Context: an optimization exercise on an open-source flow, tuned for small area. The choices shown serve that exercise and are no tape-out recipe.
RTL that was checked went through simulation tests only; none was proved equivalent to the original.
Not every run is shown, and edits may drop behaviour that the tests do not exercise.
Only the layout flow was run in run 4; the RTL was not checked for function there.

## design/flow/run.sh

```bash
#!/bin/bash
# synth_recipe.tcl (not shown) runs the flow's synth.tcl, then flattens the netlist and writes it again
# the make line also repeats each setting of config.mk as NAME=value (left out here)
make -C /OpenROAD-flow-scripts/flow DESIGN_CONFIG=/design/flow/config.mk WORK_HOME=/design/flow/orfs CLKGATE_MAP_FILE= SYNTH_SCRIPT=/design/flow/synth_recipe.tcl finish
```

## design/flow/config.mk

```make
export PLATFORM = sky130hd
export DESIGN_NAME = buck_converter_top
export DESIGN_NICKNAME = buck_converter_top
export VERILOG_FILES = /design/flow/design.v
export SDC_FILE = /design/flow/constraint.sdc
export NUM_CORES = 4
export LEC_CHECK = 0
export CAP_MARGIN = 20
export CORE_MARGIN = 2
export CORE_UTILIZATION = 40
export SLEW_MARGIN = 20
```

## design/flow/constraint.sdc

```tcl
create_clock -name core_clock -period 10.0 [get_ports {clk}]
set_input_delay 2.0000 -clock core_clock [delete_from_list [all_inputs] [get_ports {clk}]]
set_output_delay 2.0000 -clock core_clock [all_outputs]
set_load 0.01 [all_outputs]
```

## design/flow/design.v

```verilog
module adc_interface (
    input wire clk,
    input wire rst_n,
    input wire [11:0] adc_data,
    input wire adc_valid,
    output reg [11:0] voltage_fb,
    output reg data_ready
);
    always @(posedge clk or negedge rst_n) begin
        if (!rst_n) begin
            voltage_fb <= 12'd0;
            data_ready <= 1'b0;
        end else begin
            if (adc_valid) begin
                voltage_fb <= adc_data;
                data_ready <= 1'b1;
            end else begin
                data_ready <= 1'b0;
            end
        end
    end
endmodule
module pid_controller #(
    parameter DATA_WIDTH = 12,
    parameter KP = 16'd100,
    parameter KI = 16'd10,
    parameter KD = 16'd5,
    parameter SETPOINT = 12'd2048
)(
    input wire clk,
    input wire rst_n,
    input wire [DATA_WIDTH-1:0] feedback,
    input wire fb_valid,
    output reg [9:0] control_out,
    output reg out_valid
);
    reg signed [DATA_WIDTH:0] error;
    reg signed [DATA_WIDTH:0] prev_error;
    reg signed [31:0] integral;
    reg signed [DATA_WIDTH:0] derivative;
    reg signed [31:0] p_term, i_term, d_term;
    reg signed [31:0] pid_sum;
    always @(posedge clk or negedge rst_n) begin
        if (!rst_n) begin
            error <= 0;
            prev_error <= 0;
            integral <= 0;
            derivative <= 0;
            p_term <= 0;
            i_term <= 0;
            d_term <= 0;
            pid_sum <= 0;
            control_out <= 10'd512;
            out_valid <= 1'b0;
        end else if (fb_valid) begin
            error <= SETPOINT - feedback;
            prev_error <= error;
            if (integral + error > 32'sd100000)
                integral <= 32'sd100000;
            else if (integral + error < -32'sd100000)
                integral <= -32'sd100000;
            else
                integral <= integral + error;
            derivative <= error - prev_error;
            p_term <= ($signed({16'd0, KP}) * error) >>> 8;
            i_term <= ($signed({16'd0, KI}) * integral) >>> 16;
            d_term <= ($signed({16'd0, KD}) * derivative) >>> 8;
            pid_sum <= p_term + i_term + d_term + 32'sd512;
            if (pid_sum > 32'sd1023)
                control_out <= 10'd1023;
            else if (pid_sum < 32'sd0)
                control_out <= 10'd0;
            else
                control_out <= pid_sum[9:0];
            out_valid <= 1'b1;
        end else begin
            out_valid <= 1'b0;
        end
    end
endmodule
module pwm_generator #(
    parameter CLK_FREQ = 100_000_000,
    parameter PWM_FREQ = 100_000,
    parameter PWM_RESOLUTION = 10
)(
    input wire clk,
    input wire rst_n,
    input wire [PWM_RESOLUTION-1:0] duty_cycle,
    output reg pwm_out
);
    localparam COUNTER_MAX = CLK_FREQ / PWM_FREQ;
    reg [$clog2(COUNTER_MAX)-1:0] counter;
    reg [PWM_RESOLUTION-1:0] duty_reg;
    reg [PWM_RESOLUTION-1:0] compare_val;
    always @(posedge clk or negedge rst_n) begin
        if (!rst_n) begin
            counter <= 0;
            duty_reg <= 0;
            compare_val <= 0;
            pwm_out <= 1'b0;
        end else begin
            if (counter < COUNTER_MAX - 1) begin
                counter <= counter + 1;
            end else begin
                counter <= 0;
                duty_reg <= duty_cycle;
            end
            compare_val <= (duty_reg * COUNTER_MAX) >> PWM_RESOLUTION;
            pwm_out <= (counter < compare_val) ? 1'b1 : 1'b0;
        end
    end
endmodule
module buck_converter_top #(
    parameter CLK_FREQ = 100_000_000,
    parameter PWM_FREQ = 100_000,
    parameter V_REF = 12'd2048,
    parameter KP = 16'd100,
    parameter KI = 16'd10,
    parameter KD = 16'd5
)(
    input wire clk,
    input wire rst_n,
    input wire [11:0] adc_data,
    input wire adc_valid,
    output wire pwm_out,
    output wire [11:0] voltage_monitor,
    output wire [9:0] duty_cycle_monitor
);
    wire [11:0] voltage_fb;
    wire adc_ready;
    wire [9:0] duty_cycle;
    wire pid_valid;
    adc_interface adc_if (
        .clk(clk),
        .rst_n(rst_n),
        .adc_data(adc_data),
        .adc_valid(adc_valid),
        .voltage_fb(voltage_fb),
        .data_ready(adc_ready)
    );
    pid_controller #(
        .DATA_WIDTH(12),
        .KP(KP),
        .KI(KI),
        .KD(KD),
        .SETPOINT(V_REF)
    ) pid_ctrl (
        .clk(clk),
        .rst_n(rst_n),
        .feedback(voltage_fb),
        .fb_valid(adc_ready),
        .control_out(duty_cycle),
        .out_valid(pid_valid)
    );
    pwm_generator #(
        .CLK_FREQ(CLK_FREQ),
        .PWM_FREQ(PWM_FREQ),
        .PWM_RESOLUTION(10)
    ) pwm_gen (
        .clk(clk),
        .rst_n(rst_n),
        .duty_cycle(duty_cycle),
        .pwm_out(pwm_out)
    );
    assign voltage_monitor = voltage_fb;
    assign duty_cycle_monitor = duty_cycle;
endmodule
```

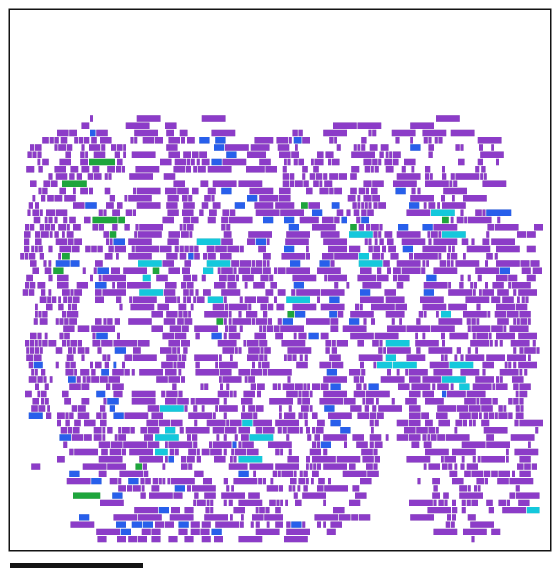
(run_1/drive_strength.png)
The bar under the picture is 50 um long.
Key: drive 2 = blue [cells 84, share 5.0%]; drive 1 or less = purple [cells 1540, share 92%]; drive 6 and up = cyan [cells 29, share 1.7%]; drive 3 to 4 = green [cells 15, share 0.90%]
P&R area growth vs syn: 9.11%
fin worst setup slack: 5.22 ns
Design Area, Final: 17200 um^2
buffers outside the clock class: 44

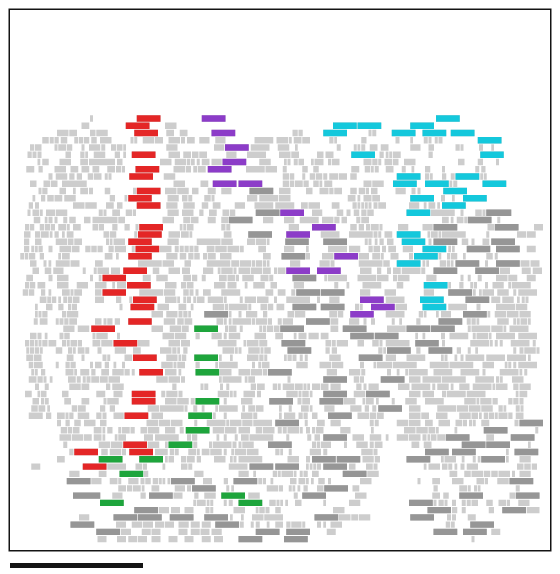
(run_1/registers.png)
The bar under the picture is 50 um long.
Key: pid_ctrl.i_term = purple [flops 16]; pid_ctrl.error = green [flops 13]; pid_ctrl.integral = red [flops 32]; pid_ctrl.pid_sum = cyan [flops 29]
sequential cell area: 4810 um^2
Seq/total area: 28.0%
Final Util: 44.4%

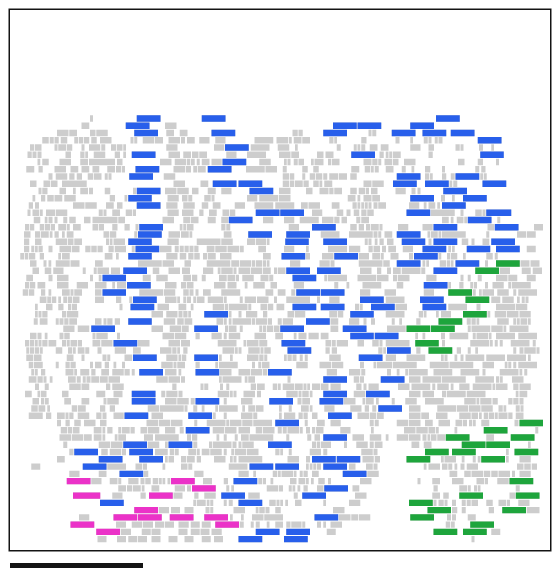
(run_1/hierarchy.png)
The bar under the picture is 50 um long.
Key: adc_if = magenta [flops 13, where bottom left]; pwm_gen = green [flops 31, where bottom right]; pid_ctrl = blue [flops 148]
total die area: 41000 um^2
final cell count without fillers: 2186

==> summary.md, run 1 <==
| Metric | Value |
|---|---|
| Outcome | complete, no violations |
| Slew margin rel. | 40.1% |
| GRT Util Overall | 16.7% |
| Pins Over Slew Limit | 0 |
| Vert. Die Dim | approximately 200 um |
| Vias in the first global route | 11.7k |
| Synth warn | 3 |
| Routed via count | 11.5k |
| Routed Antenna Nets | 0 |
| Biggest register | pid_ctrl.integral |
| Max stage delay on crit path | around 0.54 ns |
| Unrepaired setup endpoints after global routing | false |
| Layout cell share with drive strength beyond 1 | between 7 and 8% |
| Reg2Reg Setup Slack | 5.22 ns |
| Crit path required time | a little over 10 ns |
| Hold depth | 2 |
| Mean area per synthesized cell | 9.58 um^2 |
| Ys flop type | dfrtp_1 |
| HP Class | flip-flop to flip-flop |
| Syn nets | 1945 |
| Iteration-0 DRC Markers | 490 |
| ANT cells | 0 |
| Register area share after synthesis | 30.5% |
| Hold Fails Final Rpt | 0 |
| Top Registers | pid_ctrl.integral (32), pid_ctrl.pid_sum (29), pid_ctrl.i_term (16) |
| Commonest non-fill, non-tap cell in the layout | ha_1 |
| H-tree lvl count | 4 |
| Final setup fails | 0 |
| Cells on worst reg2reg path | 16 |
| Slowest-stage cell, CP | nand2b_1 |
| Clk sinks | between 150 and 200 |
| # Post-CTS Setup Buffers | 0 |
| Synth unique cells | 80 |
| Final WL | between 30000 and 40000 um |
| CTS Buffer Depth | 2 |
| Hold Path Sink | pid_ctrl.pid_sum[5] |
| Top cell family by delay on the critical path | compound AO/OA/AOI/OAI gates |
| Critical path arrival | 5.10 ns |
| CTS tree | yes |
| Worst-Margin Slew | 0.899 ns |
| Rows | 72 |
| Core ar. | 38700 um^2 |
| GP Congestion | between 0.8 and 0.9 |
| Number of I/O pins | 38 |
| Routed vias/inst | 5.27 |
| Drt wl/cell | about 15 um |
| Post-DP Area | between 15000 and 20000 um^2 |
| Period minus WS final | 4.78 ns |
| Nets | between 1.5k and 2k |
| Max Clk Rate | 0.209 GHz |
| Seq cells post-synth | around 190 |
| Final Cycle Share | 47.8% |
| Placed cell count | 2154 |
| Hold_sp | pid_ctrl.pid_sum[5] |
| Final Skew | 0.0164 ns |
| Pin count of the biggest net entering global routing | 107 |
| Post-synth EDFFs | 0 |
| First-pass DRT Iterations | 7 |
| Post-Syn Area | around 16000 um^2 |
| Initial antenna violation count | 0 |
| Buf/Inv on CP | 1 |
| Clock latency (worst-skew pair) | between 0.4 and 0.5 ns |
| Remaining global-route overflow | 0 |
| Die width | a little over 200 um |
| Worst-path maximum fanout | 30 |
| Setup crit end kind | flip-flop |
| Largest register FFs | 32 |
| Worst Hold Margin | slightly below 0.5 ns |
| Max-cap violation count | 0 |
| Clock root cell | clkbuf_16 |
| CTS resizes | 0 |
| DP HPWL | 25800 um |
| Reg2reg start | pid_ctrl.error[12] |
| First-pass GRT wire length | 56700 um |
| Dpl ws | 5.31 ns |
| Cell Chain, Critical Path | buf_4 -> ha_1 -> and3_4 -> and2_4 -> a221oi_2 -> o22ai_1 -> a21o_1 -> a221oi_4 -> a211o_1 -> nand2_1 -> a2111oi_0 -> nand4_1 -> ha_1 -> nand2b_1 -> nor2_1 -> a211o_1 |
| CTS buffer count | 17 |
| Type of origin of the critical path | flip-flop |
| R2R Path End | pid_ctrl.integral[10] |
| Port Buf Inserts | 37 |
| Setup CP Type | flip-flop to flip-flop |
| TNS Setup | 0 ns |
| Ys async rst share | 100% |
| CTS clk-pin slew, worst paths | roughly 0.080 ns |
| CTS Hold Bufs | 0 |
| Starting Density | about two fifths |
| DRC errors left | 0 |
| Commonest non-fill, non-tap cells in the layout | ha_1, dfrtp_1, inv_1, nor2_1, o21ai_0 |
| Post-synthesis cell count | 1645 |
run 1: final cells by class:
cell class,count,area (um^2)
clock buffer,18,439
clock inverter,14,141
fill,3731,21500
inverter,163,612
multi-input combinational,1237,10100
sequential,192,4810
tap,518,648
timing repair buffer,44,430
run 1: synth_stat cells (9+ instances only):
cell,count,share of area [%]
xor2_1,31,1.7
a21o_1,37,1.8
xnor2_1,80,4.4
nand4_1,16,0.63
fa_1,59,7.5
ha_1,226,18
nor2b_1,18,0.71
a21oi_1,77,2.4
and3_1,14,0.56
nor2_1,127,3.0
nand2_1,100,2.4
o22ai_1,16,0.63
inv_1,162,3.9
o21ai_0,103,3.3
mux2_2,55,3.9
nor3_1,27,0.86
and2_1,9,0.36
clkbuf_1,38,0.90
a211oi_1,11,0.52
o21a_1,18,0.86
or3_1,11,0.44
nand3_1,32,1.0
o31ai_1,22,1.0
o21bai_1,11,0.52
dfrtp_1,191,30
run 1: per-layer routing:
| metal | part of all wire (%) | track usage [%] | up-vias |
|---|---|---|---|
| met4 | 1.5 | 3.83 | 0 |
| met2 | 48 | 28.3 | 100 |
| met1 | 49 | 22.6 | 5569 |
| met5 | 0 | 0 | - |
| met3 | 1.9 | 2.28 | 30 |
| li1 | - | - | 5812 |
run 1: kinds of logic after synthesis:
| logic type | Yosys count | synth area share (%) |
|---|---|---|
| AO/OA/AOI/OAI | 392 | 16.8 |
| multiplexers | 56 | 3.99 |
| XOR/XNOR | 111 | 6.17 |
| buffers and inverters | 216 | 5.32 |
| flip-flops | 192 | 30.5 |
| adder cells (fa/ha/maj) | 285 | 25.4 |
| AND/OR/NAND/NOR | 393 | 11.8 |
run 1: how the worst max path moves through the flow:
stage | startpoint | end | slack (ns) | cells after the start
after global placement | pid_ctrl.error[12] | pid_ctrl.integral[5] | 5.44 | 17
final | pid_ctrl.error[12] | pid_ctrl.integral[10] | 5.22 | 16
after floorplan | pid_ctrl.error[12] | pid_ctrl.integral[4] | 5.62 | 17
after detailed placement | pid_ctrl.error[12] | pid_ctrl.integral[5] | 5.31 | 18
after global routing | pid_ctrl.error[12] | pid_ctrl.integral[5] | 4.94 | 17
after CTS | pid_ctrl.error[12] | pid_ctrl.integral[5] | 5.29 | 18
run 1: tightest hold or removal path, stage by stage (launching register included):
cell	delay, ns
dfrtp_1	0.35
nand2_1	0.05
o21ai_0	0.06
## Run 2: files that changed since run 1, shown whole
removed: design/flow/run.sh
==> design/flow/design.v <==
module adc_interface (
    input wire clk,
    input wire rst_n,
    input wire [11:0] adc_data,
    input wire adc_valid,
    output reg [11:0] voltage_fb,
    output reg data_ready,
    output reg [7:0] d_term
);
    reg first;
    wire [11:0] vold = {voltage_fb[11] | first, voltage_fb[10:0] & {11{~first}}};
    wire [12:0] diff;
    wire diff_co;
    add_rca #(13) u_diff (.a({1'b0, vold}), .b(~{1'b0, adc_data}), .ci(1'b1),
                          .s(diff), .co(diff_co));
    wire [15:0] d5;
    wire d5_co;
    add_rca #(16) u_d5 (.a({{3{diff[12]}}, diff}), .b({{1{diff[12]}}, diff, 2'b00}),
                        .ci(1'b0), .s(d5), .co(d5_co));
    always @(posedge clk)
        d_term <= d5[15:8];
    always @(posedge clk or negedge rst_n) begin
        if (!rst_n) begin
            voltage_fb <= 12'd0;
            data_ready <= 1'b0;
            first <= 1'b1;
        end else begin
            if (adc_valid)
                voltage_fb <= adc_data;
            data_ready <= adc_valid;
            first <= first & ~adc_valid;
        end
    end
endmodule
module add_rca #(parameter W = 8) (
    input wire [W-1:0] a,
    input wire [W-1:0] b,
    input wire ci,
    output wire [W-1:0] s,
    output wire co
);
    wire [W:0] c;
    assign c[0] = ci;
    genvar i;
    generate
        for (i = 0; i < W; i = i + 1) begin : bit_g
            assign s[i] = a[i] ^ b[i] ^ c[i];
            assign c[i+1] = (a[i] & b[i]) | (a[i] & c[i]) | (b[i] & c[i]);
        end
    endgenerate
    assign co = c[W];
endmodule
module add_csa #(parameter W = 8) (
    input wire [W-1:0] a,
    input wire [W-1:0] b,
    input wire [W-1:0] c,
    output wire [W-1:0] s,
    output wire [W-1:0] cy
);
    assign s = a ^ b ^ c;
    assign cy = (a & b) | (a & c) | (b & c);
endmodule
module pid_controller (
    input wire clk,
    input wire rst_n,
    input wire [11:0] feedback,
    input wire fb_valid,
    input wire [7:0] d_term,
    output wire [9:0] control_out
);
    reg [9:0] c0, c1, c2, c3;
    reg [19:0] kc;
    reg [7:0] gc;
    wire [11:0] n = {~feedback[11], feedback[10:0]} & {12{fb_valid}};
    wire [14:0] n5;
    wire n5_co;
    add_rca #(15) u_n5 (.a({{3{n[11]}}, n}), .b({{1{n[11]}}, n, 2'b00}), .ci(1'b0),
                        .s(n5), .co(n5_co));
    wire [19:0] ks;
    wire ks_co;
    add_rca #(20) u_ks (.a(kc), .b({{5{n5[14]}}, n5}), .ci(1'b0), .s(ks), .co(ks_co));
    function gt_const;
        input [18:0] v;
        input [18:0] k;
        integer i;
        begin
            gt_const = 1'b0;
            for (i = 0; i < 19; i = i + 1)
                gt_const = k[i] ? (v[i] & gt_const) : (v[i] | gt_const);
        end
    endfunction
    function lt_const;
        input [18:0] v;
        input [18:0] k;
        integer i;
        begin
            lt_const = 1'b0;
            for (i = 0; i < 19; i = i + 1)
                lt_const = k[i] ? (~v[i] | lt_const) : (~v[i] & lt_const);
        end
    endfunction
    wire pos_ovf = ~ks[19] & gt_const(ks[18:0], 19'h7A11F);
    wire neg_ovf = ks[19] & lt_const(ks[18:0], 19'd24287);
    wire [19:0] kc_new = pos_ovf ? 20'h7A11F : neg_ovf ? 20'h85EDF : ks;
    wire [7:0] a;
    wire a_co;
    add_rca #(8) u_a (.a({{3{kc[19]}}, kc[19:15]}), .b(gc), .ci(1'b1), .s(a), .co(a_co));
    wire [17:0] op1 = {{3{n5[14]}}, n5};
    wire [17:0] op2 = {{1{n5[14]}}, n5, 2'b00};
    wire [17:0] op3 = {1'b1, 1'b1, ~a[7], a[7], a, 6'b111111};
    wire [17:0] cs_s, cs_c;
    add_csa #(18) u_cs (.a(op1), .b(op2), .c(op3), .s(cs_s), .cy(cs_c));
    wire [17:0] zs;
    wire zs_co;
    add_rca #(18) u_z (.a(cs_s), .b({cs_c[16:0], 1'b0}), .ci(1'b0), .s(zs), .co(zs_co));
    wire [11:0] z = zs[17:6];
    wire [9:0] c3_new = {10{z[11]}} & ~({10{z[10]}} & z[9:0]);
    always @(posedge clk or negedge rst_n) begin
        if (!rst_n) begin
            c0 <= 10'd512;
            c1 <= 10'd0;
            c2 <= 10'd512;
            c3 <= 10'd512;
            gc <= 8'hff;
        end else if (fb_valid) begin
            c0 <= c1;
            c1 <= c2;
            c2 <= c3;
            c3 <= c3_new;
            gc <= ~d_term;
        end
    end
    always @(posedge clk or negedge rst_n) begin
        if (!rst_n)
            kc <= 20'hfffff;
        else
            kc <= kc_new;
    end
    assign control_out = c0;
endmodule
module pwm_generator (
    input wire clk,
    input wire rst_n,
    input wire [9:0] duty_cycle,
    output reg pwm_out
);
    reg [9:0] h;
    reg [9:0] duty_reg;
    reg nz;
    wire [6:0] m = h[6:0];
    wire skip = (m == 7'd41) | (m == 7'd84) | (m == 7'd127);
    wire wrap = &h;
    wire start = (h[9:1] == 9'd0);
    wire inc = h[0] | skip;
    wire [9:0] carry;
    wire [9:0] h_next;
    assign carry[1] = inc;
    assign h_next[0] = h[0] ^ ~skip;
    genvar i;
    generate
        for (i = 1; i < 10; i = i + 1) begin : inc_g
            assign h_next[i] = h[i] ^ carry[i];
            if (i < 9) begin : c_g
                assign carry[i+1] = carry[i] & h[i];
            end
        end
    endgenerate
    function lt10;
        input [9:0] x;
        input [9:0] y;
        integer j;
        begin
            lt10 = 1'b0;
            for (j = 0; j < 10; j = j + 1)
                lt10 = (~x[j] & y[j]) | (~(x[j] ^ y[j]) & lt10);
        end
    endfunction
    always @(posedge clk or negedge rst_n) begin
        if (!rst_n) begin
            h <= 10'd1;
            duty_reg <= 10'd0;
            nz <= 1'b0;
            pwm_out <= 1'b0;
        end else begin
            h <= h_next;
            if (wrap)
                duty_reg <= duty_cycle;
            if (start) begin
                nz <= |duty_reg[9:1];
                pwm_out <= nz;
            end else begin
                pwm_out <= lt10(h, duty_reg);
            end
        end
    end
endmodule
module buck_converter_top (
    input wire clk,
    input wire rst_n,
    input wire [11:0] adc_data,
    input wire adc_valid,
    output wire pwm_out,
    output wire [11:0] voltage_monitor,
    output wire [9:0] duty_cycle_monitor
);
    wire [11:0] voltage_fb;
    wire adc_ready;
    wire [7:0] d_term;
    wire [9:0] duty_cycle;
    adc_interface adc_if (
        .clk(clk),
        .rst_n(rst_n),
        .adc_data(adc_data),
        .adc_valid(adc_valid),
        .voltage_fb(voltage_fb),
        .data_ready(adc_ready),
        .d_term(d_term)
    );
    pid_controller pid_ctrl (
        .clk(clk),
        .rst_n(rst_n),
        .feedback(voltage_fb),
        .fb_valid(adc_ready),
        .d_term(d_term),
        .control_out(duty_cycle)
    );
    pwm_generator pwm_gen (
        .clk(clk),
        .rst_n(rst_n),
        .duty_cycle(duty_cycle),
        .pwm_out(pwm_out)
    );
    assign voltage_monitor = voltage_fb;
    assign duty_cycle_monitor = duty_cycle;
endmodule
==> design/flow/flow/run.sh <==
#!/bin/bash
# Layout flow: the standard ORFS flow with
#  - plain buf_1 cells as the port buffers,
#  - CTS without dummy loads and with smaller clock buffers.
set -euo pipefail
cat >> config.mk <<'CFG'
export BUFFER_PORTS_ARGS = -buffer_cell sky130_fd_sc_hd__buf_1
export CTS_ARGS = -sink_clustering_enable -repair_clock_nets -dont_use_dummy_load -buf_list {sky130_fd_sc_hd__clkbuf_4 sky130_fd_sc_hd__clkbuf_8}
CFG
bash standard.sh > standard.log 2>&1
==> design/flow/standard.sh <==
#!/bin/bash
# synth_recipe.tcl (not shown) runs the flow's synth.tcl, then flattens the netlist and writes it again
# the make line also repeats each setting of config.mk as NAME=value (left out here)
make -C /OpenROAD-flow-scripts/flow DESIGN_CONFIG=/design/flow/config.mk WORK_HOME=/design/flow/orfs CLKGATE_MAP_FILE= SYNTH_SCRIPT=/design/flow/synth_recipe.tcl "${@:-finish}"
==> design/flow/config.mk <==
export PLATFORM = sky130hd
export DESIGN_NAME = buck_converter_top
export DESIGN_NICKNAME = buck_converter_top
export VERILOG_FILES = /design/flow/design.v
export SDC_FILE = /design/flow/constraint.sdc
export NUM_CORES = 4
export LEC_CHECK = 0
export CAP_MARGIN = 20
export CORE_MARGIN = 2
export CORE_UTILIZATION = 40
export SLEW_MARGIN = 20
export BUFFER_PORTS_ARGS = -buffer_cell sky130_fd_sc_hd__buf_1
export CTS_ARGS = -sink_clustering_enable -repair_clock_nets -dont_use_dummy_load -buf_list {sky130_fd_sc_hd__clkbuf_4 sky130_fd_sc_hd__clkbuf_8}
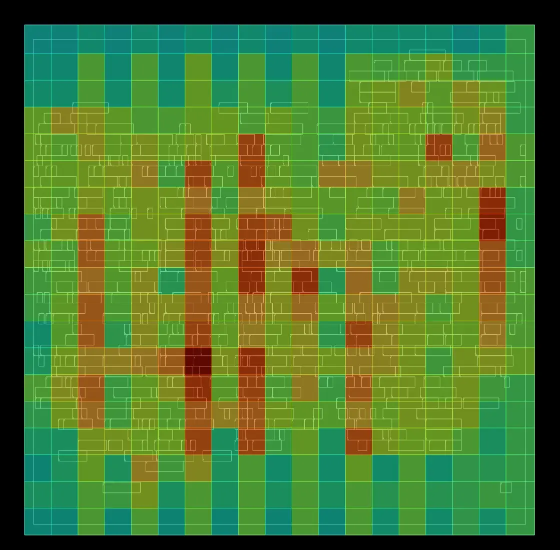
(run_2/final_congestion.png)
met3 Usage GRT: 3.36%
GRT Util Overall: 14.0%
met1 usage: 18.0%

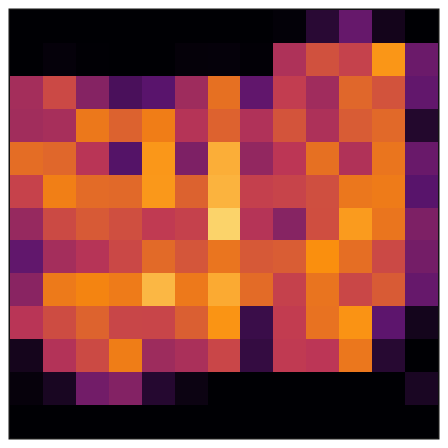
(run_2/density.png)
The die is cut into 13 by 13 equal tiles; black is low, pale yellow is high, 0 to 100% covered.
The fullest tile reaches 90%. 7.1% of the tiles are over 75% full. The densest ninth of the die: middle.
Starting Density: 41.0%
Final Util: 44.2%
Core ar.: 15900 um^2

==> run 2 against run 1 <==
Effect of this change:
- register-to-register slack lost 4.0 ns
- clock skew grew 0.021 ns
- core utilization is 0.25 points lower
- non-clock buffer count is 5 lower
- area after synthesis shrank 59%
- sequential cell count is 80 lower
- wire length decreased by 66%
- global-route usage decreased by 2.7 points
- design area down 59%
- worst hold slack worse by 0.12 ns
- critical endpoint is now pid_ctrl.kc[5]
==> summary.md, run 2 <==
| Metric | Value |
|---|---|
| Outcome | complete, no violations |
| CTS tree | yes |
| Routed Antenna Nets | 0 |
| Dpl ws | 1.20 ns |
| Top cells by area, synth | dfrtp_1, fa_1, dfstp_2, mux2_2, inv_1 |
| Seq cells post-synth | 112 |
| R2R Path End | pid_ctrl.kc[5] |
| Post-synth top cells | inv_1, dfrtp_1, fa_1 |
| Mean area per synthesized cell | 12.8 um^2 |
| Initial antenna violation count | 0 |
| Buf/Inv on CP | 5 |
| Hold Fails Final Rpt | 0 |
| Largest register FFs | 20 |
| Nets | 662 |
| Setup crit end kind | flip-flop |
| HP Class | flip-flop to flip-flop |
| Drt wl/cell | ~15 um |
| Die width | between 100 and 150 um |
| Final Cycle Share | 87.6% |
| Top cell family by delay on the critical path | adder cells |
| Hold Path Sink | pid_ctrl.gc[0] |
| CTS Buffer Depth | 2 |
| DRC errors left | 0 |
| Pin count of the biggest net entering global routing | 62 |
| Post-synthesis cell count | 510 |
| Synth warn | 3 |
| Ys async rst share | 92.9% |
| CTS buffer count | 9 |
| Final setup fails | 0 |
| CTS Hold Bufs | 0 |
| Crit path required time | slightly above 10 ns |
| Placed cell count | 755 |
| Reg2Reg Setup Slack | about 1.2 ns |
| Routed vias/inst | 4.77 |
| Top Registers | pid_ctrl.kc (20), adc_if.voltage_fb (12) |
| H-tree lvl count | 3 |
| Pins Over Slew Limit | 0 |
| Max-cap violation count | 0 |
| Commonest non-fill, non-tap cells in the layout | inv_1, fa_1, dfrtp_1, mux2_2, buf_1 |
| Cells on worst reg2reg path | 29 |
| Setup CP Type | flip-flop to flip-flop |
| Post-synth top area cell | dfrtp_1 |
| ANT cells | 0 |
| Ys flop type | dfrtp_1 |
| P&R area growth vs syn | 7.75% |
| Final cell count without fillers | 764 |
| Clk sinks | 112 |
| Cell with the most instances after synthesis | inv_1 |
| Final Skew | between 0.03 and 0.04 ns |
| Hold depth | 1 |
| CTS clk-pin slew, worst paths | 0.10 ns |
| Reg2reg start | adc_if.voltage_fb[0] |
| TNS Setup | 0 ns |
| CTS resizes | 0 |
| Max stage delay on crit path | ~0.46 ns |
| Worst-Margin Slew | 0.753 ns |
| Share of the synthesized area in the top cell type | 27.3% |
| Worst-path maximum fanout | 10 |
| Commonest non-fill, non-tap cell in the layout | inv_1 |
| Fin worst setup slack | 1.24 ns |
| Port Buf Inserts | 37 |
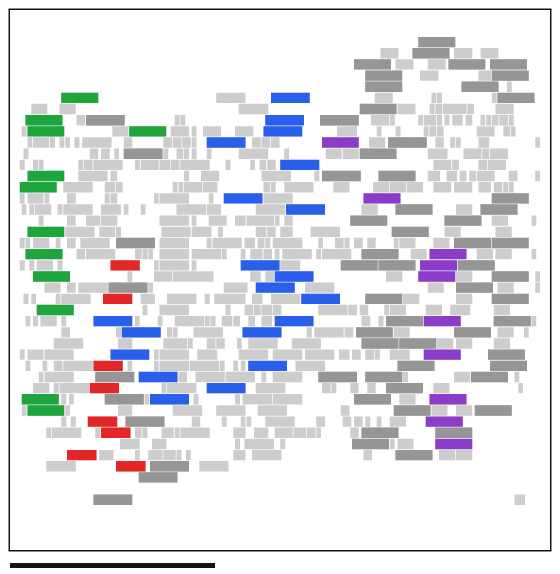
(run_2/registers.png)
The bar under the picture is 50 um long.
Key: pid_ctrl.kc = blue [flops 20]; adc_if.voltage_fb = green [flops 12]; adc_if.d_term = red [flops 8]; pid_ctrl.c1 = purple [flops 10]
Another 62 sequential cells are not coloured.
Seq/total area: 40.0%
sequential cell area: 2810 um^2

==> run 2: cell type report <==
class | count | area (um^2)
fillers | 1516 | 8870
multi-input cells | 291 | 3290
flip-flops and latches | 112 | 2810
inverters | 97 | 364
well taps | 216 | 270
repair buffers | 39 | 158
clock buffers | 9 | 124
==> run 2: worst max path at each step <==
stage                          from             end  slack, ns  depth (start not counted)
3_5_place_dp   adc_if.voltage_fb[0]  pid_ctrl.kc[5]       1.20                         29
2_1_floorplan     adc_if.data_ready  pid_ctrl.kc[5]       1.27                         33
6_report       adc_if.voltage_fb[0]  pid_ctrl.kc[5]       1.24                         29
5_1_grt           adc_if.data_ready  pid_ctrl.kc[8]       0.72                         29
3_3_place_gp   adc_if.voltage_fb[0]  pid_ctrl.kc[5]       1.41                         29
4_1_cts        adc_if.voltage_fb[0]  pid_ctrl.kc[5]       1.17                         29
==> run 2: cell families after synthesis <==
group / after synthesis / synth area share, %
compound gates: 47 / 5.15
flops: 112 / 43.1
mux: 58 / 9.92
xor+xnor: 8 / 1.48
fa+ha+maj: 100 / 27.2
simple gates: 78 / 6.86
buf+inv: 107 / 6.34
==> run 2: per-layer routing <==
metal	track usage [%]	part of all wire, %	wire, um
met1	18.0	45	5050
met5	0	0	0
met2	23.2	49	5490
met4	5.07	2.1	230
met3	3.36	3.2	359
==> run 2: stage by stage <==
stage               hold WS (ns)  area, um^2  utilization [%]
finish                     0.368        7010             44.2
global route               0.382        7010             44.2
CTS                        0.370        7010             44.2
detailed placement         0.361        6890             43.4
global placement           0.352        6890             43.4
floorplan                  0.348        6510                -
==> run 2 -> run 3 <==
==> design/flow/run.sh (new file) <==
#!/bin/bash
# synth_recipe.tcl (not shown) runs the flow's synth.tcl, then flattens the netlist and writes it again
# the make line also repeats each setting of config.mk as NAME=value (left out here)
make -C /OpenROAD-flow-scripts/flow DESIGN_CONFIG=/design/flow/config.mk WORK_HOME=/design/flow/orfs CLKGATE_MAP_FILE= SYNTH_SCRIPT=/design/flow/synth_recipe.tcl finish
--- a/design/flow/config.mk
+++ b/design/flow/config.mk
@@ -10,4 +10,2 @@
 export CORE_UTILIZATION = 40
 export SLEW_MARGIN = 20
-export BUFFER_PORTS_ARGS = -buffer_cell sky130_fd_sc_hd__buf_1
-export CTS_ARGS = -sink_clustering_enable -repair_clock_nets -dont_use_dummy_load -buf_list {sky130_fd_sc_hd__clkbuf_4 sky130_fd_sc_hd__clkbuf_8}
removed: design/flow/flow/run.sh
removed: design/flow/standard.sh
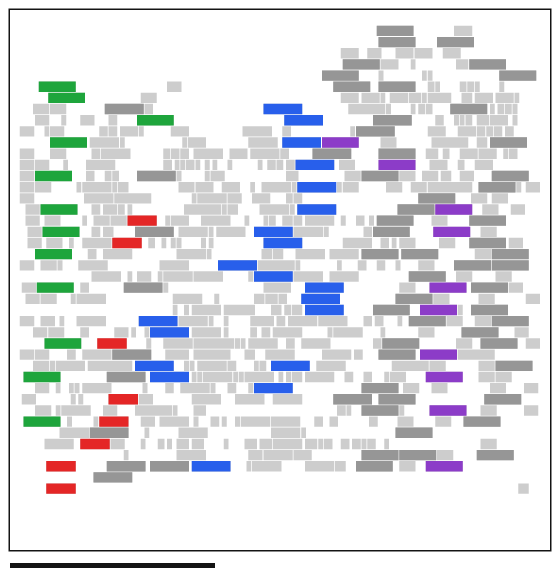
(run_3/registers.png)
The bar under the picture is 50 um long.
Key: pid_ctrl.c1 = purple [flops 10]; adc_if.d_term = red [flops 8]; adc_if.voltage_fb = green [flops 12]; pid_ctrl.kc = blue [flops 20, where middle]
Final Util: 46.8%
Seq/total area: 37.7%

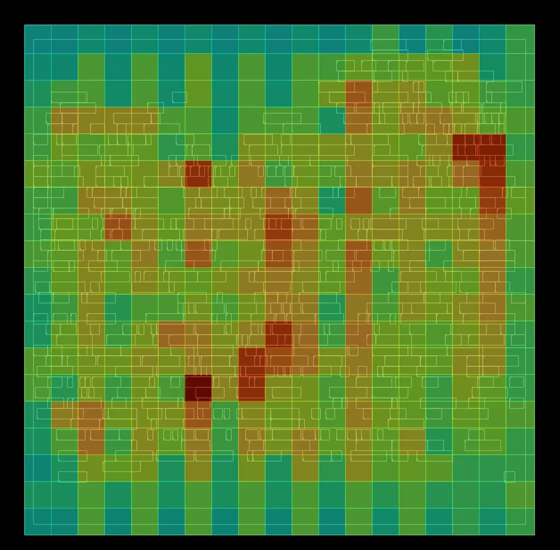
(run_3/final_congestion.png)
GRT Util Overall: 14.5%
met3 Usage GRT: 3.94%
global routing's busiest layer: met2
met1 usage: 18.4%
drt wl/cell: 14.6 um

==> run 3 against run 2 <==
Effect of this change:
- critical endpoint unchanged
- final cell count rose by 0.92%
- largest cell class unchanged
- count of clock-buffer cells in the layout rose by 2
- register-to-register slack lost 0.29 ns
- still clean
- sequential cell count unchanged
==> summary.md, run 3 <==
| Metric | Value |
|---|---|
| Final Cycle Share | 90.4% |
| Post-Syn Area | 6510 um^2 |
| Routed vias/inst | roughly 4.8 |
| Clock root cell | clkbuf_16 |
| Type of origin of the critical path | flip-flop |
| Top cells by area, synth | dfrtp_1, fa_1, dfstp_2, mux2_2, inv_1 |
| CTS Buffer Depth | 2 |
| Slowest-stage cell, CP | dfrtp_2 |
| CTS buffer count | 9 |
| Final setup fails | 0 |
| Post-synth top cells | inv_1, dfrtp_1, fa_1 |
| Top Registers | pid_ctrl.kc (20), adc_if.voltage_fb (12) |
| Max stage delay on crit path | 0.66 ns |
| Critical path arrival | 9.33 ns |
| Routed Antenna Nets | 0 |
| Iteration-0 DRC Markers | 128 |
| Dpl ws | 0.970 ns |
| CTS tree | yes |
| Synth warn | 3 |
| Hold Fails Final Rpt | 0 |
| Slew margin rel. | 55.0% |
| Largest register FFs | 20 |
| Crit path required time | 10.29 ns |
| Max-cap violation count | 0 |
| Post-synth top area cell | dfrtp_1 |
| CTS resizes | 0 |
| Cell with the most instances after synthesis | inv_1 |
| Vert. Die Dim | 132 um |
| Mean area per synthesized cell | 12.8 um^2 |
| Setup crit end kind | flip-flop |
| Register area share after synthesis | 43.1% |
| Post-synthesis cell count | 510 |
| Share of the synthesized area in the top cell type | 27.3% |
| HP Class | flip-flop to flip-flop |
| Port Buf Inserts | 37 |
| Layout cell share with drive strength beyond 1 | around 20% |
| Reg2Reg Setup Slack | about 0.96 ns |
| Worst-Margin Slew | slightly below 0.7 ns |
| Rows | 46 |
| Remaining global-route overflow | 0 |
| DP HPWL | 8820 um |
| Final Skew | ~0.0056 ns |
| Synth unique cells | 45 |
| Worst-path maximum fanout | 25 |
| Number of I/O pins | 38 |
| Period minus WS final | between 9 and 10 ns |
| P&R area growth vs syn | 14.2% |
| Outcome | complete, no violations |
| GP Congestion | 0.839 |
| Die width | 132 um |
| Fill count | roughly 1.5k |
| Routed via count | 3673 |
| Initial antenna violation count | 0 |
| Nets | approximately 660 |
| # Post-CTS Setup Buffers | 0 |
| ANT cells | 0 |
| Ys async rst share | 92.9% |
| Pin count of the biggest net entering global routing | 55 |
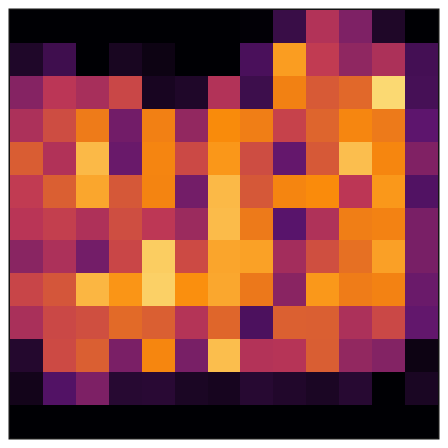
(run_3/density.png)
The die is cut into 13 by 13 equal tiles; black is low, pale yellow is high, 0 to 100% covered.
15% of the tiles are nearly empty. The mean over all tiles is 41%. 12% of the tiles are over 75% full.

==> run 3: critical path: cells and delay by family (launching register included) <==
| family | cells | cell delay (ns) |
|---|---|---|
| AO/OA/AOI/OAI | 2 | 0.46 |
| AND/OR/NAND/NOR | 3 | 0.92 |
| adder cells (fa/ha/maj) | 18 | 6.40 |
| flip-flops | 1 | 0.66 |
| buffers and inverters | 7 | 0.54 |
==> run 3: metrics by stage <==
stage | cells | instance area (um^2) | util (%)
finish | 771 | 7440 | 46.8
global route | 771 | 7440 | 46.8
CTS | 771 | 7440 | 46.8
detailed placement | 755 | 7120 | 44.8
global placement | 755 | 7120 | 44.8
floorplan | 510 | 6510 | -
==> run 3: layer usage <==
metal,GRT usage (%),up-vias,wire length [um]
met2,24.6,67,5620
li1,-,1714,-
met1,18.4,1880,5080
met5,0,-,0
met3,3.94,12,414
met4,3.74,0,167
==> run 3: final timing paths <==
kind / start / endpoint / cells past startpoint
setup / recovery: adc_if.data_ready / pid_ctrl.kc[5] / 30
setup reg to reg: adc_if.data_ready / pid_ctrl.kc[5] / 30
max in group asynchronous: rst_n / adc_if.data_ready / 2
hold reg to reg: adc_if.d_term[0] / pid_ctrl.gc[0] / 1
min in group asynchronous: rst_n / pid_ctrl.c0[8] / 1
hold / removal: adc_if.d_term[0] / pid_ctrl.gc[0] / 1
==> run 3: logic make-up after synthesis <==
| kind of cell | Yosys count | share of synthesized area (%) |
|---|---|---|
| buffers and inverters | 107 | 6.34 |
| AND/OR/NAND/NOR | 78 | 6.86 |
| XOR/XNOR | 8 | 1.48 |
| adder cells (fa/ha/maj) | 100 | 27.2 |
| AO/OA/AOI/OAI | 47 | 5.15 |
| multiplexers | 58 | 9.92 |
| flip-flops | 112 | 43.1 |
==> run 3: final cells by class <==
class	count	area (um^2)	share of cell area [%]
multi-input combinational	291	3290	44.3
sequential	112	2810	37.7
timing repair buffer	39	383	5.15
inverter	97	364	4.90
tap	216	270	3.63
clock buffer	11	233	3.13
clock inverter	5	87.6	1.18
--- run 4 (changed files replaced; the others as in run 3) ---
removed: design/flow/run.sh
==> design/flow/design.v <==
module adc_interface (
    input wire clk,
    input wire rst_n,
    input wire [11:0] adc_data,
    input wire adc_valid,
    output reg [11:0] voltage_fb,
    output reg data_ready,
    output reg [7:0] d_term
);
    reg first;
    wire [11:0] vold_n = {~(voltage_fb[11] | first), ~voltage_fb[10:0] | {11{first}}};
    wire [12:0] s;
    wire s_co;
    add_rca #(13) u_s (.a({1'b0, adc_data}), .b({1'b1, vold_n}), .ci(1'b0),
                       .s(s), .co(s_co));
    wire [13:0] d5;
    wire d5_co;
    add_rca #(14) u_d5 (.a({{3{s[12]}}, s[12:2]}), .b({{1{s[12]}}, s}), .ci(1'b1),
                        .s(d5), .co(d5_co));
    always @(posedge clk)
        d_term <= d5[13:6];
    always @(posedge clk or negedge rst_n) begin
        if (!rst_n) begin
            voltage_fb <= 12'd0;
            data_ready <= 1'b0;
            first <= 1'b1;
        end else begin
            if (adc_valid)
                voltage_fb <= adc_data;
            data_ready <= adc_valid;
            first <= first & ~adc_valid;
        end
    end
endmodule
module add_rca #(parameter W = 8) (
    input wire [W-1:0] a,
    input wire [W-1:0] b,
    input wire ci,
    output wire [W-1:0] s,
    output wire co
);
    wire [W:0] c;
    assign c[0] = ci;
    genvar i;
    generate
        for (i = 0; i < W; i = i + 1) begin : bit_g
            assign s[i] = a[i] ^ b[i] ^ c[i];
            assign c[i+1] = (a[i] & b[i]) | (a[i] & c[i]) | (b[i] & c[i]);
        end
    endgenerate
    assign co = c[W];
endmodule
module add_csa #(parameter W = 8) (
    input wire [W-1:0] a,
    input wire [W-1:0] b,
    input wire [W-1:0] c,
    output wire [W-1:0] s,
    output wire [W-1:0] cy
);
    assign s = a ^ b ^ c;
    assign cy = (a & b) | (a & c) | (b & c);
endmodule
module pid_controller (
    input wire clk,
    input wire rst_n,
    input wire [11:0] feedback,
    input wire fb_valid,
    input wire [7:0] d_term,
    output wire [9:0] control_out
);
    reg [9:0] c0, c1, c2, c3;
    reg [19:0] kc;
    reg [7:0] gc;
    wire [11:0] n = {~feedback[11], feedback[10:0]} & {12{fb_valid}};
    wire [14:0] n5;
    wire n5_co;
    add_rca #(15) u_n5 (.a({{3{n[11]}}, n}), .b({{1{n[11]}}, n, 2'b00}), .ci(1'b0),
                        .s(n5), .co(n5_co));
    wire [19:0] ks;
    wire ks_co;
    add_rca #(20) u_ks (.a(kc), .b({{5{n5[14]}}, n5}), .ci(1'b0), .s(ks), .co(ks_co));
    function gt_const;
        input [18:0] v;
        input [18:0] k;
        integer i;
        begin
            gt_const = 1'b0;
            for (i = 0; i < 19; i = i + 1)
                gt_const = k[i] ? (v[i] & gt_const) : (v[i] | gt_const);
        end
    endfunction
    function lt_const;
        input [18:0] v;
        input [18:0] k;
        integer i;
        begin
            lt_const = 1'b0;
            for (i = 0; i < 19; i = i + 1)
                lt_const = k[i] ? (~v[i] | lt_const) : (~v[i] & lt_const);
        end
    endfunction
    wire pos_ovf = ~ks[19] & gt_const(ks[18:0], 19'h7A11F);
    wire neg_ovf = ks[19] & lt_const(ks[18:0], 19'd24287);
    wire [19:0] kc_new = pos_ovf ? 20'h7A11F : neg_ovf ? 20'h85EDF : ks;
    wire [7:0] a;
    wire a_co;
    add_rca #(8) u_a (.a({{3{kc[19]}}, kc[19:15]}), .b(gc), .ci(1'b1), .s(a), .co(a_co));
    wire [17:0] op1 = {{3{n5[14]}}, n5};
    wire [17:0] op2 = {{1{n5[14]}}, n5, 2'b00};
    wire [17:0] op3 = {1'b1, 1'b1, ~a[7], a[7], a, 6'b111111};
    wire [17:0] cs_s, cs_c;
    add_csa #(18) u_cs (.a(op1), .b(op2), .c(op3), .s(cs_s), .cy(cs_c));
    wire [17:0] zs;
    wire zs_co;
    add_rca #(18) u_z (.a(cs_s), .b({cs_c[16:0], 1'b0}), .ci(1'b0), .s(zs), .co(zs_co));
    wire [11:0] z = zs[17:6];
    wire [9:0] c3_new = {10{z[11]}} & ~({10{z[10]}} & z[9:0]);
    always @(posedge clk or negedge rst_n) begin
        if (!rst_n) begin
            c0 <= 10'd512;
            c1 <= 10'd0;
            c2 <= 10'd512;
            c3 <= 10'd512;
            gc <= 8'hff;
        end else if (fb_valid) begin
            c0 <= c1;
            c1 <= c2;
            c2 <= c3;
            c3 <= c3_new;
            gc <= d_term;
        end
    end
    always @(posedge clk or negedge rst_n) begin
        if (!rst_n)
            kc <= 20'hfffff;
        else
            kc <= kc_new;
    end
    assign control_out = c0;
endmodule
module pwm_generator (
    input wire clk,
    input wire rst_n,
    input wire [9:0] duty_cycle,
    output reg pwm_out
);
    reg [9:0] h;
    reg [9:0] duty_reg;
    reg nz;
    wire [6:0] m = h[6:0];
    wire skip = (m == 7'd41) | (m == 7'd84) | (m == 7'd127);
    wire wrap = &h;
    wire start = (h[9:1] == 9'd0);
    wire inc = h[0] | skip;
    wire [9:0] carry;
    wire [9:0] h_next;
    assign carry[1] = inc;
    assign h_next[0] = h[0] ^ ~skip;
    genvar i;
    generate
        for (i = 1; i < 10; i = i + 1) begin : inc_g
            assign h_next[i] = h[i] ^ carry[i];
            if (i < 9) begin : c_g
                assign carry[i+1] = carry[i] & h[i];
            end
        end
    endgenerate
    function lt10;
        input [9:0] x;
        input [9:0] y;
        integer j;
        begin
            lt10 = 1'b0;
            for (j = 0; j < 10; j = j + 1)
                lt10 = (~x[j] & y[j]) | (~(x[j] ^ y[j]) & lt10);
        end
    endfunction
    always @(posedge clk or negedge rst_n) begin
        if (!rst_n) begin
            h <= 10'd1;
            duty_reg <= 10'd0;
            nz <= 1'b0;
            pwm_out <= 1'b0;
        end else begin
            h <= h_next;
            if (wrap)
                duty_reg <= duty_cycle;
            if (start) begin
                nz <= |duty_reg[9:1];
                pwm_out <= nz;
            end else begin
                pwm_out <= lt10(h, duty_reg);
            end
        end
    end
endmodule
module buck_converter_top (
    input wire clk,
    input wire rst_n,
    input wire [11:0] adc_data,
    input wire adc_valid,
    output wire pwm_out,
    output wire [11:0] voltage_monitor,
    output wire [9:0] duty_cycle_monitor
);
    wire [11:0] voltage_fb;
    wire adc_ready;
    wire [7:0] d_term;
    wire [9:0] duty_cycle;
    adc_interface adc_if (
        .clk(clk),
        .rst_n(rst_n),
        .adc_data(adc_data),
        .adc_valid(adc_valid),
        .voltage_fb(voltage_fb),
        .data_ready(adc_ready),
        .d_term(d_term)
    );
    pid_controller pid_ctrl (
        .clk(clk),
        .rst_n(rst_n),
        .feedback(voltage_fb),
        .fb_valid(adc_ready),
        .d_term(d_term),
        .control_out(duty_cycle)
    );
    pwm_generator pwm_gen (
        .clk(clk),
        .rst_n(rst_n),
        .duty_cycle(duty_cycle),
        .pwm_out(pwm_out)
    );
    assign voltage_monitor = voltage_fb;
    assign duty_cycle_monitor = duty_cycle;
endmodule
==> design/flow/flow/run.sh <==
#!/bin/bash
# Layout flow: the standard ORFS flow (standard.sh) with
#  - plain buf_1 cells as the port buffers (every port still gets one),
#  - CTS without dummy loads and with clkbuf_4/clkbuf_8 buffers,
#  - after the standard synthesis, fa_polarity.py removes inverters around
#    full-adder cells (FA(~a,~b,~c) = ~FA(a,b,c)); registers and their cells
#    are untouched.  A Yosys equivalence check guards it: if the check fails
#    the standard netlist is used as is.
set -uo pipefail
W=$PWD
R=$W/orfs/results/sky130hd/buck_converter_top/base
cat >> config.mk <<'CFG'
export BUFFER_PORTS_ARGS = -buffer_cell sky130_fd_sc_hd__buf_1
export CTS_ARGS = -sink_clustering_enable -repair_clock_nets -dont_use_dummy_load -buf_list {sky130_fd_sc_hd__clkbuf_4 sky130_fd_sc_hd__clkbuf_8}
CFG
bash standard.sh $R/1_2_yosys.v > synth.log 2>&1 || exit 1
cp $R/1_2_yosys.v pol_before.v
if python3 flow/fa_polarity.py pol_before.v pol_after.v > polarity.log 2>&1; then
  sed -E 's/\b(_[0-9]+_|_fapol_[0-9]+_)/\1x/g' pol_after.v > pol_after_renamed.v
  if yosys -q -s flow/eq_check.ys > eq_check.log 2>&1; then
    cp pol_after.v $R/1_2_yosys.v
    echo "polarity: netlist replaced" >> polarity.log
  else
    echo "polarity: equivalence check failed, standard netlist kept" >> polarity.log
  fi
else
  echo "polarity: script failed, standard netlist kept" >> polarity.log
fi
bash standard.sh > layout.log 2>&1
==> design/flow/flow/eq_check.ys <==
# Equivalence of the netlist before and after fa_polarity.py (registers and
# ports matched by name; internal nets renamed apart by the caller).
read_liberty -ignore_miss_func /OpenROAD-flow-scripts/flow/platforms/sky130hd/lib/sky130_fd_sc_hd__tt_025C_1v80.lib
read_verilog pol_before.v
rename buck_converter_top gold
read_verilog pol_after_renamed.v
rename buck_converter_top gate
flatten
async2sync
equiv_make gold gate eq
hierarchy -top eq
equiv_simple -seq 2
equiv_induct
equiv_status -assert
==> design/flow/flow/fa_polarity.py <==
#!/usr/bin/env python3
"""Remove inverters around full-adder cells in a flat sky130 netlist.

A full adder is self-dual: FA(~a, ~b, ~c) = (~sum, ~cout).  Yosys's
extract_fa often leaves inverters on the inputs and outputs of fa cells
(between two adders, between a register and an adder, ...).  This script
chooses for every fa cell whether it computes the true or the complemented
function, then rebuilds the inverters so each load sees the value it had
before, with as few inverters as it can find.  The logic function of the
netlist is unchanged.

usage: fa_polarity.py IN.v OUT.v
"""
import random
import re
import sys

OUT_PINS = {"X", "Y", "Q", "Q_N", "SUM", "COUT", "HI", "LO", "GCLK"}
FA_IN = ("A", "B", "CIN")
FA_OUT = ("SUM", "COUT")

src = open(sys.argv[1]).read()
inst_re = re.compile(r"^(\s*)(sky130_fd_sc_hd__\w+)\s+(\S+)\s*\((.*?)\);[ \t]*\n", re.S | re.M)
pin_re = re.compile(r"\.(\w+)\(([^()]*)\)")

mod_hdr = re.search(r"module\s+\w+\s*\(([^)]*)\);", src)
outputs = set()
for m in re.finditer(r"^\s*output\s+(?:\[\d+:\d+\]\s*)?(\S+?)\s*;", src, re.M):
    outputs.add(m.group(1))

def base(net):
    n = net.strip()
    if n.startswith("\\"):
        n = n[1:]
    return re.sub(r"\[\d+\]$", "", n)

cells = []
for m in inst_re.finditer(src):
    pins = {p: n.strip() for p, n in pin_re.findall(m.group(4))}
    cells.append({"type": m.group(2), "name": m.group(3), "pins": pins,
                  "span": m.span(), "indent": m.group(1)})

def is_inv(c):
    return re.fullmatch(r"sky130_fd_sc_hd__inv_\d+", c["type"]) is not None

def is_fa(c):
    return re.fullmatch(r"sky130_fd_sc_hd__fa_\d+", c["type"]) is not None

driver = {}
loads = {}
for i, c in enumerate(cells):
    for p, n in c["pins"].items():
        if not n:
            continue
        if p in OUT_PINS:
            driver[n] = (i, p)
        else:
            loads.setdefault(n, []).append((i, p))

port_nets = {n for n in list(driver) + list(loads) if base(n) in outputs}

def root(net):
    par = 0
    seen = 0
    while net in driver and is_inv(cells[driver[net][0]]) and seen < 100:
        net = cells[driver[net][0]]["pins"]["A"]
        par ^= 1
        seen += 1
    return net, par

# give up on anything unusual: an inverter driving an output port
for n in port_nets:
    if n in driver and is_inv(cells[driver[n][0]]):
        sys.stderr.write("inverter drives port %s; netlist left as is\n" % n)
        open(sys.argv[2], "w").write(src)
        sys.exit(0)

fas = [i for i, c in enumerate(cells) if is_fa(c)]
frozen = set()
for i in fas:
    for p in FA_OUT:
        n = cells[i]["pins"].get(p)
        if n in port_nets:
            frozen.add(i)

# consumers: (cell index, pin, root net, parity)
consumers = []
for i, c in enumerate(cells):
    if is_inv(c):
        continue
    for p, n in c["pins"].items():
        if p in OUT_PINS or not n or n.startswith(("1'", "0'")):
            continue
        r, par = root(n)
        consumers.append((i, p, r, par))

def root_flip_cell(r):
    if r in driver:
        i, p = driver[r]
        if is_fa(cells[i]) and p in FA_OUT:
            return i
    return None

by_root = {}
for k, (i, p, r, par) in enumerate(consumers):
    by_root.setdefault(r, []).append(k)

def need_inv(k, flip):
    i, p, r, par = consumers[k]
    v = par
    if is_fa(cells[i]) and p in FA_IN and flip.get(i):
        v ^= 1
    rc = root_flip_cell(r)
    if rc is not None and flip.get(rc):
        v ^= 1
    return v

def cost(flip):
    return sum(1 for r, ks in by_root.items() if any(need_inv(k, flip) for k in ks))

touch = {i: set() for i in fas}
for r, ks in by_root.items():
    rc = root_flip_cell(r)
    if rc in touch:
        touch[rc].add(r)
    for k in ks:
        i = consumers[k][0]
        if i in touch:
            touch[i].add(r)

def root_cost(r, flip):
    return 1 if any(need_inv(k, flip) for k in by_root[r]) else 0

def local_search(flip):
    improved = True
    while improved:
        improved = False
        for i in fas:
            if i in frozen:
                continue
            before = sum(root_cost(r, flip) for r in touch[i])
            flip[i] = not flip.get(i, False)
            after = sum(root_cost(r, flip) for r in touch[i])
            if after < before:
                improved = True
            else:
                flip[i] = not flip[i]
    return flip

rng = random.Random(1)
best = local_search({})
best_cost = cost(best)
start_cost = cost({})
orig_invs = sum(1 for c in cells if is_inv(c))
for t in range(200):
    f = {i: (rng.random() < 0.5) for i in fas if i not in frozen}
    f = local_search(f)
    c = cost(f)
    if c < best_cost:
        best, best_cost = f, c

# rebuild
new_conn = {}  # (cell, pin) -> net
inv_for_root = {}
new_cells = []
new_wires = []
for r, ks in sorted(by_root.items()):
    for k in ks:
        i, p, rr, par = consumers[k]
        if need_inv(k, best):
            if r not in inv_for_root:
                idx = len(inv_for_root)
                net = "_fapol_%d_" % idx
                inv_for_root[r] = net
                new_wires.append(net)
                new_cells.append("  sky130_fd_sc_hd__inv_1 _fapol_inv_%d_ (\n    .A(%s),\n    .Y(%s)\n  );\n"
                                 % (idx, r + (" " if r.startswith("\\") else ""), net))
            new_conn[(i, p)] = inv_for_root[r]
        else:
            new_conn[(i, p)] = r

def fmt(n):
    return n + " " if n.startswith("\\") else n

out = []
pos = 0
for i, c in enumerate(cells):
    s, e = c["span"]
    out.append(src[pos:s])
    pos = e
    if is_inv(c):
        continue
    pins = dict(c["pins"])
    for p in pins:
        if (i, p) in new_conn:
            pins[p] = new_conn[(i, p)]
    body = ",\n".join("    .%s(%s)" % (p, fmt(n)) for p, n in pins.items())
    out.append("%s%s %s (\n%s\n  );\n" % (c["indent"], c["type"], c["name"], body))
tail = src[pos:]
# add the new cells before endmodule
k = tail.rfind("endmodule")
tail = tail[:k] + "".join(new_cells) + tail[k:]
out.append(tail)
text = "".join(out)
# declare new wires after the module header's port list declarations
decl = "".join("  wire %s;\n" % w for w in new_wires)
hdr_end = text.find(";", text.find("module")) + 1
text = text[:hdr_end] + "\n" + decl + text[hdr_end:]
open(sys.argv[2], "w").write(text)
sys.stderr.write("fa_polarity: %d fa cells, inverters %d -> %d (roots needing inversion before %d)\n"
                 % (len(fas), orig_invs, len(inv_for_root), start_cost))
==> design/flow/standard.sh <==
#!/bin/bash
# synth_recipe.tcl (not shown) runs the flow's synth.tcl, then flattens the netlist and writes it again
# the make line also repeats each setting of config.mk as NAME=value (left out here)
make -C /OpenROAD-flow-scripts/flow DESIGN_CONFIG=/design/flow/config.mk WORK_HOME=/design/flow/orfs CLKGATE_MAP_FILE= SYNTH_SCRIPT=/design/flow/synth_recipe.tcl "${@:-finish}"
==> design/flow/config.mk <==
export PLATFORM = sky130hd
export DESIGN_NAME = buck_converter_top
export DESIGN_NICKNAME = buck_converter_top
export VERILOG_FILES = /design/flow/design.v
export SDC_FILE = /design/flow/constraint.sdc
export NUM_CORES = 4
export LEC_CHECK = 0
export CAP_MARGIN = 20
export CORE_MARGIN = 2
export CORE_UTILIZATION = 40
export SLEW_MARGIN = 20
export BUFFER_PORTS_ARGS = -buffer_cell sky130_fd_sc_hd__buf_1
export CTS_ARGS = -sink_clustering_enable -repair_clock_nets -dont_use_dummy_load -buf_list {sky130_fd_sc_hd__clkbuf_4 sky130_fd_sc_hd__clkbuf_8}
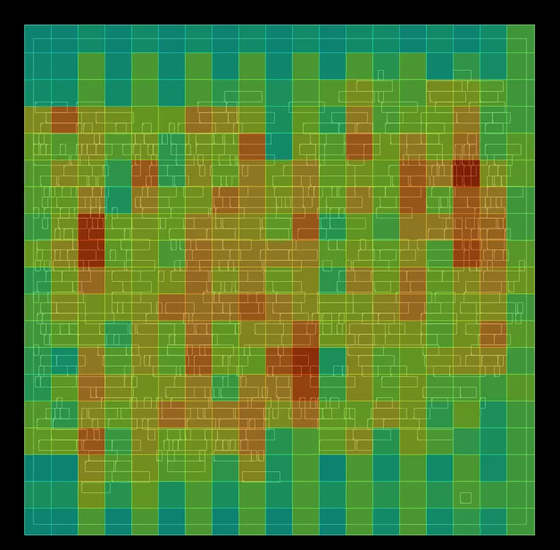
(run_4/final_congestion.png)
met3 Usage GRT: 3.16%
drt wl/cell: 14.3 um

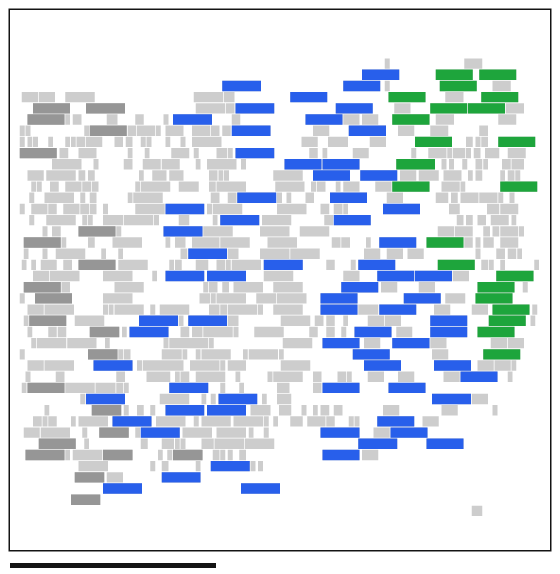
(run_4/hierarchy.png)
The bar under the picture is 50 um long.
Key: pwm_gen = green [flops 22]; pid_ctrl = blue [flops 68]
Another 22 sequential cells are not coloured.
final cell count without fillers: 766
total die area: 17300 um^2

==> run 4 against run 3 <==
Effect of this change:
- wire length down 3.0%
- clock skew increased by 0.027 ns
- global-route usage decreased by 0.80 points
- design area shrank 6.0%
- sequential cell count did not move
- core utilization is 2.8 points lower
- largest cell class unchanged
==> summary.md, run 4 <==
| Metric | Value |
|---|---|
| Outcome | complete, no violations |
| Share of the synthesized area in the top cell type | 27.4% |
| Die width | 131 um |
| Max-cap violation count | 0 |
| CTS buffer count | 9 |
| Final WL | 10900 um |
| Worst path most repeated cell | fa_1 |
| Crit path required time | 10.32 ns |
| First-pass GRT wire length | 19200 um |
| Clock root cell | clkbuf_8 |
| GRT Util Overall | 13.7% |
| Register area share after synthesis | 43.2% |
| Synth Area in Adders | 27.3% |
| Number of I/O pins | 38 |
| Final setup fails | 0 |
| Final Skew | roughly 0.033 ns |
| Syn nets | between 600 and 700 |
| Starting Density | 40.8% |
| Iteration-0 DRC Markers | 144 |
| Synth Area in Compound Gates | 5.67% |
| Top Registers | pid_ctrl.kc (20), adc_if.voltage_fb (12) |
| # Post-CTS Setup Buffers | 0 |
| Synth unique cells | 45 |
| Post-synth EDFFs | 0 |
| Port Buf Inserts | 37 |
| Post-synth top cells | inv_1, dfrtp_1, fa_1 |
| Multi-input gate area | 3290 um^2 |
| Ys flop type | dfrtp_1 |
| Cells on worst reg2reg path | 29 |
| First-pass DRT Iterations | 4 |
| Xor/xnor share of the synthesized area | 1.48% |
| Reg2Reg Setup Slack | 1.30 ns |
| Core ar. | 15900 um^2 |
| CTS Buffer Depth | 2 |
| Commonest non-fill, non-tap cells in the layout | inv_1, fa_1, dfrtp_1, mux2_2, buf_1 |
| Seq cells post-synth | 112 |
| TNS Setup | 0 ns |
| Critical path arrival | 9.02 ns |
| Largest register FFs | 20 |
| Worst-path maximum fanout | 10 |
| Synth warn | 3 |
| Setup CP Type | flip-flop to flip-flop |
| Post-Synth Simple-Gate Area | between 7 and 8% |
| Setup crit end kind | flip-flop |
| Routed Antenna Nets | 0 |
| Unrepaired setup endpoints after global routing | false |
| Mean area per synthesized cell | 12.6 um^2 |
| P&R area growth vs syn | 7.77% |
| Hold_sp | adc_if.d_term[2] |
| DRC errors left | 0 |
| Rows | 46 |
| Hold Path Sink | pid_ctrl.gc[2] |
| Ys async rst share | 92.9% |
| ANT cells | 0 |
| Pins Over Slew Limit | 0 |
| CTS tree | yes |
| Largest family of logic cells by synthesized area | adder cells |
| Pin count of the biggest net entering global routing | 82 |
| Slew margin rel. | between 40% and 50% |
| Post-Syn Area | 6490 um^2 |
| Routed via count | 3689 |
| Vias in the first global route | roughly 4k |
| Max Clk Rate | 0.115 GHz |
| GP Congestion | 0.806 |
| Sequential cell area | 2810 um^2 |
| R2R Path End | pid_ctrl.kc[5] |
| CTS resizes | 0 |
| Layout cell share with drive strength beyond 1 | 19.6% |
| Max stage delay on crit path | 0.46 ns |
| Placed cell count | ~760 |
| DP HPWL | 8480 um |
| Vert. Die Dim | 131 um |
| Routed vias/inst | between 4 and 5 |
| Final Cycle Share | 87.0% |
| Type of origin of the critical path | flip-flop |
| Post-synthesis cell count | ~510 |
| Period minus WS final | 8.70 ns |
| Fill count | 1538 |
| H-tree lvl count | 3 |
| HP Class | flip-flop to flip-flop |
| Initial antenna violation count | 0 |
| Reg2reg start | adc_if.voltage_fb[0] |
| Hold depth | 2 |
| Remaining global-route overflow | 0 |
| CTS clk-pin slew, worst paths | around 0.10 ns |
| Hold Fails Final Rpt | 0 |
| Post-synth top area cell | dfrtp_1 |
| Cell with the most instances after synthesis | inv_1 |
| Post-synthesis mux area share | 9.20% |
| Biggest register | pid_ctrl.kc |
| Top cells by area, synth | dfrtp_1, fa_1, dfstp_2, mux2_2, inv_1 |
| Slowest-stage cell, CP | fa_1 |
| Worst-Margin Slew | about 0.84 ns |
| CTS Hold Bufs | 0 |
| Commonest non-fill, non-tap cell in the layout | inv_1 |
| Nets | 664 |
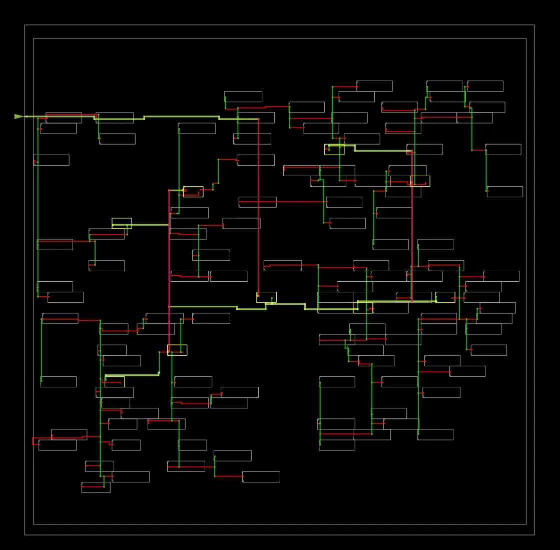
(run_4/final_clocks.png)
clock latency (worst-skew pair): 0.38 ns
clock buffers: 9
clk sinks: 112
Seq Cell Count: 112

run 4: cell types whose count changed after synthesis, sizes merged, moves of 5 or more:
cell    delta
inv        -5
mux2i      -6
nand2      +8
nand2b     +9
nor2b     -10
o21ai      +5
run 4: how the worst max path moves through the flow:
stage	startpoint	slack (ns)	endpoint	cells after the start
2_1_floorplan	adc_if.data_ready	1.18	pid_ctrl.kc[5]	32
3_3_place_gp	adc_if.voltage_fb[0]	1.33	pid_ctrl.kc[5]	29
3_5_place_dp	adc_if.data_ready	1.17	pid_ctrl.kc[5]	29
4_1_cts	adc_if.data_ready	1.20	pid_ctrl.kc[5]	29
5_1_grt	adc_if.data_ready	0.73	pid_ctrl.kc[13]	29
6_report	adc_if.voltage_fb[0]	1.30	pid_ctrl.kc[5]	29
run 4: worst max-delay path: cells and delay by family (launching register included):
family	cells	cell delay (ns)
and+or+nand+nor	3	0.74
adders and majority gates	19	6.60
DFF	1	0.42
AOI/OAI and AO/OA	2	0.52
buffers and inverters	5	0.34
run 4: layer usage:
layer / share of wire, % / GRT usage (%)
met1: 45 / 17.3
met4: 1.4 / 3.74
met5: 0 / 0
met3: 3.3 / 3.16
met2: 51 / 23.8
run 4: stage by stage:
stage               instance area [um^2]  setup slack [ns]  utilization (%)  hold WS [ns]
detailed placement                  6870              1.17             43.2         0.413
global placement                    6870              1.33             43.2         0.412
global route                        6990             0.731             44.0         0.466
CTS                                 6990              1.20             44.0         0.438
floorplan                           6490              1.18                -         0.396
finish                              6990              1.30             44.0         0.430
run 4: area by class of cell:
cell class                 count  share of cell area [%]
tap                          216                    3.86
inverter                      92                    4.94
timing repair buffer          39                    2.31
sequential                   112                    40.1
clock buffer                   9                    1.77
multi-input combinational    298                    47.0
run 4: logic make-up after synthesis:
family,count (synthesis)
and+or+nand+nor,84
DFF,112
buffers and inverters,103
xor gates and xnor gates,8
muxes,53
AOI/OAI and AO/OA,53
adders and majority gates,100
==> run 4 -> run 5 <==
--- a/design/flow/design.v
+++ b/design/flow/design.v
@@ -116,17 +116,21 @@
     wire [11:0] z = zs[17:6];
     wire [9:0] c3_new = {10{z[11]}} & ~({10{z[10]}} & z[9:0]);
+    reg [1:0] n_upd;
     always @(posedge clk or negedge rst_n) begin
         if (!rst_n) begin
             c0 <= 10'd512;
-            c1 <= 10'd0;
-            c2 <= 10'd512;
-            c3 <= 10'd512;
+            n_upd <= 2'd0;
             gc <= 8'hff;
         end else if (fb_valid) begin
-            c0 <= c1;
+            c0 <= (n_upd == 2'd3) ? c1 : (n_upd == 2'd0) ? 10'd0 : 10'd512;
+            n_upd <= n_upd + {1'b0, n_upd != 2'd3};
+            gc <= d_term;
+        end
+    end
+    always @(posedge clk) begin
+        if (fb_valid) begin
             c1 <= c2;
             c2 <= c3;
             c3 <= c3_new;
-            gc <= d_term;
         end
     end
--- a/design/flow/flow/run.sh
+++ b/design/flow/flow/run.sh
@@ -17,6 +17,6 @@
 cp $R/1_2_yosys.v pol_before.v
 if python3 flow/fa_polarity.py pol_before.v pol_after.v > polarity.log 2>&1; then
-  sed -E 's/\b(_[0-9]+_|_fapol_[0-9]+_)/\1x/g' pol_after.v > pol_after_renamed.v
-  if yosys -q -s flow/eq_check.ys > eq_check.log 2>&1; then
+  if python3 flow/rename_nets.py pol_after.v pol_after_renamed.v >> polarity.log 2>&1 &&
+     yosys -q -s flow/eq_check.ys > eq_check.log 2>&1; then
     cp pol_after.v $R/1_2_yosys.v
     echo "polarity: netlist replaced" >> polarity.log
--- a/design/flow/flow/fa_polarity.py
+++ b/design/flow/flow/fa_polarity.py
@@ -175,10 +175,22 @@
                 new_wires.append(net)
                 new_cells.append("  sky130_fd_sc_hd__inv_1 _fapol_inv_%d_ (\n    .A(%s),\n    .Y(%s)\n  );\n"
-                                 % (idx, r + (" " if r.startswith("\\") else ""), net))
+                                 % (idx, "@@%s@@" % r, net))
             new_conn[(i, p)] = inv_for_root[r]
         else:
             new_conn[(i, p)] = r
 
+# a flipped adder's output nets now carry the complement: give the ones
+# with public names fresh private names, so no name keeps a changed meaning
+rename = {}
+for i in fas:
+    if best.get(i):
+        for p in FA_OUT:
+            n = cells[i]["pins"].get(p)
+            if n and not re.fullmatch(r"_\d+_", n):
+                rename[n] = "_fapoln_%d_" % len(rename)
+                new_wires.append(rename[n])
+
 def fmt(n):
+    n = rename.get(n, n)
     return n + " " if n.startswith("\\") else n
 
@@ -203,4 +215,5 @@
 out.append(tail)
 text = "".join(out)
+text = re.sub(r"@@(.*?)@@", lambda m: fmt(m.group(1)), text)
 # declare new wires after the module header's port list declarations
 decl = "".join("  wire %s;\n" % w for w in new_wires)
@@ -208,4 +221,4 @@
 text = text[:hdr_end] + "\n" + decl + text[hdr_end:]
 open(sys.argv[2], "w").write(text)
-sys.stderr.write("fa_polarity: %d fa cells, inverters %d -> %d (roots needing inversion before %d)\n"
-                 % (len(fas), orig_invs, len(inv_for_root), start_cost))
+sys.stderr.write("fa_polarity: %d fa cells, %d flipped, %d nets renamed, inverters %d -> %d\n"
+                 % (len(fas), sum(1 for i in fas if best.get(i)), len(rename), orig_invs, len(inv_for_root)))
==> design/flow/flow/rename_nets.py (new file) <==
#!/usr/bin/env python3
"""Rename every net and cell of a flat netlist apart except ports and
registers, so an equivalence check pairs only registers and ports.
usage: rename_nets.py IN.v OUT.v"""
import re, sys
src = open(sys.argv[1]).read()
keep = set()
for m in re.finditer(r"^\s*(?:input|output)\s+(?:\[\d+:\d+\]\s*)?(\S+?)\s*;", src, re.M):
    keep.add(m.group(1))
for m in re.finditer(r"sky130_fd_sc_hd__(?:df|edf|sdf)\w*\s+\S+\s*\((.*?)\);", src, re.S):
    for p, n in re.findall(r"\.(\w+)\(([^()]*)\)", m.group(1)):
        if p in ("Q", "Q_N"):
            keep.add(n.strip())
def base(n):
    return re.sub(r"\[\d+\]$", "", n.lstrip("\\"))
def ren(m):
    n = m.group(0).strip()
    if n in keep or base(n) in keep:
        return m.group(0)
    core = n.lstrip("\\")
    return "\\" + core + "__r "
# rename nets inside pin connections and wire declarations
src = re.sub(r"(?<=\()\s*(\\\S+\s|[A-Za-z_][\w$]*(?:\[\d+\])?)\s*(?=\))",
             lambda m: ren(m), src)
src = re.sub(r"^(\s*wire\s+(?:\[\d+:\d+\]\s*)?)(\\\S+\s|[A-Za-z_][\w$]*)\s*;",
             lambda m: m.group(1) + ren(re.match(r".*", m.group(2))) + ";", src, flags=re.M)
# rename the instances of all cells but registers
def ren_inst(m):
    typ, name = m.group(1), m.group(2)
    if re.match(r"(df|edf|sdf)", typ):
        return m.group(0)
    return "sky130_fd_sc_hd__%s \\%s__r (" % (typ, name.lstrip("\\"))
src = re.sub(r"sky130_fd_sc_hd__(\w+)\s+(\S+)\s*\(", ren_inst, src)
open(sys.argv[2], "w").write(src)
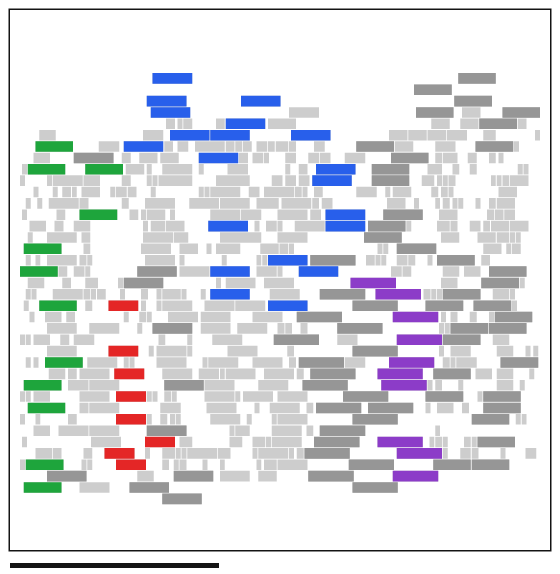
(run_5/registers.png)
The bar under the picture is 50 um long.
Key: pid_ctrl.c1 = purple [flops 10]; adc_if.voltage_fb = green [flops 12]; adc_if.d_term = red [flops 8, where bottom left]; pid_ctrl.kc = blue [flops 20]
Seq/total area: 43.2%

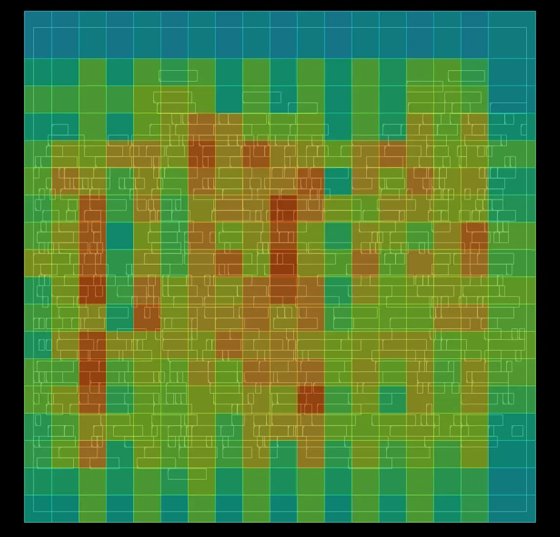
(run_5/final_congestion.png)
met1 usage: 17.0%
GRT Util Overall: 14.1%
drt wl/cell: 14.1 um

==> run 5 against run 4 <==
Effect of this change:
- synthesized cell count decreased by 7.6%
- critical path depth is 3 lower
- final cell count decreased by 3.7%
- global-route usage is 0.34 points higher
- worst setup slack worse by 0.93 ns
- register-to-register slack got worse by 0.93 ns
- largest cell class unchanged
- wire length is 5.2% lower
- design area shrank 0.57%
- fmax shrank 9.7%
==> summary.md, run 5 <==
| Metric | Value |
|---|---|
| Setup crit end kind | flip-flop |
| Routed via count | around 3.5k |
| Setup CP Type | flip-flop to flip-flop |
| Top Registers | pid_ctrl.kc (20), adc_if.voltage_fb (12) |
| Vias in the first global route | 3839 |
| GP Congestion | roughly 0.82 |
| CTS tree | yes |
| ANT cells | 0 |
| Worst Hold Margin | 0.410 ns |
| Fin worst setup slack | 0.367 ns |
| Hold Fails Final Rpt | 0 |
| Buf/Inv on CP | 3 |
| Clk sinks | 114 |
| Number of I/O pins | 38 |
| P&R area growth vs syn | 10.8% |
| Final setup fails | 0 |
| Slowest-stage cell, CP | fa_1 |
| HP Class | flip-flop to flip-flop |
| Worst-path maximum fanout | 5 |
| Port Buf Inserts | 37 |
| Post-Syn Area | 6270 um^2 |
| Worst-Margin Slew | 0.897 ns |
| Clock root cell | clkbuf_8 |
| Hold depth | 0 |
| Synth warn | 3 |
| Critical path arrival | 10.00 ns |
| Max stage delay on crit path | 0.49 ns |
| DP HPWL | ~8000 um |
| Remaining global-route overflow | 0 |
| Final Skew | roughly 0.025 ns |
| Design Area, Final | 6950 um^2 |
| Post-synthesis cell count | 474 |
| Clock latency (worst-skew pair) | 0.42 ns |
| Outcome | complete, no violations |
| Reg2reg start | adc_if.voltage_fb[0] |
| H-tree lvl count | 4 |
| Post-DP Area | 6670 um^2 |
| Final Cycle Share | around 96% |
| Max-cap violation count | 0 |
| Initial antenna violation count | 0 |
| Hold_sp | pid_ctrl.c3[2] |
| Final WL | slightly above 10000 um |
| Top cell family by delay on the critical path | adder cells |
| Routed Antenna Nets | 0 |
| DRC errors left | 0 |
| CTS clk-pin slew, worst paths | 0.06 ns |
| Period minus WS final | 9.63 ns |
| Biggest register | pid_ctrl.kc |
| Hold Path Sink | pid_ctrl.c2[2] |
| Max Clk Rate | 0.104 GHz |
| R2R Path End | pid_ctrl.kc[12] |
| Sequential cell area | 3000 um^2 |
| Mean area per synthesized cell | 13.2 um^2 |
| Commonest non-fill, non-tap cells in the layout | fa_1, inv_1, dfrtp_1, buf_1, nand2_1 |
| Slew margin rel. | around two fifths |
| Syn nets | 586 |
| First-pass GRT wire length | approximately 18000 um |
| Pin count of the biggest net entering global routing | 69 |
| Layout cell share with drive strength beyond 1 | around 18% |
| Iteration-0 DRC Markers | 143 |
| Pins Over Slew Limit | 0 |
| CTS Buffer Depth | 2 |
| Cells on worst reg2reg path | 26 |
| Reg2Reg Setup Slack | between 0.3 and 0.4 ns |
| Type of origin of the critical path | flip-flop |
| Largest register FFs | 20 |
| Dpl ws | 0.229 ns |
| Fill count | 1427 |
| Rows | 45 |
| Worst path most repeated cell | fa_1 |
| Crit path required time | roughly 10 ns |
| Routed vias/inst | between 4 and 5 |
| Nets | 641 |
| Multi-input gate area | roughly 3000 um^2 |
| Vert. Die Dim | 129 um |
| Die width | 129 um |
| CTS buffer count | 17 |
| TNS Setup | 0 ns |
| Total die area | 16700 um^2 |
| First-pass DRT Iterations | 4 |
| Commonest non-fill, non-tap cell in the layout | fa_1 |
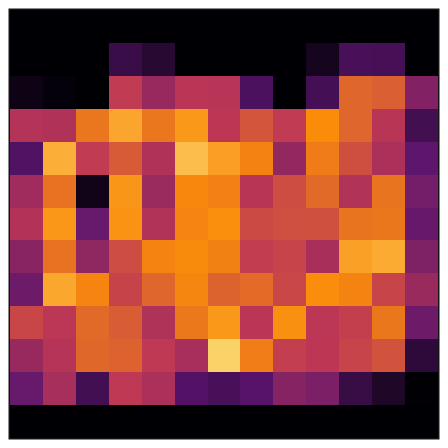
(run_5/density.png)
The die is cut into 13 by 13 equal tiles; black is low, pale yellow is high, 0 to 100% covered.
The fullest tile reaches 90%. The emptiest ninth of the die: top left. 23% of the tiles are nearly empty. The mean over all tiles is 40%. The densest ninth of the die: middle.
Core ar.: 15300 um^2
Starting Density: 41.1%

-- run 5: layout make-up --
cell class                      instances  area share [%]
Multi-Input combinational cell        285            43.2
Tap cell                              211            3.80
Clock buffer                           17            3.37
Sequential cell                       114            43.2
Inverter                               67            3.62
Timing Repair Buffer                   44            2.81
-- run 5: worst max-delay path by stage --
stage          slack [ns]         endpoint                 start  cells past startpoint
2_1_floorplan        0.06   pid_ctrl.kc[5]     adc_if.data_ready                     26
3_3_place_gp         0.36   pid_ctrl.kc[7]  adc_if.voltage_fb[0]                     26
3_5_place_dp         0.23   pid_ctrl.kc[7]  adc_if.voltage_fb[0]                     26
4_1_cts              0.15   pid_ctrl.kc[7]  adc_if.voltage_fb[0]                     26
5_1_grt            -0.002  pid_ctrl.kc[12]  adc_if.voltage_fb[0]                     26
6_report             0.37  pid_ctrl.kc[12]  adc_if.voltage_fb[0]                     26
-- run 5: metal layers --
layer	part of all wire [%]	GRT usage, %	vias to the layer above
met2	52	24.5	59
met4	0.91	4.03	0
met5	0	0	-
li1	-	-	1653
met1	44	17.0	1739
met3	3.7	4.21	10
-- run 5: stage by stage --
step / util (%) / instances
after CTS: 45.2 / 734
after floorplan: - / 474
after detailed placement: 43.7 / 717
after global routing: 45.6 / 738
final: 45.6 / 738
after global placement: 43.7 / 717
-- run 5: timing repair --
| action | 4_1_cts | 5_1_grt |
|---|---|---|
| resized for setup | 0 | 5 |
| buffers inserted | 0 | 4 |
| endpoints found under the hold margin | 0 | 0 |
| endpoints found under the setup margin | 0 | 15 |
| hold buffers | 0 | 0 |
==> run 5 -> run 6 <==
--- a/design/flow/design.v
+++ b/design/flow/design.v
@@ -177,5 +177,5 @@
             lt10 = 1'b0;
             for (j = 0; j < 10; j = j + 1)
-                lt10 = (~x[j] & y[j]) | (~(x[j] ^ y[j]) & lt10);
+                lt10 = (~x[j] & y[j]) | (~x[j] & lt10) | (y[j] & lt10);
         end
     endfunction
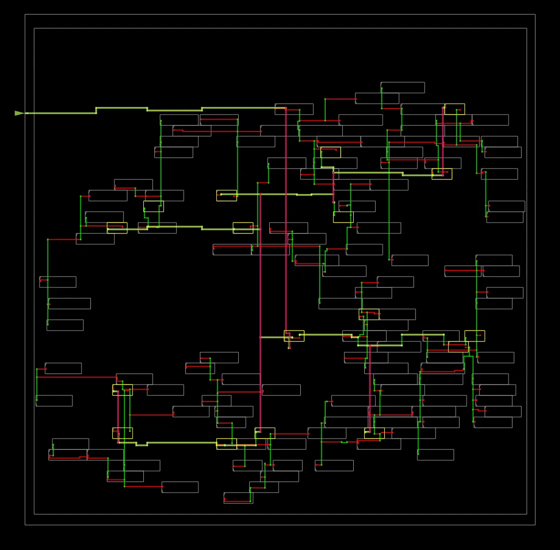
(run_6/final_clocks.png)
clock latency (worst-skew pair): 0.43 ns
Seq Cell Count: 114
Final Skew: 0.0190 ns
CTS buffer count: 17

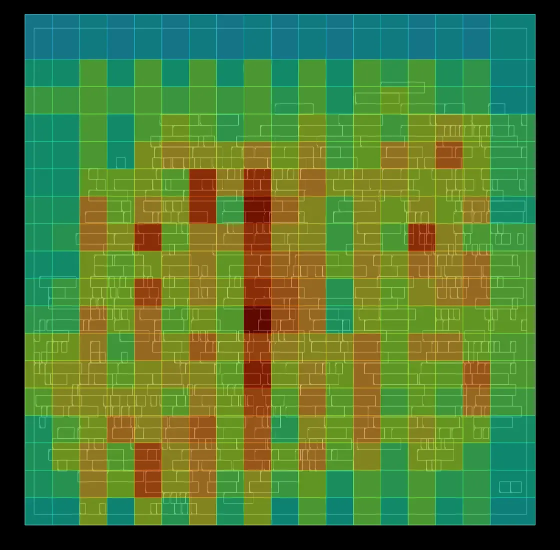
(run_6/final_congestion.png)
met3 Usage GRT: 4.95%
GRT Util Overall: 14.9%
met1 usage: 17.8%

==> run 6 against run 5 <==
Effect of this change:
- still clean on timing, DRC and antenna
- core utilization shrank 0.60 points
- synthesized cell count rose by 1.5%
- global-route usage is 0.89 points higher
- final cell count is 2.7% lower
- fmax fell by 0.22%
- wire length increased by 6.5%
- worst setup slack got worse by 0.021 ns
- area after synthesis is 1.0% lower
- critical path depth decreased by 1
- critical path type unchanged
- largest cell class is now registers
==> summary.md, run 6 <==
| Metric | Value |
|---|---|
| Outcome | complete, no violations |
| P&R area growth vs syn | 10.1% |
| Port Buf Inserts | 37 |
| Die width | 129 um |
| DRC errors left | 0 |
| Hold Fails Final Rpt | 0 |
| Drt wl/cell | 15.4 um |
| Final WL | 11100 um |
| H-tree lvl count | 4 |
| Slew margin rel. | between 30% and 40% |
| Commonest non-fill, non-tap cell in the layout | fa_1 |
| Number of I/O pins | 38 |
| Clk sinks | 114 |
| Nets | 635 |
| DP HPWL | around 8300 um |
| Total die area | 16500 um^2 |
| Routed Antenna Nets | 0 |
| CTS Hold Bufs | 0 |
| Worst-path maximum fanout | 5 |
| Post-synthesis cell count | slightly below 500 |
| HP Class | flip-flop to flip-flop |
| Layout cell share with drive strength beyond 1 | 15.3% |
| Starting Density | 40.9% |
| Unrepaired setup endpoints after global routing | false |
| Vias in the first global route | 3732 |
| Period minus WS final | 9.65 ns |
| Worst Hold Margin | just over 0.4 ns |
| Largest register FFs | 20 |
| GP Congestion | 0.897 |
| Routed vias/inst | 4.97 |
| Remaining global-route overflow | 0 |
| CTS clk-pin slew, worst paths | 0.07 ns |
| ANT cells | 0 |
| First-pass DRT Iterations | 4 |
| Biggest register | pid_ctrl.kc |
| Type of origin of the critical path | flip-flop |
| Mean area per synthesized cell | 12.9 um^2 |
| Crit path required time | 10.37 ns |
| Setup CP Type | flip-flop to flip-flop |
| Max-cap violation count | 0 |
| CTS tree | yes |
| Post-Syn Area | 6210 um^2 |
| Placed cell count | 699 |
| Iteration-0 DRC Markers | 161 |
| Final cell count without fillers | 718 |
| Top Registers | pid_ctrl.kc (20), adc_if.voltage_fb (12) |
| Post-DP Area | 6570 um^2 |
| Commonest non-fill, non-tap cells in the layout | fa_1, inv_1, dfrtp_1, nand2_1, buf_1 |
| Dpl ws | roughly 0.12 ns |
| Final setup fails | 0 |
| Initial antenna violation count | 0 |
| Reg2Reg Setup Slack | roughly 0.35 ns |
| Setup crit end kind | flip-flop |
| Pins Over Slew Limit | 0 |
| First-pass GRT wire length | around 19000 um |
| Critical path arrival | around 10 ns |
| Worst-Margin Slew | ~0.96 ns |
| Pin count of the biggest net entering global routing | between 70 and 80 |
| Rows | 45 |
| Fin worst setup slack | around 0.35 ns |
| Synth warn | 3 |
| TNS Setup | 0 ns |
| Design Area, Final | around 6800 um^2 |
| CTS Buffer Depth | 2 |
| Final Cycle Share | a little over nine tenths |
| Clock root cell | clkbuf_8 |
| Fill count | between 1k and 1.5k |
| Max Clk Rate | 0.104 GHz |
| Vert. Die Dim | 129 um |
| Routed via count | approximately 3.6k |
| Syn nets | about 580 |
| Core ar. | 15200 um^2 |
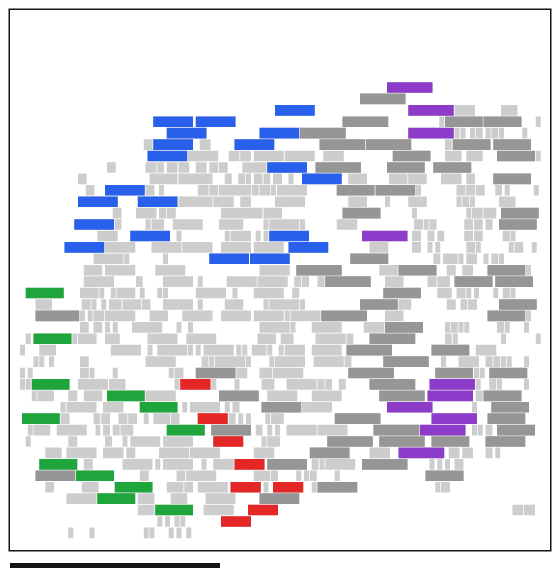
(run_6/registers.png)
The bar under the picture is 50 um long.
Key: adc_if.voltage_fb = green [flops 12, where bottom left]; pid_ctrl.kc = blue [flops 20]; pid_ctrl.c1 = purple [flops 10]; adc_if.d_term = red [flops 8, where bottom middle]
sequential cell area: 3010 um^2
Seq/total area: 44.0%

-- run 6: final timing paths --
check                             startpoint           endpoint  cells after the start
min in group asynchronous              rst_n     pid_ctrl.c0[8]                      2
min                           pid_ctrl.c2[5]     pid_ctrl.c1[5]                      0
min reg2reg                   pid_ctrl.c2[5]     pid_ctrl.c1[5]                      0
max in group asynchronous              rst_n  adc_if.data_ready                      2
max                        adc_if.data_ready     pid_ctrl.kc[7]                     25
max reg2reg                adc_if.data_ready     pid_ctrl.kc[7]                     25
-- run 6: timing repair --
action / CTS / global route
setup endpoints to repair: 0 / 14
resized for setup: 0 / 4
setup buffers: 0 / 2
-- run 6: stage by stage --
| step | util, % |
|---|---|
| global placement | 43.2 |
| global route | 45.0 |
| floorplan | - |
| finish | 45.0 |
| detailed placement | 43.2 |
| CTS | 44.7 |
-- run 6: per-layer routing --
metal	vias up	GRT usage, %	wire length, um
met5	-	0	0
met4	0	5.37	180
met3	15	4.95	394
met2	56	25.5	5690
met1	1820	17.8	4790
li1	1678	-	-
-- run 6: critical path, stage by stage, from the launching register on --
cell and delay [ns]:
dfrtp_4 0.48, and2_1 0.17, ha_1 0.22, fa_1 0.41, fa_1 0.43, fa_1 0.44, fa_1 0.44, fa_1 0.44
fa_1 0.43, fa_1 0.44, fa_2 0.38, fa_1 0.44, fa_2 0.40, fa_1 0.43, fa_1 0.43, fa_1 0.43
fa_1 0.43, fa_1 0.44, fa_1 0.43, fa_1 0.42, fa_1 0.48, inv_1 0.11, nand4_1 0.17, nor3_4 0.37
and2_1 0.22, o21a_1 0.12
-- run 6: cell type report --
cell class                 count  area (um^2)  share of cell area (%)
clock buffer                  17          234                    3.42
inverter                      66          248                    3.62
multi-input combinational    291         2930                    42.9
sequential                   114         3010                    44.0
tap                          188          235                    3.44
timing repair buffer          42          180                    2.64
==> run 6 -> run 7 <==
--- a/design/flow/design.v
+++ b/design/flow/design.v
@@ -177,5 +177,5 @@
             lt10 = 1'b0;
             for (j = 0; j < 10; j = j + 1)
-                lt10 = (~x[j] & y[j]) | (~x[j] & lt10) | (y[j] & lt10);
+                lt10 = (~x[j] & y[j]) | (~(x[j] ^ y[j]) & lt10);
         end
     endfunction
--- a/design/flow/flow/run.sh
+++ b/design/flow/flow/run.sh
@@ -12,5 +12,5 @@
 cat >> config.mk <<'CFG'
 export BUFFER_PORTS_ARGS = -buffer_cell sky130_fd_sc_hd__buf_1
-export CTS_ARGS = -sink_clustering_enable -repair_clock_nets -dont_use_dummy_load -buf_list {sky130_fd_sc_hd__clkbuf_4 sky130_fd_sc_hd__clkbuf_8}
+export CTS_ARGS = -sink_clustering_enable -repair_clock_nets -dont_use_dummy_load -sink_clustering_size 30 -sink_clustering_max_diameter 150 -buf_list {sky130_fd_sc_hd__clkbuf_4 sky130_fd_sc_hd__clkbuf_8 sky130_fd_sc_hd__clkbuf_16}
 CFG
 bash standard.sh $R/1_2_yosys.v > synth.log 2>&1 || exit 1
--- a/design/flow/config.mk
+++ b/design/flow/config.mk
@@ -11,3 +11,3 @@
 export SLEW_MARGIN = 20
 export BUFFER_PORTS_ARGS = -buffer_cell sky130_fd_sc_hd__buf_1
-export CTS_ARGS = -sink_clustering_enable -repair_clock_nets -dont_use_dummy_load -buf_list {sky130_fd_sc_hd__clkbuf_4 sky130_fd_sc_hd__clkbuf_8}
+export CTS_ARGS = -sink_clustering_enable -repair_clock_nets -dont_use_dummy_load -sink_clustering_size 30 -sink_clustering_max_diameter 150 -buf_list {sky130_fd_sc_hd__clkbuf_4 sky130_fd_sc_hd__clkbuf_8 sky130_fd_sc_hd__clkbuf_16}
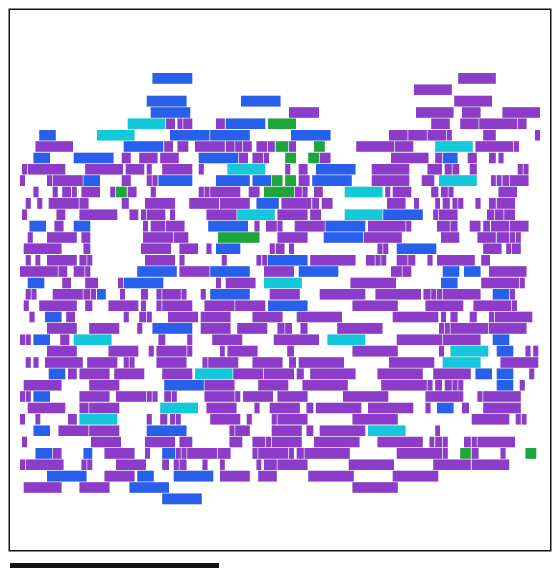
(run_7/drive_strength.png)
The bar under the picture is 50 um long.
Key: drive 1 or less = purple [cells 434, share 82%]; drive 3 to 4 = green [cells 12, share 2.3%]; drive 2 = blue [cells 64, share 12%]; drive 6 and up = cyan [cells 17, share 3.2%]
P&R area growth vs syn: 13.9%
Design Area, Final: 7140 um^2
fin worst setup slack: 0.339 ns

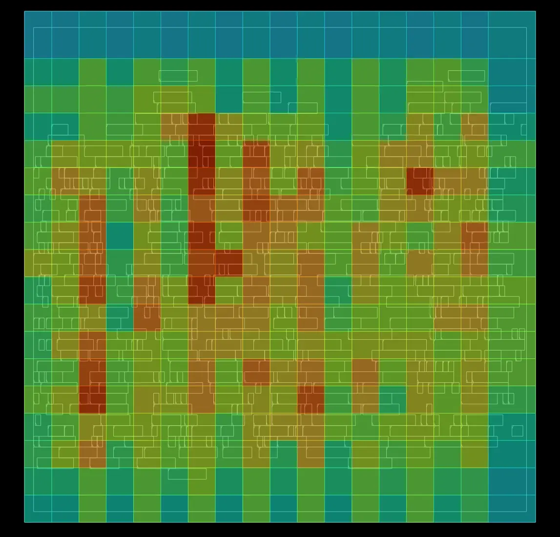
(run_7/final_congestion.png)
met3 Usage GRT: 3.47%
met2 usage: 24.8%
met1 usage: 16.8%
GRT Util Overall: 14.1%

==> run 7 against run 6 <==
Effect of this change:
- still clean on timing, DRC and antenna
- count of clock-buffer cells in the layout did not move
- wire length fell by 4.1%
- sequential cell count did not move
- die area rose by 0.97%
- clock skew fell by 0.0047 ns
- non-clock buffer count rose by 2
- sequential share of layout area fell by 1.9 points
- global-route usage fell by 0.81 points
- largest cell class is now multi-input gates
==> summary.md, run 7 <==
| Metric | Value |
|---|---|
| DP HPWL | just under 8000 um |
| DRC errors left | 0 |
| Layout cell share with drive strength beyond 1 | 17.6% |
| Post-DP Area | between 6000 and 7000 um^2 |
| HP Class | flip-flop to flip-flop |
| Critical path arrival | roughly 10 ns |
| Setup crit end kind | flip-flop |
| Routed Antenna Nets | 0 |
| First-pass GRT wire length | ~18000 um |
| Total die area | about 17000 um^2 |
| Type of origin of the critical path | flip-flop |
| CTS tree | yes |
| Max Clk Rate | 0.104 GHz |
| Final WL | ~11000 um |
| Starting Density | between 40% and 50% |
| Pin count of the biggest net entering global routing | 69 |
| Largest register FFs | 20 |
| Worst Hold Margin | about 0.41 ns |
| Pins Over Slew Limit | 0 |
| Post-Syn Area | 6270 um^2 |
| Outcome | complete, no violations |
| Clock root cell | clkbuf_16 |
| Initial antenna violation count | 0 |
| Worst-path maximum fanout | 5 |
| Syn nets | just under 600 |
| CTS Hold Bufs | 0 |
| Die width | 129 um |
| Remaining global-route overflow | 0 |
| Top Registers | pid_ctrl.kc (20), adc_if.voltage_fb (12) |
| Commonest non-fill, non-tap cell in the layout | fa_1 |
| Slowest-stage cell, CP | fa_1 |
| H-tree lvl count | 4 |
| Commonest non-fill, non-tap cells in the layout | fa_1, inv_1, dfrtp_1, buf_1, nand2_1 |
| Routed via count | roughly 3.5k |
| Nets | 641 |
| Hold Fails Final Rpt | 0 |
| Buf/Inv on CP | 3 |
| CTS Buffer Depth | 2 |
| Max-cap violation count | 0 |
| Period minus WS final | 9.66 ns |
| Top cell family by delay on the critical path | adder cells |
| Core ar. | approximately 15000 um^2 |
| CTS buffer count | 17 |
| Number of I/O pins | 38 |
| CTS clk-pin slew, worst paths | 0.05 ns |
| Max stage delay on crit path | around 0.49 ns |
| Final Cycle Share | 96.6% |
| Post-synthesis cell count | around 470 |
| Synth warn | 3 |
| ANT cells | 0 |
| Vias in the first global route | 3861 |
| Port Buf Inserts | 37 |
| Final setup fails | 0 |
| Worst path most repeated cell | fa_1 |
| GP Congestion | 0.818 |
| Final Util | 46.8% |
| Slew margin rel. | about 40% |
| Crit path required time | 10.35 ns |
| Mean area per synthesized cell | around 13 um^2 |
| Iteration-0 DRC Markers | 130 |
| First-pass DRT Iterations | 4 |
| Drt wl/cell | 14.4 um |
| Worst-Margin Slew | 0.900 ns |
| Rows | 45 |
| Setup CP Type | flip-flop to flip-flop |
| Routed vias/inst | 4.72 |
| Vert. Die Dim | 129 um |
| Biggest register | pid_ctrl.kc |
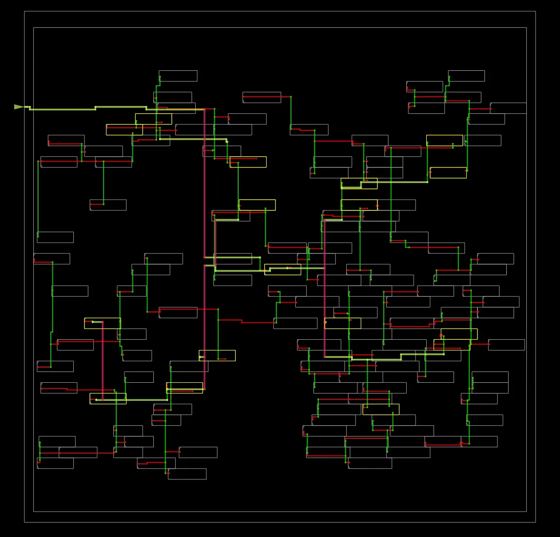
(run_7/final_clocks.png)
clk sinks: 114
Final Skew: 0.0143 ns
clock latency (worst-skew pair): 0.40 ns
clock buffers: 17

run 7: changes by cell type in the layout (fill, tap and decap cells not counted), moves of 4 or more:
cell / previous run / this run
a21oi_1: 15 / 11
nor4_1: 6 / 2
ha_1: 18 / 27
mux2_2: 17 / 23
clkbuf_16: 0 / 17
clkbuf_8: 17 / 0
nand2b_1: 20 / 15
and3_1: 6 / 2
nand2_1: 38 / 32
run 7: through the flow:
step	setup TNS, ns	instances	worst slack, ns
floorplan	0	474	0.0642
global placement	0	717	0.359
detailed placement	0	717	0.229
CTS	0	734	0.145
global route	-0.0375	738	-0.0205
finish	0	738	0.339
run 7: worst paths after layout:
kind / from / endpoint / slack [ns] / cells past startpoint
worst min register to register: pid_ctrl.c3[2] / pid_ctrl.c2[2] / 0.41 / 0
max in group asynchronous: rst_n / adc_if.data_ready / 7.43 / 2
worst max-delay path: adc_if.voltage_fb[0] / pid_ctrl.kc[11] / 0.34 / 26
worst max register to register: adc_if.voltage_fb[0] / pid_ctrl.kc[11] / 0.34 / 26
min in group asynchronous: rst_n / pid_ctrl.c0[3] / 1.52 / 1
worst min-delay path: pid_ctrl.c3[2] / pid_ctrl.c2[2] / 0.41 / 0
run 7: routing by layer:
metal,global-route usage [%],part of all wire (%),vias to the layer above
met5,0,0,-
met4,5.37,1.3,0
met3,3.47,3.3,13
met2,24.8,52,57
met1,16.8,43,1753
li1,-,-,1659
run 7: area by class of cell:
type	instances	area [um^2]
timing repair buffer	44	195
tap	211	264
clock buffer	17	425
fill	1405	8110
inverter	67	251
sequential	114	3000
multi-input combinational	285	3010
run 7: repair_timing:
| action | 4_1_cts | 5_1_grt |
|---|---|---|
| endpoints found under the setup margin | 0 | 15 |
| gates resized for setup | 0 | 5 |
| buffers inserted | 0 | 4 |
==> run 7 -> run 8 <==
--- a/design/flow/design.v
+++ b/design/flow/design.v
@@ -4,9 +4,10 @@
     input wire [11:0] adc_data,
     input wire adc_valid,
+    input wire no_update,
     output reg [11:0] voltage_fb,
     output reg data_ready,
     output reg [7:0] d_term
 );
-    reg first;
+    wire first = no_update & ~data_ready;
     wire [11:0] vold_n = {~(voltage_fb[11] | first), ~voltage_fb[10:0] | {11{first}}};
     wire [12:0] s;
@@ -24,10 +25,8 @@
             voltage_fb <= 12'd0;
             data_ready <= 1'b0;
-            first <= 1'b1;
         end else begin
             if (adc_valid)
                 voltage_fb <= adc_data;
             data_ready <= adc_valid;
-            first <= first & ~adc_valid;
         end
     end
@@ -67,5 +66,6 @@
     input wire fb_valid,
     input wire [7:0] d_term,
-    output wire [9:0] control_out
+    output wire [9:0] control_out,
+    output wire no_update
 );
     reg [9:0] c0, c1, c2, c3;
@@ -142,4 +142,5 @@
     end
     assign control_out = c0;
+    assign no_update = (n_upd == 2'd0);
 endmodule
 module pwm_generator (
@@ -177,5 +178,5 @@
             lt10 = 1'b0;
             for (j = 0; j < 10; j = j + 1)
-                lt10 = (~x[j] & y[j]) | (~(x[j] ^ y[j]) & lt10);
+                lt10 = (~x[j] & y[j]) | (~x[j] & lt10) | (y[j] & lt10);
         end
     endfunction
@@ -211,4 +212,5 @@
     wire adc_ready;
     wire [7:0] d_term;
+    wire no_update;
     wire [9:0] duty_cycle;
     adc_interface adc_if (
@@ -217,4 +219,5 @@
         .adc_data(adc_data),
         .adc_valid(adc_valid),
+        .no_update(no_update),
         .voltage_fb(voltage_fb),
         .data_ready(adc_ready),
@@ -227,5 +230,6 @@
         .fb_valid(adc_ready),
         .d_term(d_term),
-        .control_out(duty_cycle)
+        .control_out(duty_cycle),
+        .no_update(no_update)
     );
     pwm_generator pwm_gen (
--- a/design/flow/flow/run.sh
+++ b/design/flow/flow/run.sh
@@ -2,5 +2,5 @@
 # Layout flow: the standard ORFS flow (standard.sh) with
 #  - plain buf_1 cells as the port buffers (every port still gets one),
-#  - CTS without dummy loads and with clkbuf_4/clkbuf_8 buffers,
+#  - CTS without dummy loads and with clkbuf_4 buffers,
 #  - after the standard synthesis, fa_polarity.py removes inverters around
 #    full-adder cells (FA(~a,~b,~c) = ~FA(a,b,c)); registers and their cells
@@ -12,5 +12,5 @@
 cat >> config.mk <<'CFG'
 export BUFFER_PORTS_ARGS = -buffer_cell sky130_fd_sc_hd__buf_1
-export CTS_ARGS = -sink_clustering_enable -repair_clock_nets -dont_use_dummy_load -sink_clustering_size 30 -sink_clustering_max_diameter 150 -buf_list {sky130_fd_sc_hd__clkbuf_4 sky130_fd_sc_hd__clkbuf_8 sky130_fd_sc_hd__clkbuf_16}
+export CTS_ARGS = -sink_clustering_enable -repair_clock_nets -dont_use_dummy_load -buf_list {sky130_fd_sc_hd__clkbuf_4}
 CFG
 bash standard.sh $R/1_2_yosys.v > synth.log 2>&1 || exit 1
==> design/flow/config.mk (replaced) <==
export PLATFORM = sky130hd
export DESIGN_NAME = buck_converter_top
export DESIGN_NICKNAME = buck_converter_top
export VERILOG_FILES = /design/flow/design.v
export SDC_FILE = /design/flow/constraint.sdc
export NUM_CORES = 4
export LEC_CHECK = 0
export CAP_MARGIN = 20
export CORE_MARGIN = 2
export CORE_UTILIZATION = 75
export SLEW_MARGIN = 20
export BUFFER_PORTS_ARGS = -buffer_cell sky130_fd_sc_hd__buf_1
export CTS_ARGS = -sink_clustering_enable -repair_clock_nets -dont_use_dummy_load -buf_list {sky130_fd_sc_hd__clkbuf_4}
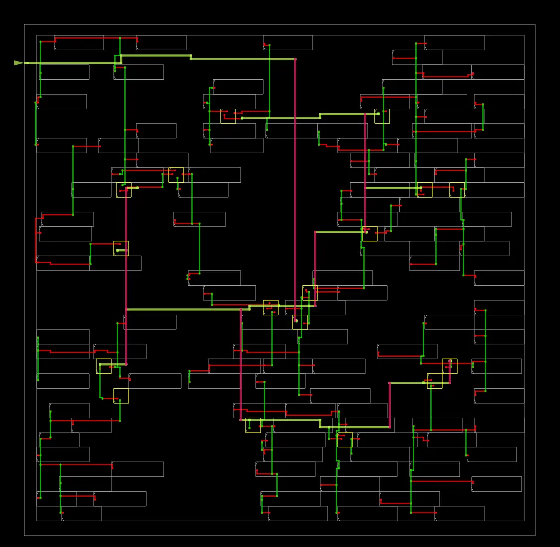
(run_8/final_clocks.png)
Seq Cell Count: 113
clk sinks: 113
clock latency (worst-skew pair): 0.52 ns

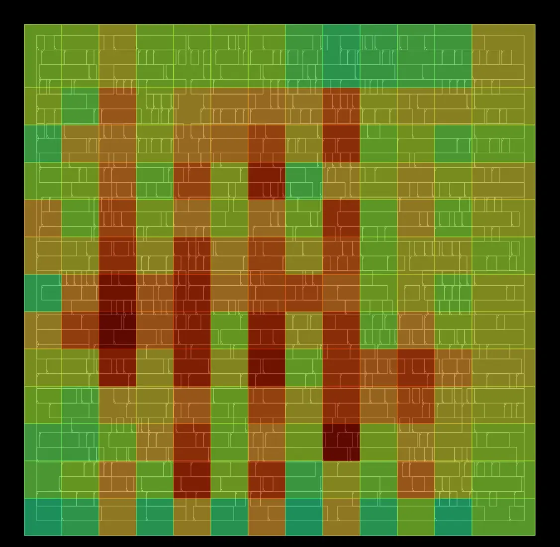
(run_8/final_congestion.png)
drt wl/cell: 18.0 um
Final Util: 81.6%
met1 usage: 33.8%
GRT Util Overall: 28.4%
met2 usage: 49.9%

==> run 8 against run 7 <==
Effect of this change:
- wire length grew 8.5%
- global-route usage grew 14 points
- still clean
- non-clock buffer count grew 1
- count of clock-buffer cells in the layout is the same
- clock skew grew 0.022 ns
- via count grew 6.4%
- critical endpoint is now pid_ctrl.kc[14]
- critical path depth is the same
==> summary.md, run 8 <==
| Metric | Value |
|---|---|
| Outcome | complete, no violations |
| Worst-path maximum fanout | 9 |
| Reg2reg start | adc_if.voltage_fb[0] |
| Worst Hold Margin | around 0.4 ns |
| Max-cap violation count | 0 |
| Cells on worst reg2reg path | 26 |
| Met3 Usage GRT | under 10% |
| Vias in the first global route | between 3k and 4k |
| Hold Path Sink | pid_ctrl.c2[0] |
| Remaining global-route overflow | 0 |
| Routed vias/inst | between 5 and 6 |
| Max Clk Rate | 0.103 GHz |
| Iteration-0 DRC Markers | about 160 |
| Post-DP Area | roughly 6400 um^2 |
| Worst-Margin Slew | 0.949 ns |
| Type of origin of the critical path | flip-flop |
| Final Cycle Share | 97.4% |
| Reg2Reg Setup Slack | about 0.26 ns |
| Period minus WS final | between 9 and 10 ns |
| Setup CP Type | flip-flop to flip-flop |
| Final WL | 11500 um |
| P&R area growth vs syn | 7.48% |
| Design Area, Final | 6600 um^2 |
| Final setup fails | 0 |
| Crit path required time | between 10 and 15 ns |
| Pin count of the biggest net entering global routing | 76 |
| Commonest non-fill, non-tap cell in the layout | fa_1 |
| Setup crit end kind | flip-flop |
| DRC errors left | 0 |
| ANT cells | 0 |
| Nets | 640 |
| Mean area per synthesized cell | 12.7 um^2 |
| Hold depth | 0 |
| Total die area | between 8000 and 9000 um^2 |
| Synth warn | 3 |
| Largest register FFs | 20 |
| GP Congestion | 0.851 |
| First-pass DRT Iterations | 4 |
| Port Buf Inserts | 37 |
| Hold_sp | pid_ctrl.c3[0] |
| Routed Antenna Nets | 0 |
| Top Registers | pid_ctrl.kc (20), adc_if.voltage_fb (12) |
| Routed via count | 3704 |
| Critical path arrival | 10.16 ns |
| Vert. Die Dim | 94.5 um |
| Post-synthesis cell count | 483 |
| HP Class | flip-flop to flip-flop |
| Fill count | 470 |
| Clock root cell | clkbuf_4 |
| First-pass GRT wire length | 18500 um |
| CTS buffer count | 17 |
| Number of I/O pins | 38 |
| Syn nets | a little under 600 |
| Commonest non-fill, non-tap cells in the layout | fa_1, inv_1, nand2_1, dfrtp_1, buf_1 |
| DP HPWL | 8680 um |
| Global routing's busiest layer | met2 |
| Initial antenna violation count | 0 |
| Pins Over Slew Limit | 0 |
| Hold Fails Final Rpt | 0 |
| CTS tree | yes |
| Post-Syn Area | between 6000 and 7000 um^2 |
| CTS clk-pin slew, worst paths | 0.11 ns |
| Layout cell share with drive strength beyond 1 | 16.8% |
| Biggest register | pid_ctrl.kc |
| Rows | 33 |
| R2R Path End | pid_ctrl.kc[14] |
| H-tree lvl count | 4 |
| CTS Buffer Depth | 2 |
| Final Skew | 0.0359 ns |
| Slew margin rel. | 36.7% |
| Die width | 94.5 um |
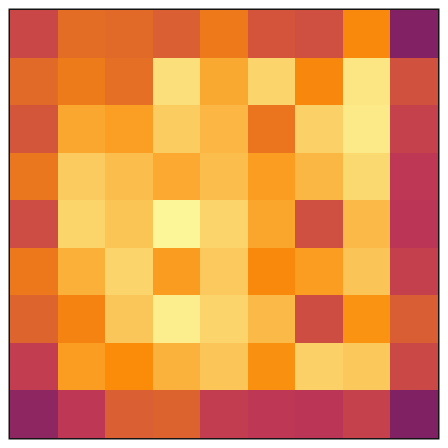
(run_8/density.png)
The die is cut into 9 by 9 equal tiles; black is low, pale yellow is high, 0 to 100% covered.
The fullest tile reaches 98%. 51% of the tiles are over 75% full. The mean over all tiles is 73%.
Starting Density: 75.9%
Core ar.: 8090 um^2

==> run 8: area by class of cell <==
| cell class | instances | area [um^2] | area share, % |
|---|---|---|---|
| Multi-Input combinational cell | 295 | 2920 | 44.2 |
| Inverter | 65 | 244 | 3.70 |
| Clock buffer | 17 | 128 | 1.93 |
| Sequential cell | 113 | 2980 | 45.1 |
| Timing Repair Buffer | 45 | 204 | 3.09 |
| Tap cell | 105 | 131 | 1.99 |
==> run 8: critical path, stage by stage, from the launching register on <==
cell and delay [ns]:
dfrtp_1 0.42, and2_1 0.21, ha_1 0.23, fa_1 0.43, fa_2 0.38, fa_1 0.44
fa_1 0.44, fa_1 0.44, fa_1 0.44, fa_1 0.45, fa_2 0.40, fa_1 0.42
fa_1 0.43, fa_1 0.42, fa_1 0.42, fa_1 0.44, fa_1 0.43, fa_1 0.42
fa_1 0.43, fa_1 0.42, fa_2 0.60, inv_1 0.06, nor4_2 0.27, o211ai_1 0.20
buf_4 0.22, nand2_1 0.11, nand2_1 0.08
==> run 8: worst max-delay path by stage <==
stage,from,end
floorplan,adc_if.data_ready,pid_ctrl.kc[0]
global placement,adc_if.voltage_fb[0],pid_ctrl.kc[0]
detailed placement,adc_if.voltage_fb[0],pid_ctrl.kc[2]
CTS,adc_if.voltage_fb[0],pid_ctrl.kc[3]
global route,adc_if.voltage_fb[0],pid_ctrl.kc[14]
finish,adc_if.voltage_fb[0],pid_ctrl.kc[14]
==> run 8: through the flow <==
stage	TNS (ns)	setup slack [ns]	instances
2_1_floorplan	0	0.170	483
3_3_place_gp	0	0.352	621
3_5_place_dp	0	0.0159	621
4_1_cts	0	0.00821	638
5_1_grt	-0.179	-0.0823	640
6_report	0	0.258	640
==> run 8: per-layer routing <==
layer  share of wire [%]  up-vias  wire, um
li1                    -     1703         -
met1                  40     1894      4550
met2                  54       79      6210
met3                 3.7       28       430
met4                 2.7        0       308
met5                   0        -         0
==> run 8: what timing repair did <==
action | in CTS | in global routing
hold buffers | 0 | 0
gates resized for setup | 0 | 9
setup buffers | 0 | 2
setup endpoints to repair | 0 | 15
==> run 8 -> run 9 <==
--- a/design/flow/config.mk
+++ b/design/flow/config.mk
@@ -8,5 +8,5 @@
 export CAP_MARGIN = 20
 export CORE_MARGIN = 2
-export CORE_UTILIZATION = 75
+export CORE_UTILIZATION = 60
 export SLEW_MARGIN = 20
 export BUFFER_PORTS_ARGS = -buffer_cell sky130_fd_sc_hd__buf_1
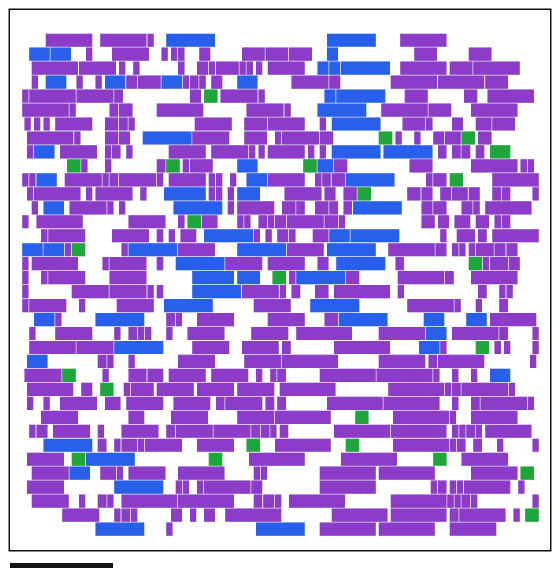
(run_9/drive_strength.png)
The bar under the picture is 20 um long.
Key: drive 1 or less = purple [cells 447, share 84%]; drive 2 = blue [cells 62, share 12%]; drive 3 to 4 = green [cells 24, share 4.5%]
fin worst setup slack: 0.368 ns
P&R area growth vs syn: 7.62%

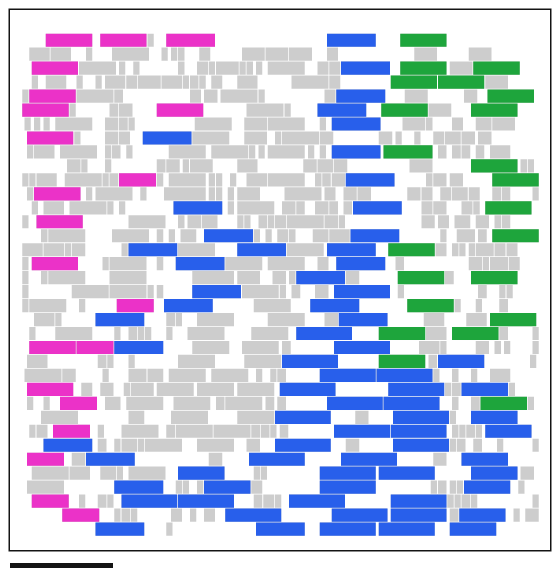
(run_9/hierarchy.png)
The bar under the picture is 20 um long.
Key: adc_if = magenta [flops 21]; pid_ctrl = blue [flops 70]; pwm_gen = green [flops 22]
Final Util: 67.0%
total die area: 11100 um^2
final cell count without fillers: 666

==> run 9 against run 8 <==
Effect of this change:
- clock skew fell by 0.00082 ns
- design area grew 0.13%
- fmax is 1.1% higher
- via count down 4.1%
- critical endpoint is now pid_ctrl.kc[4]
- core utilization down 15 points
- register-to-register slack better by 0.11 ns
- largest cell class unchanged
- global-route usage down 7.1 points
- still clean
==> summary.md, run 9 <==
| Metric | Value |
|---|---|
| TNS Setup | 0 ns |
| CTS clk-pin slew, worst paths | 0.10 ns |
| Commonest non-fill, non-tap cell in the layout | fa_1 |
| Setup CP Type | flip-flop to flip-flop |
| Starting Density | 62.3% |
| Clock root cell | clkbuf_4 |
| Placed cell count | 648 |
| Unrepaired setup endpoints after global routing | false |
| Core ar. | 9860 um^2 |
| Synth warn | 3 |
| Pin count of the biggest net entering global routing | 76 |
| Clock latency (worst-skew pair) | 0.52 ns |
| Layout cell share with drive strength beyond 1 | 16.1% |
| Remaining global-route overflow | 0 |
| Setup crit end kind | flip-flop |
| GP Congestion | 0.837 |
| Vias in the first global route | 3719 |
| Nets | 638 |
| Rows | 36 |
| Outcome | complete, no violations |
| Worst-path maximum fanout | 5 |
| Post-Syn Area | 6140 um^2 |
| Max stage delay on crit path | 0.58 ns |
| H-tree lvl count | 4 |
| Max-cap violation count | 0 |
| Final WL | roughly 10000 um |
| Slowest-stage cell, CP | fa_2 |
| Iteration-0 DRC Markers | 168 |
| DP HPWL | 7920 um |
| Clk sinks | 113 |
| Syn nets | 586 |
| Drt wl/cell | 15.7 um |
| Hold Fails Final Rpt | 0 |
| Worst-Margin Slew | 0.950 ns |
| Critical path arrival | 10.07 ns |
| CTS tree | yes |
| Vert. Die Dim | 105 um |
| Post-synthesis cell count | 483 |
| Final Skew | 0.0351 ns |
| Biggest register | pid_ctrl.kc |
| Final setup fails | 0 |
| Routed vias/inst | 5.33 |
| CTS Hold Bufs | 0 |
| First-pass GRT wire length | ~18000 um |
| Buf/Inv on CP | 2 |
| ANT cells | 0 |
| Top Registers | pid_ctrl.kc (20), adc_if.voltage_fb (12) |
| Initial antenna violation count | 0 |
| Die width | ~110 um |
| Slew margin rel. | approximately 37% |
| HP Class | flip-flop to flip-flop |
| Period minus WS final | 9.63 ns |
| Port Buf Inserts | 37 |
| Top cell family by delay on the critical path | adder cells |
| Largest register FFs | 20 |
| Final Cycle Share | 96.3% |
| Worst path most repeated cell | fa_1 |
| GRT Util Overall | approximately a fifth |
| Max Clk Rate | 0.104 GHz |
| Pins Over Slew Limit | 0 |
| Commonest non-fill, non-tap cells in the layout | fa_1, inv_1, nand2_1, dfrtp_1, buf_1 |
| Type of origin of the critical path | flip-flop |
| Routed Antenna Nets | 0 |
| Routed via count | 3552 |
| Number of I/O pins | 38 |
| DRC errors left | 0 |
| Reg2Reg Setup Slack | 0.37 ns |
| CTS buffer count | 17 |
| Crit path required time | 10.44 ns |
| Mean area per synthesized cell | 12.7 um^2 |
| CTS Buffer Depth | 2 |
| First-pass DRT Iterations | 5 |
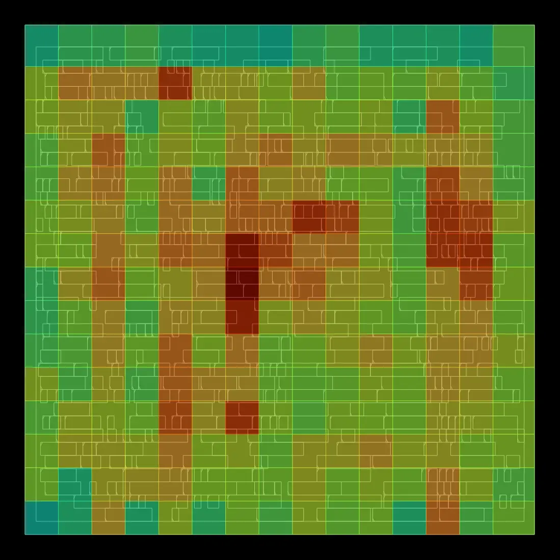
(run_9/final_congestion.png)
met3 Usage GRT: 6.80%
met2 usage: 36.5%

-- run 9: worst paths after layout --
kind                                      start             endpoint  depth (start not counted)
setup / recovery           adc_if.voltage_fb[0]       pid_ctrl.kc[4]                         25
hold reg to reg                  pid_ctrl.c3[2]       pid_ctrl.c2[2]                          0
max in group asynchronous                 rst_n    adc_if.data_ready                          2
min in group asynchronous                 rst_n  pwm_gen.duty_reg[5]                          2
setup reg to reg           adc_if.voltage_fb[0]       pid_ctrl.kc[4]                         25
hold / removal                   pid_ctrl.c3[2]       pid_ctrl.c2[2]                          0
-- run 9: what timing repair did --
| item | in CTS | in global routing |
|---|---|---|
| endpoints found under the setup margin | 0 | 9 |
| hold endpoints to repair | 0 | 0 |
| setup buffers | 0 | 0 |
| resized for setup | 0 | 5 |
-- run 9: final cells by class --
cell class	instances	area [um^2]
multi-input cells	295	2900
well taps	133	166
repair buffers	43	191
clock buffers	17	128
flip-flops and latches	113	2980
fillers	756	3260
inverters	65	244
-- run 9: metal layers --
| layer | GRT usage (%) | share of wire, % | up-vias |
|---|---|---|---|
| li1 | - | - | 1686 |
| met2 | 36.5 | 53 | 77 |
| met5 | 0 | 0 | - |
| met1 | 25.7 | 41 | 1774 |
| met3 | 6.80 | 4.0 | 15 |
| met4 | 7.14 | 1.6 | 0 |
-- run 9: stage by stage --
step / worst slack (ns) / hold WS (ns) / utilization (%) / area [um^2]
finish: 0.368 / 0.395 / 67.0 / 6610
detailed placement: 0.151 / 0.405 / 65.4 / 6450
floorplan: 0.170 / 0.396 / - / 6140
global placement: 0.289 / 0.401 / 65.4 / 6450
global route: 0.0172 / 0.402 / 67.0 / 6610
CTS: 0.114 / 0.397 / 66.7 / 6580
==> run 9 -> run 10 <==
--- a/design/flow/config.mk
+++ b/design/flow/config.mk
@@ -8,5 +8,5 @@
 export CAP_MARGIN = 20
 export CORE_MARGIN = 2
-export CORE_UTILIZATION = 60
+export CORE_UTILIZATION = 40
 export SLEW_MARGIN = 20
 export BUFFER_PORTS_ARGS = -buffer_cell sky130_fd_sc_hd__buf_1
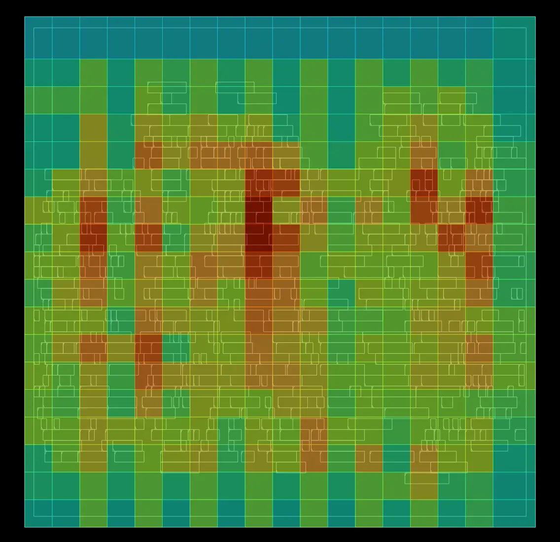
(run_10/final_congestion.png)
GRT Util Overall: 14.0%
drt wl/cell: 14.0 um
Final Util: 44.2%
met1 usage: 17.7%
met2 usage: 22.5%

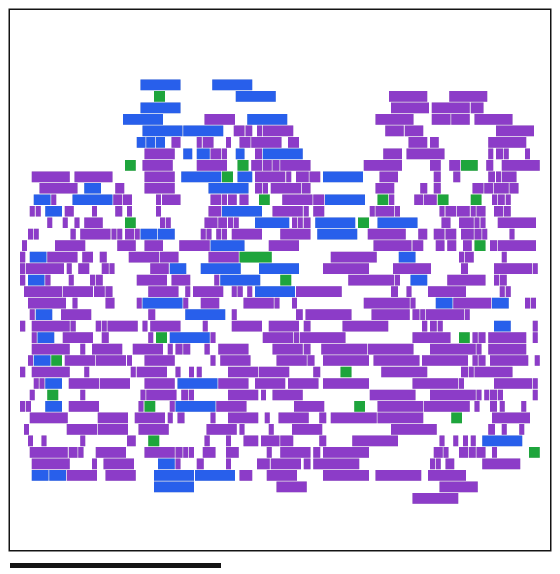
(run_10/drive_strength.png)
The bar under the picture is 50 um long.
Key: drive 2 = blue [cells 61, share 11%]; drive 1 or less = purple [cells 446, share 84%]; drive 3 to 4 = green [cells 24, share 4.5%]
buffers outside the clock class: 41
Design Area, Final: 6670 um^2
P&R area growth vs syn: 8.60%
fin worst setup slack: 0.395 ns

==> run 10 against run 9 <==
Effect of this change:
- core utilization decreased by 23 points
- critical path type unchanged
==> summary.md, run 10 <==
| Metric | Value |
|---|---|
| DP HPWL | ~7700 um |
| Reg2Reg Setup Slack | 0.39 ns |
| Placed cell count | about 700 |
| CTS tree | yes |
| Core ar. | 15100 um^2 |
| H-tree lvl count | 4 |
| Final setup fails | 0 |
| Mean area per synthesized cell | 12.7 um^2 |
| Layout cell share with drive strength beyond 1 | roughly 16% |
| Final Cycle Share | 96.1% |
| First-pass GRT wire length | 17500 um |
| Post-Syn Area | roughly 6100 um^2 |
| GP Congestion | 0.797 |
| Worst path most repeated cell | fa_1 |
| Cells on worst reg2reg path | 26 |
| Clk sinks | between 100 and 150 |
| Total die area | roughly 16000 um^2 |
| Clock root cell | clkbuf_4 |
| Routed via count | 3484 |
| Post-synthesis cell count | 483 |
| Final cell count without fillers | 719 |
| Worst-path maximum fanout | 10 |
| Dpl ws | 0.137 ns |
| Iteration-0 DRC Markers | 109 |
| CTS Buffer Depth | 2 |
| Top Registers | pid_ctrl.kc (20), adc_if.voltage_fb (12) |
| Pins Over Slew Limit | 0 |
| Routed vias/inst | 4.85 |
| Max-cap violation count | 0 |
| Unrepaired setup endpoints after global routing | false |
| First-pass DRT Iterations | 5 |
| Final WL | 10000 um |
| Setup CP Type | flip-flop to flip-flop |
| Final Skew | 0.0384 ns |
| Outcome | complete, no violations |
| Reg2reg start | adc_if.voltage_fb[0] |
| Commonest non-fill, non-tap cell in the layout | fa_1 |
| Setup crit end kind | flip-flop |
| HP Class | flip-flop to flip-flop |
| Vert. Die Dim | 128 um |
| Hold Fails Final Rpt | 0 |
| Commonest non-fill, non-tap cells in the layout | fa_1, inv_1, nand2_1, dfrtp_1, buf_1 |
| Crit path to | pid_ctrl.kc[14] |
| Rows | 45 |
| Pin count of the biggest net entering global routing | 76 |
| Clock latency (worst-skew pair) | between 0.5 and 0.6 ns |
| Post-DP Area | 6510 um^2 |
| Remaining global-route overflow | 0 |
| R2R Path End | pid_ctrl.kc[14] |
| DRC errors left | 0 |
| Slew margin rel. | 37.9% |
| Max Clk Rate | approximately 0.10 GHz |
| Biggest register | pid_ctrl.kc |
| ANT cells | 0 |
| Period minus WS final | 9.61 ns |
| Number of I/O pins | 38 |
| Crit path from | adc_if.voltage_fb[0] |
| Critical path arrival | 10.04 ns |
| Worst Hold Margin | between 0.4 and 0.5 ns |
| Slowest-stage cell, CP | fa_2 |
| CTS Hold Bufs | 0 |
| Max stage delay on crit path | around 0.6 ns |
| Routed Antenna Nets | 0 |
| Syn nets | 586 |
| Largest register FFs | 20 |
| Synth warn | 3 |
| Type of origin of the critical path | flip-flop |
| CTS clk-pin slew, worst paths | about 0.070 ns |
| Die width | 128 um |
| Crit path required time | 10.43 ns |
| Worst-Margin Slew | 0.932 ns |
| TNS Setup | 0 ns |
| Nets | between 600 and 700 |
| Port Buf Inserts | 37 |
| CTS buffer count | 17 |
| Starting Density | 40.7% |
| Initial antenna violation count | 0 |
| Vias in the first global route | between 3k and 4k |
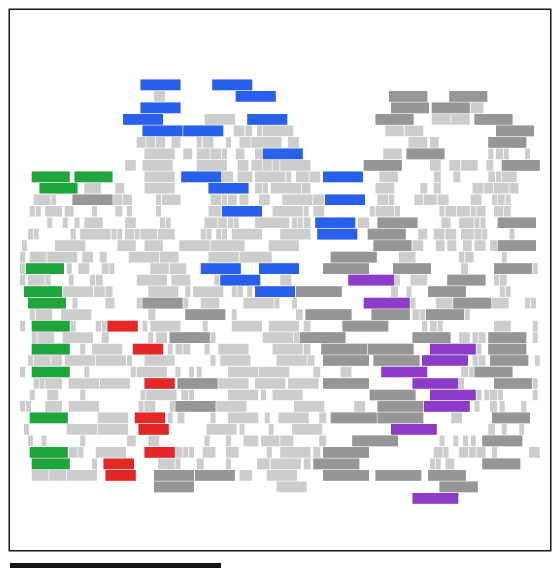
(run_10/registers.png)
The bar under the picture is 50 um long.
Key: adc_if.d_term = red [flops 8, where bottom left]; pid_ctrl.c1 = purple [flops 10]; adc_if.voltage_fb = green [flops 12]; pid_ctrl.kc = blue [flops 20]
sequential cell area: 2980 um^2

[run 10: per-layer routing]
layer	global-route usage, %	part of all wire [%]	vias up
met1	17.7	45	1714
li1	-	-	1691
met2	22.5	49	61
met5	0	0	-
met3	3.88	3.8	18
met4	6.40	2.3	0
[run 10: timing repair]
action                                 in CTS  in global routing
setup endpoints to repair                   0                 13
endpoints found under the hold margin       0                  0
gates resized for setup                     0                  7
buffers inserted                            0                  0
[run 10: worst max-delay path: cells and delay by family (launching register included)]
kind / cells / cell delay (ns)
DFF: 1 / 0.42
AOI/OAI and AO/OA: 1 / 0.17
adders and majority gates: 19 / 8.08
buffers and inverters: 2 / 0.26
and+or+nand+nor: 4 / 0.62
[run 10: worst min path at each step]
| stage | from | end | slack [ns] | cells after the start |
|---|---|---|---|---|
| after floorplan | adc_if.d_term[1] | pid_ctrl.gc[1] | 0.40 | 2 |
| after global placement | pid_ctrl.c3[2] | pid_ctrl.c2[2] | 0.40 | 0 |
| after detailed placement | pid_ctrl.c3[3] | pid_ctrl.c2[3] | 0.40 | 0 |
| after CTS | pid_ctrl.c3[0] | pid_ctrl.c2[0] | 0.42 | 0 |
| after global routing | pid_ctrl.c3[0] | pid_ctrl.c2[0] | 0.42 | 0 |
| final | adc_if.d_term[1] | pid_ctrl.gc[1] | 0.41 | 2 |
[run 10: final cells by class]
| cell class | instances | area [um^2] |
|---|---|---|
| inverter | 65 | 244 |
| multi-input combinational | 295 | 2910 |
| tap | 188 | 235 |
| fill | 1424 | 8420 |
| sequential | 113 | 2980 |
| clock buffer | 17 | 128 |
| timing repair buffer | 41 | 173 |

## what the ideal ports hide
Ports are ideal in the flow. The routed layouts listed here were re-timed in OpenROAD. Step 1 (the two cells are an assumption about what drives the block):
set clk [get_ports {clk}]
set_driving_cell -lib_cell sky130_fd_sc_hd__clkbuf_16 $clk
set_driving_cell -lib_cell sky130_fd_sc_hd__buf_2 [delete_from_list [all_inputs] $clk]
Step 2 times the ports against the registers' clock, not the clock port: input delays grow and output delays shrink by t, the midpoint of the rising clock arrivals with the driver on. Three values: ideal ports, drivers, drivers and shift; two values: the first two.
run | t (ns) | setup WS [ns] | worst data-port slew with drivers (ns)
run 1 | 0.487 | 5.225 / 5.225 / 5.225 | 0.04
run 2 | 0.414 | 1.243 / 1.243 / 1.243 | 0.04
run 3 | 0.394 | 0.956 / 0.956 / 0.956 | 0.04
run 4 | 0.396 | 1.299 / 1.299 / 1.299 | 0.03
run 5 | 0.445 | 0.367 / 0.367 / 0.367 | 0.03
run 6 | 0.464 | 0.346 / 0.346 / 0.346 | 0.03
run 7 | 0.439 | 0.339 / 0.339 / 0.339 | 0.03
run 8 | 0.537 | 0.258 / 0.258 / 0.258 | 0.04
run 9 | 0.534 | 0.368 / 0.368 / 0.368 | 0.03
run 10 | 0.536 | 0.395 / 0.395 / 0.395 | 0.03
After both steps every run listed still meets setup and hold.
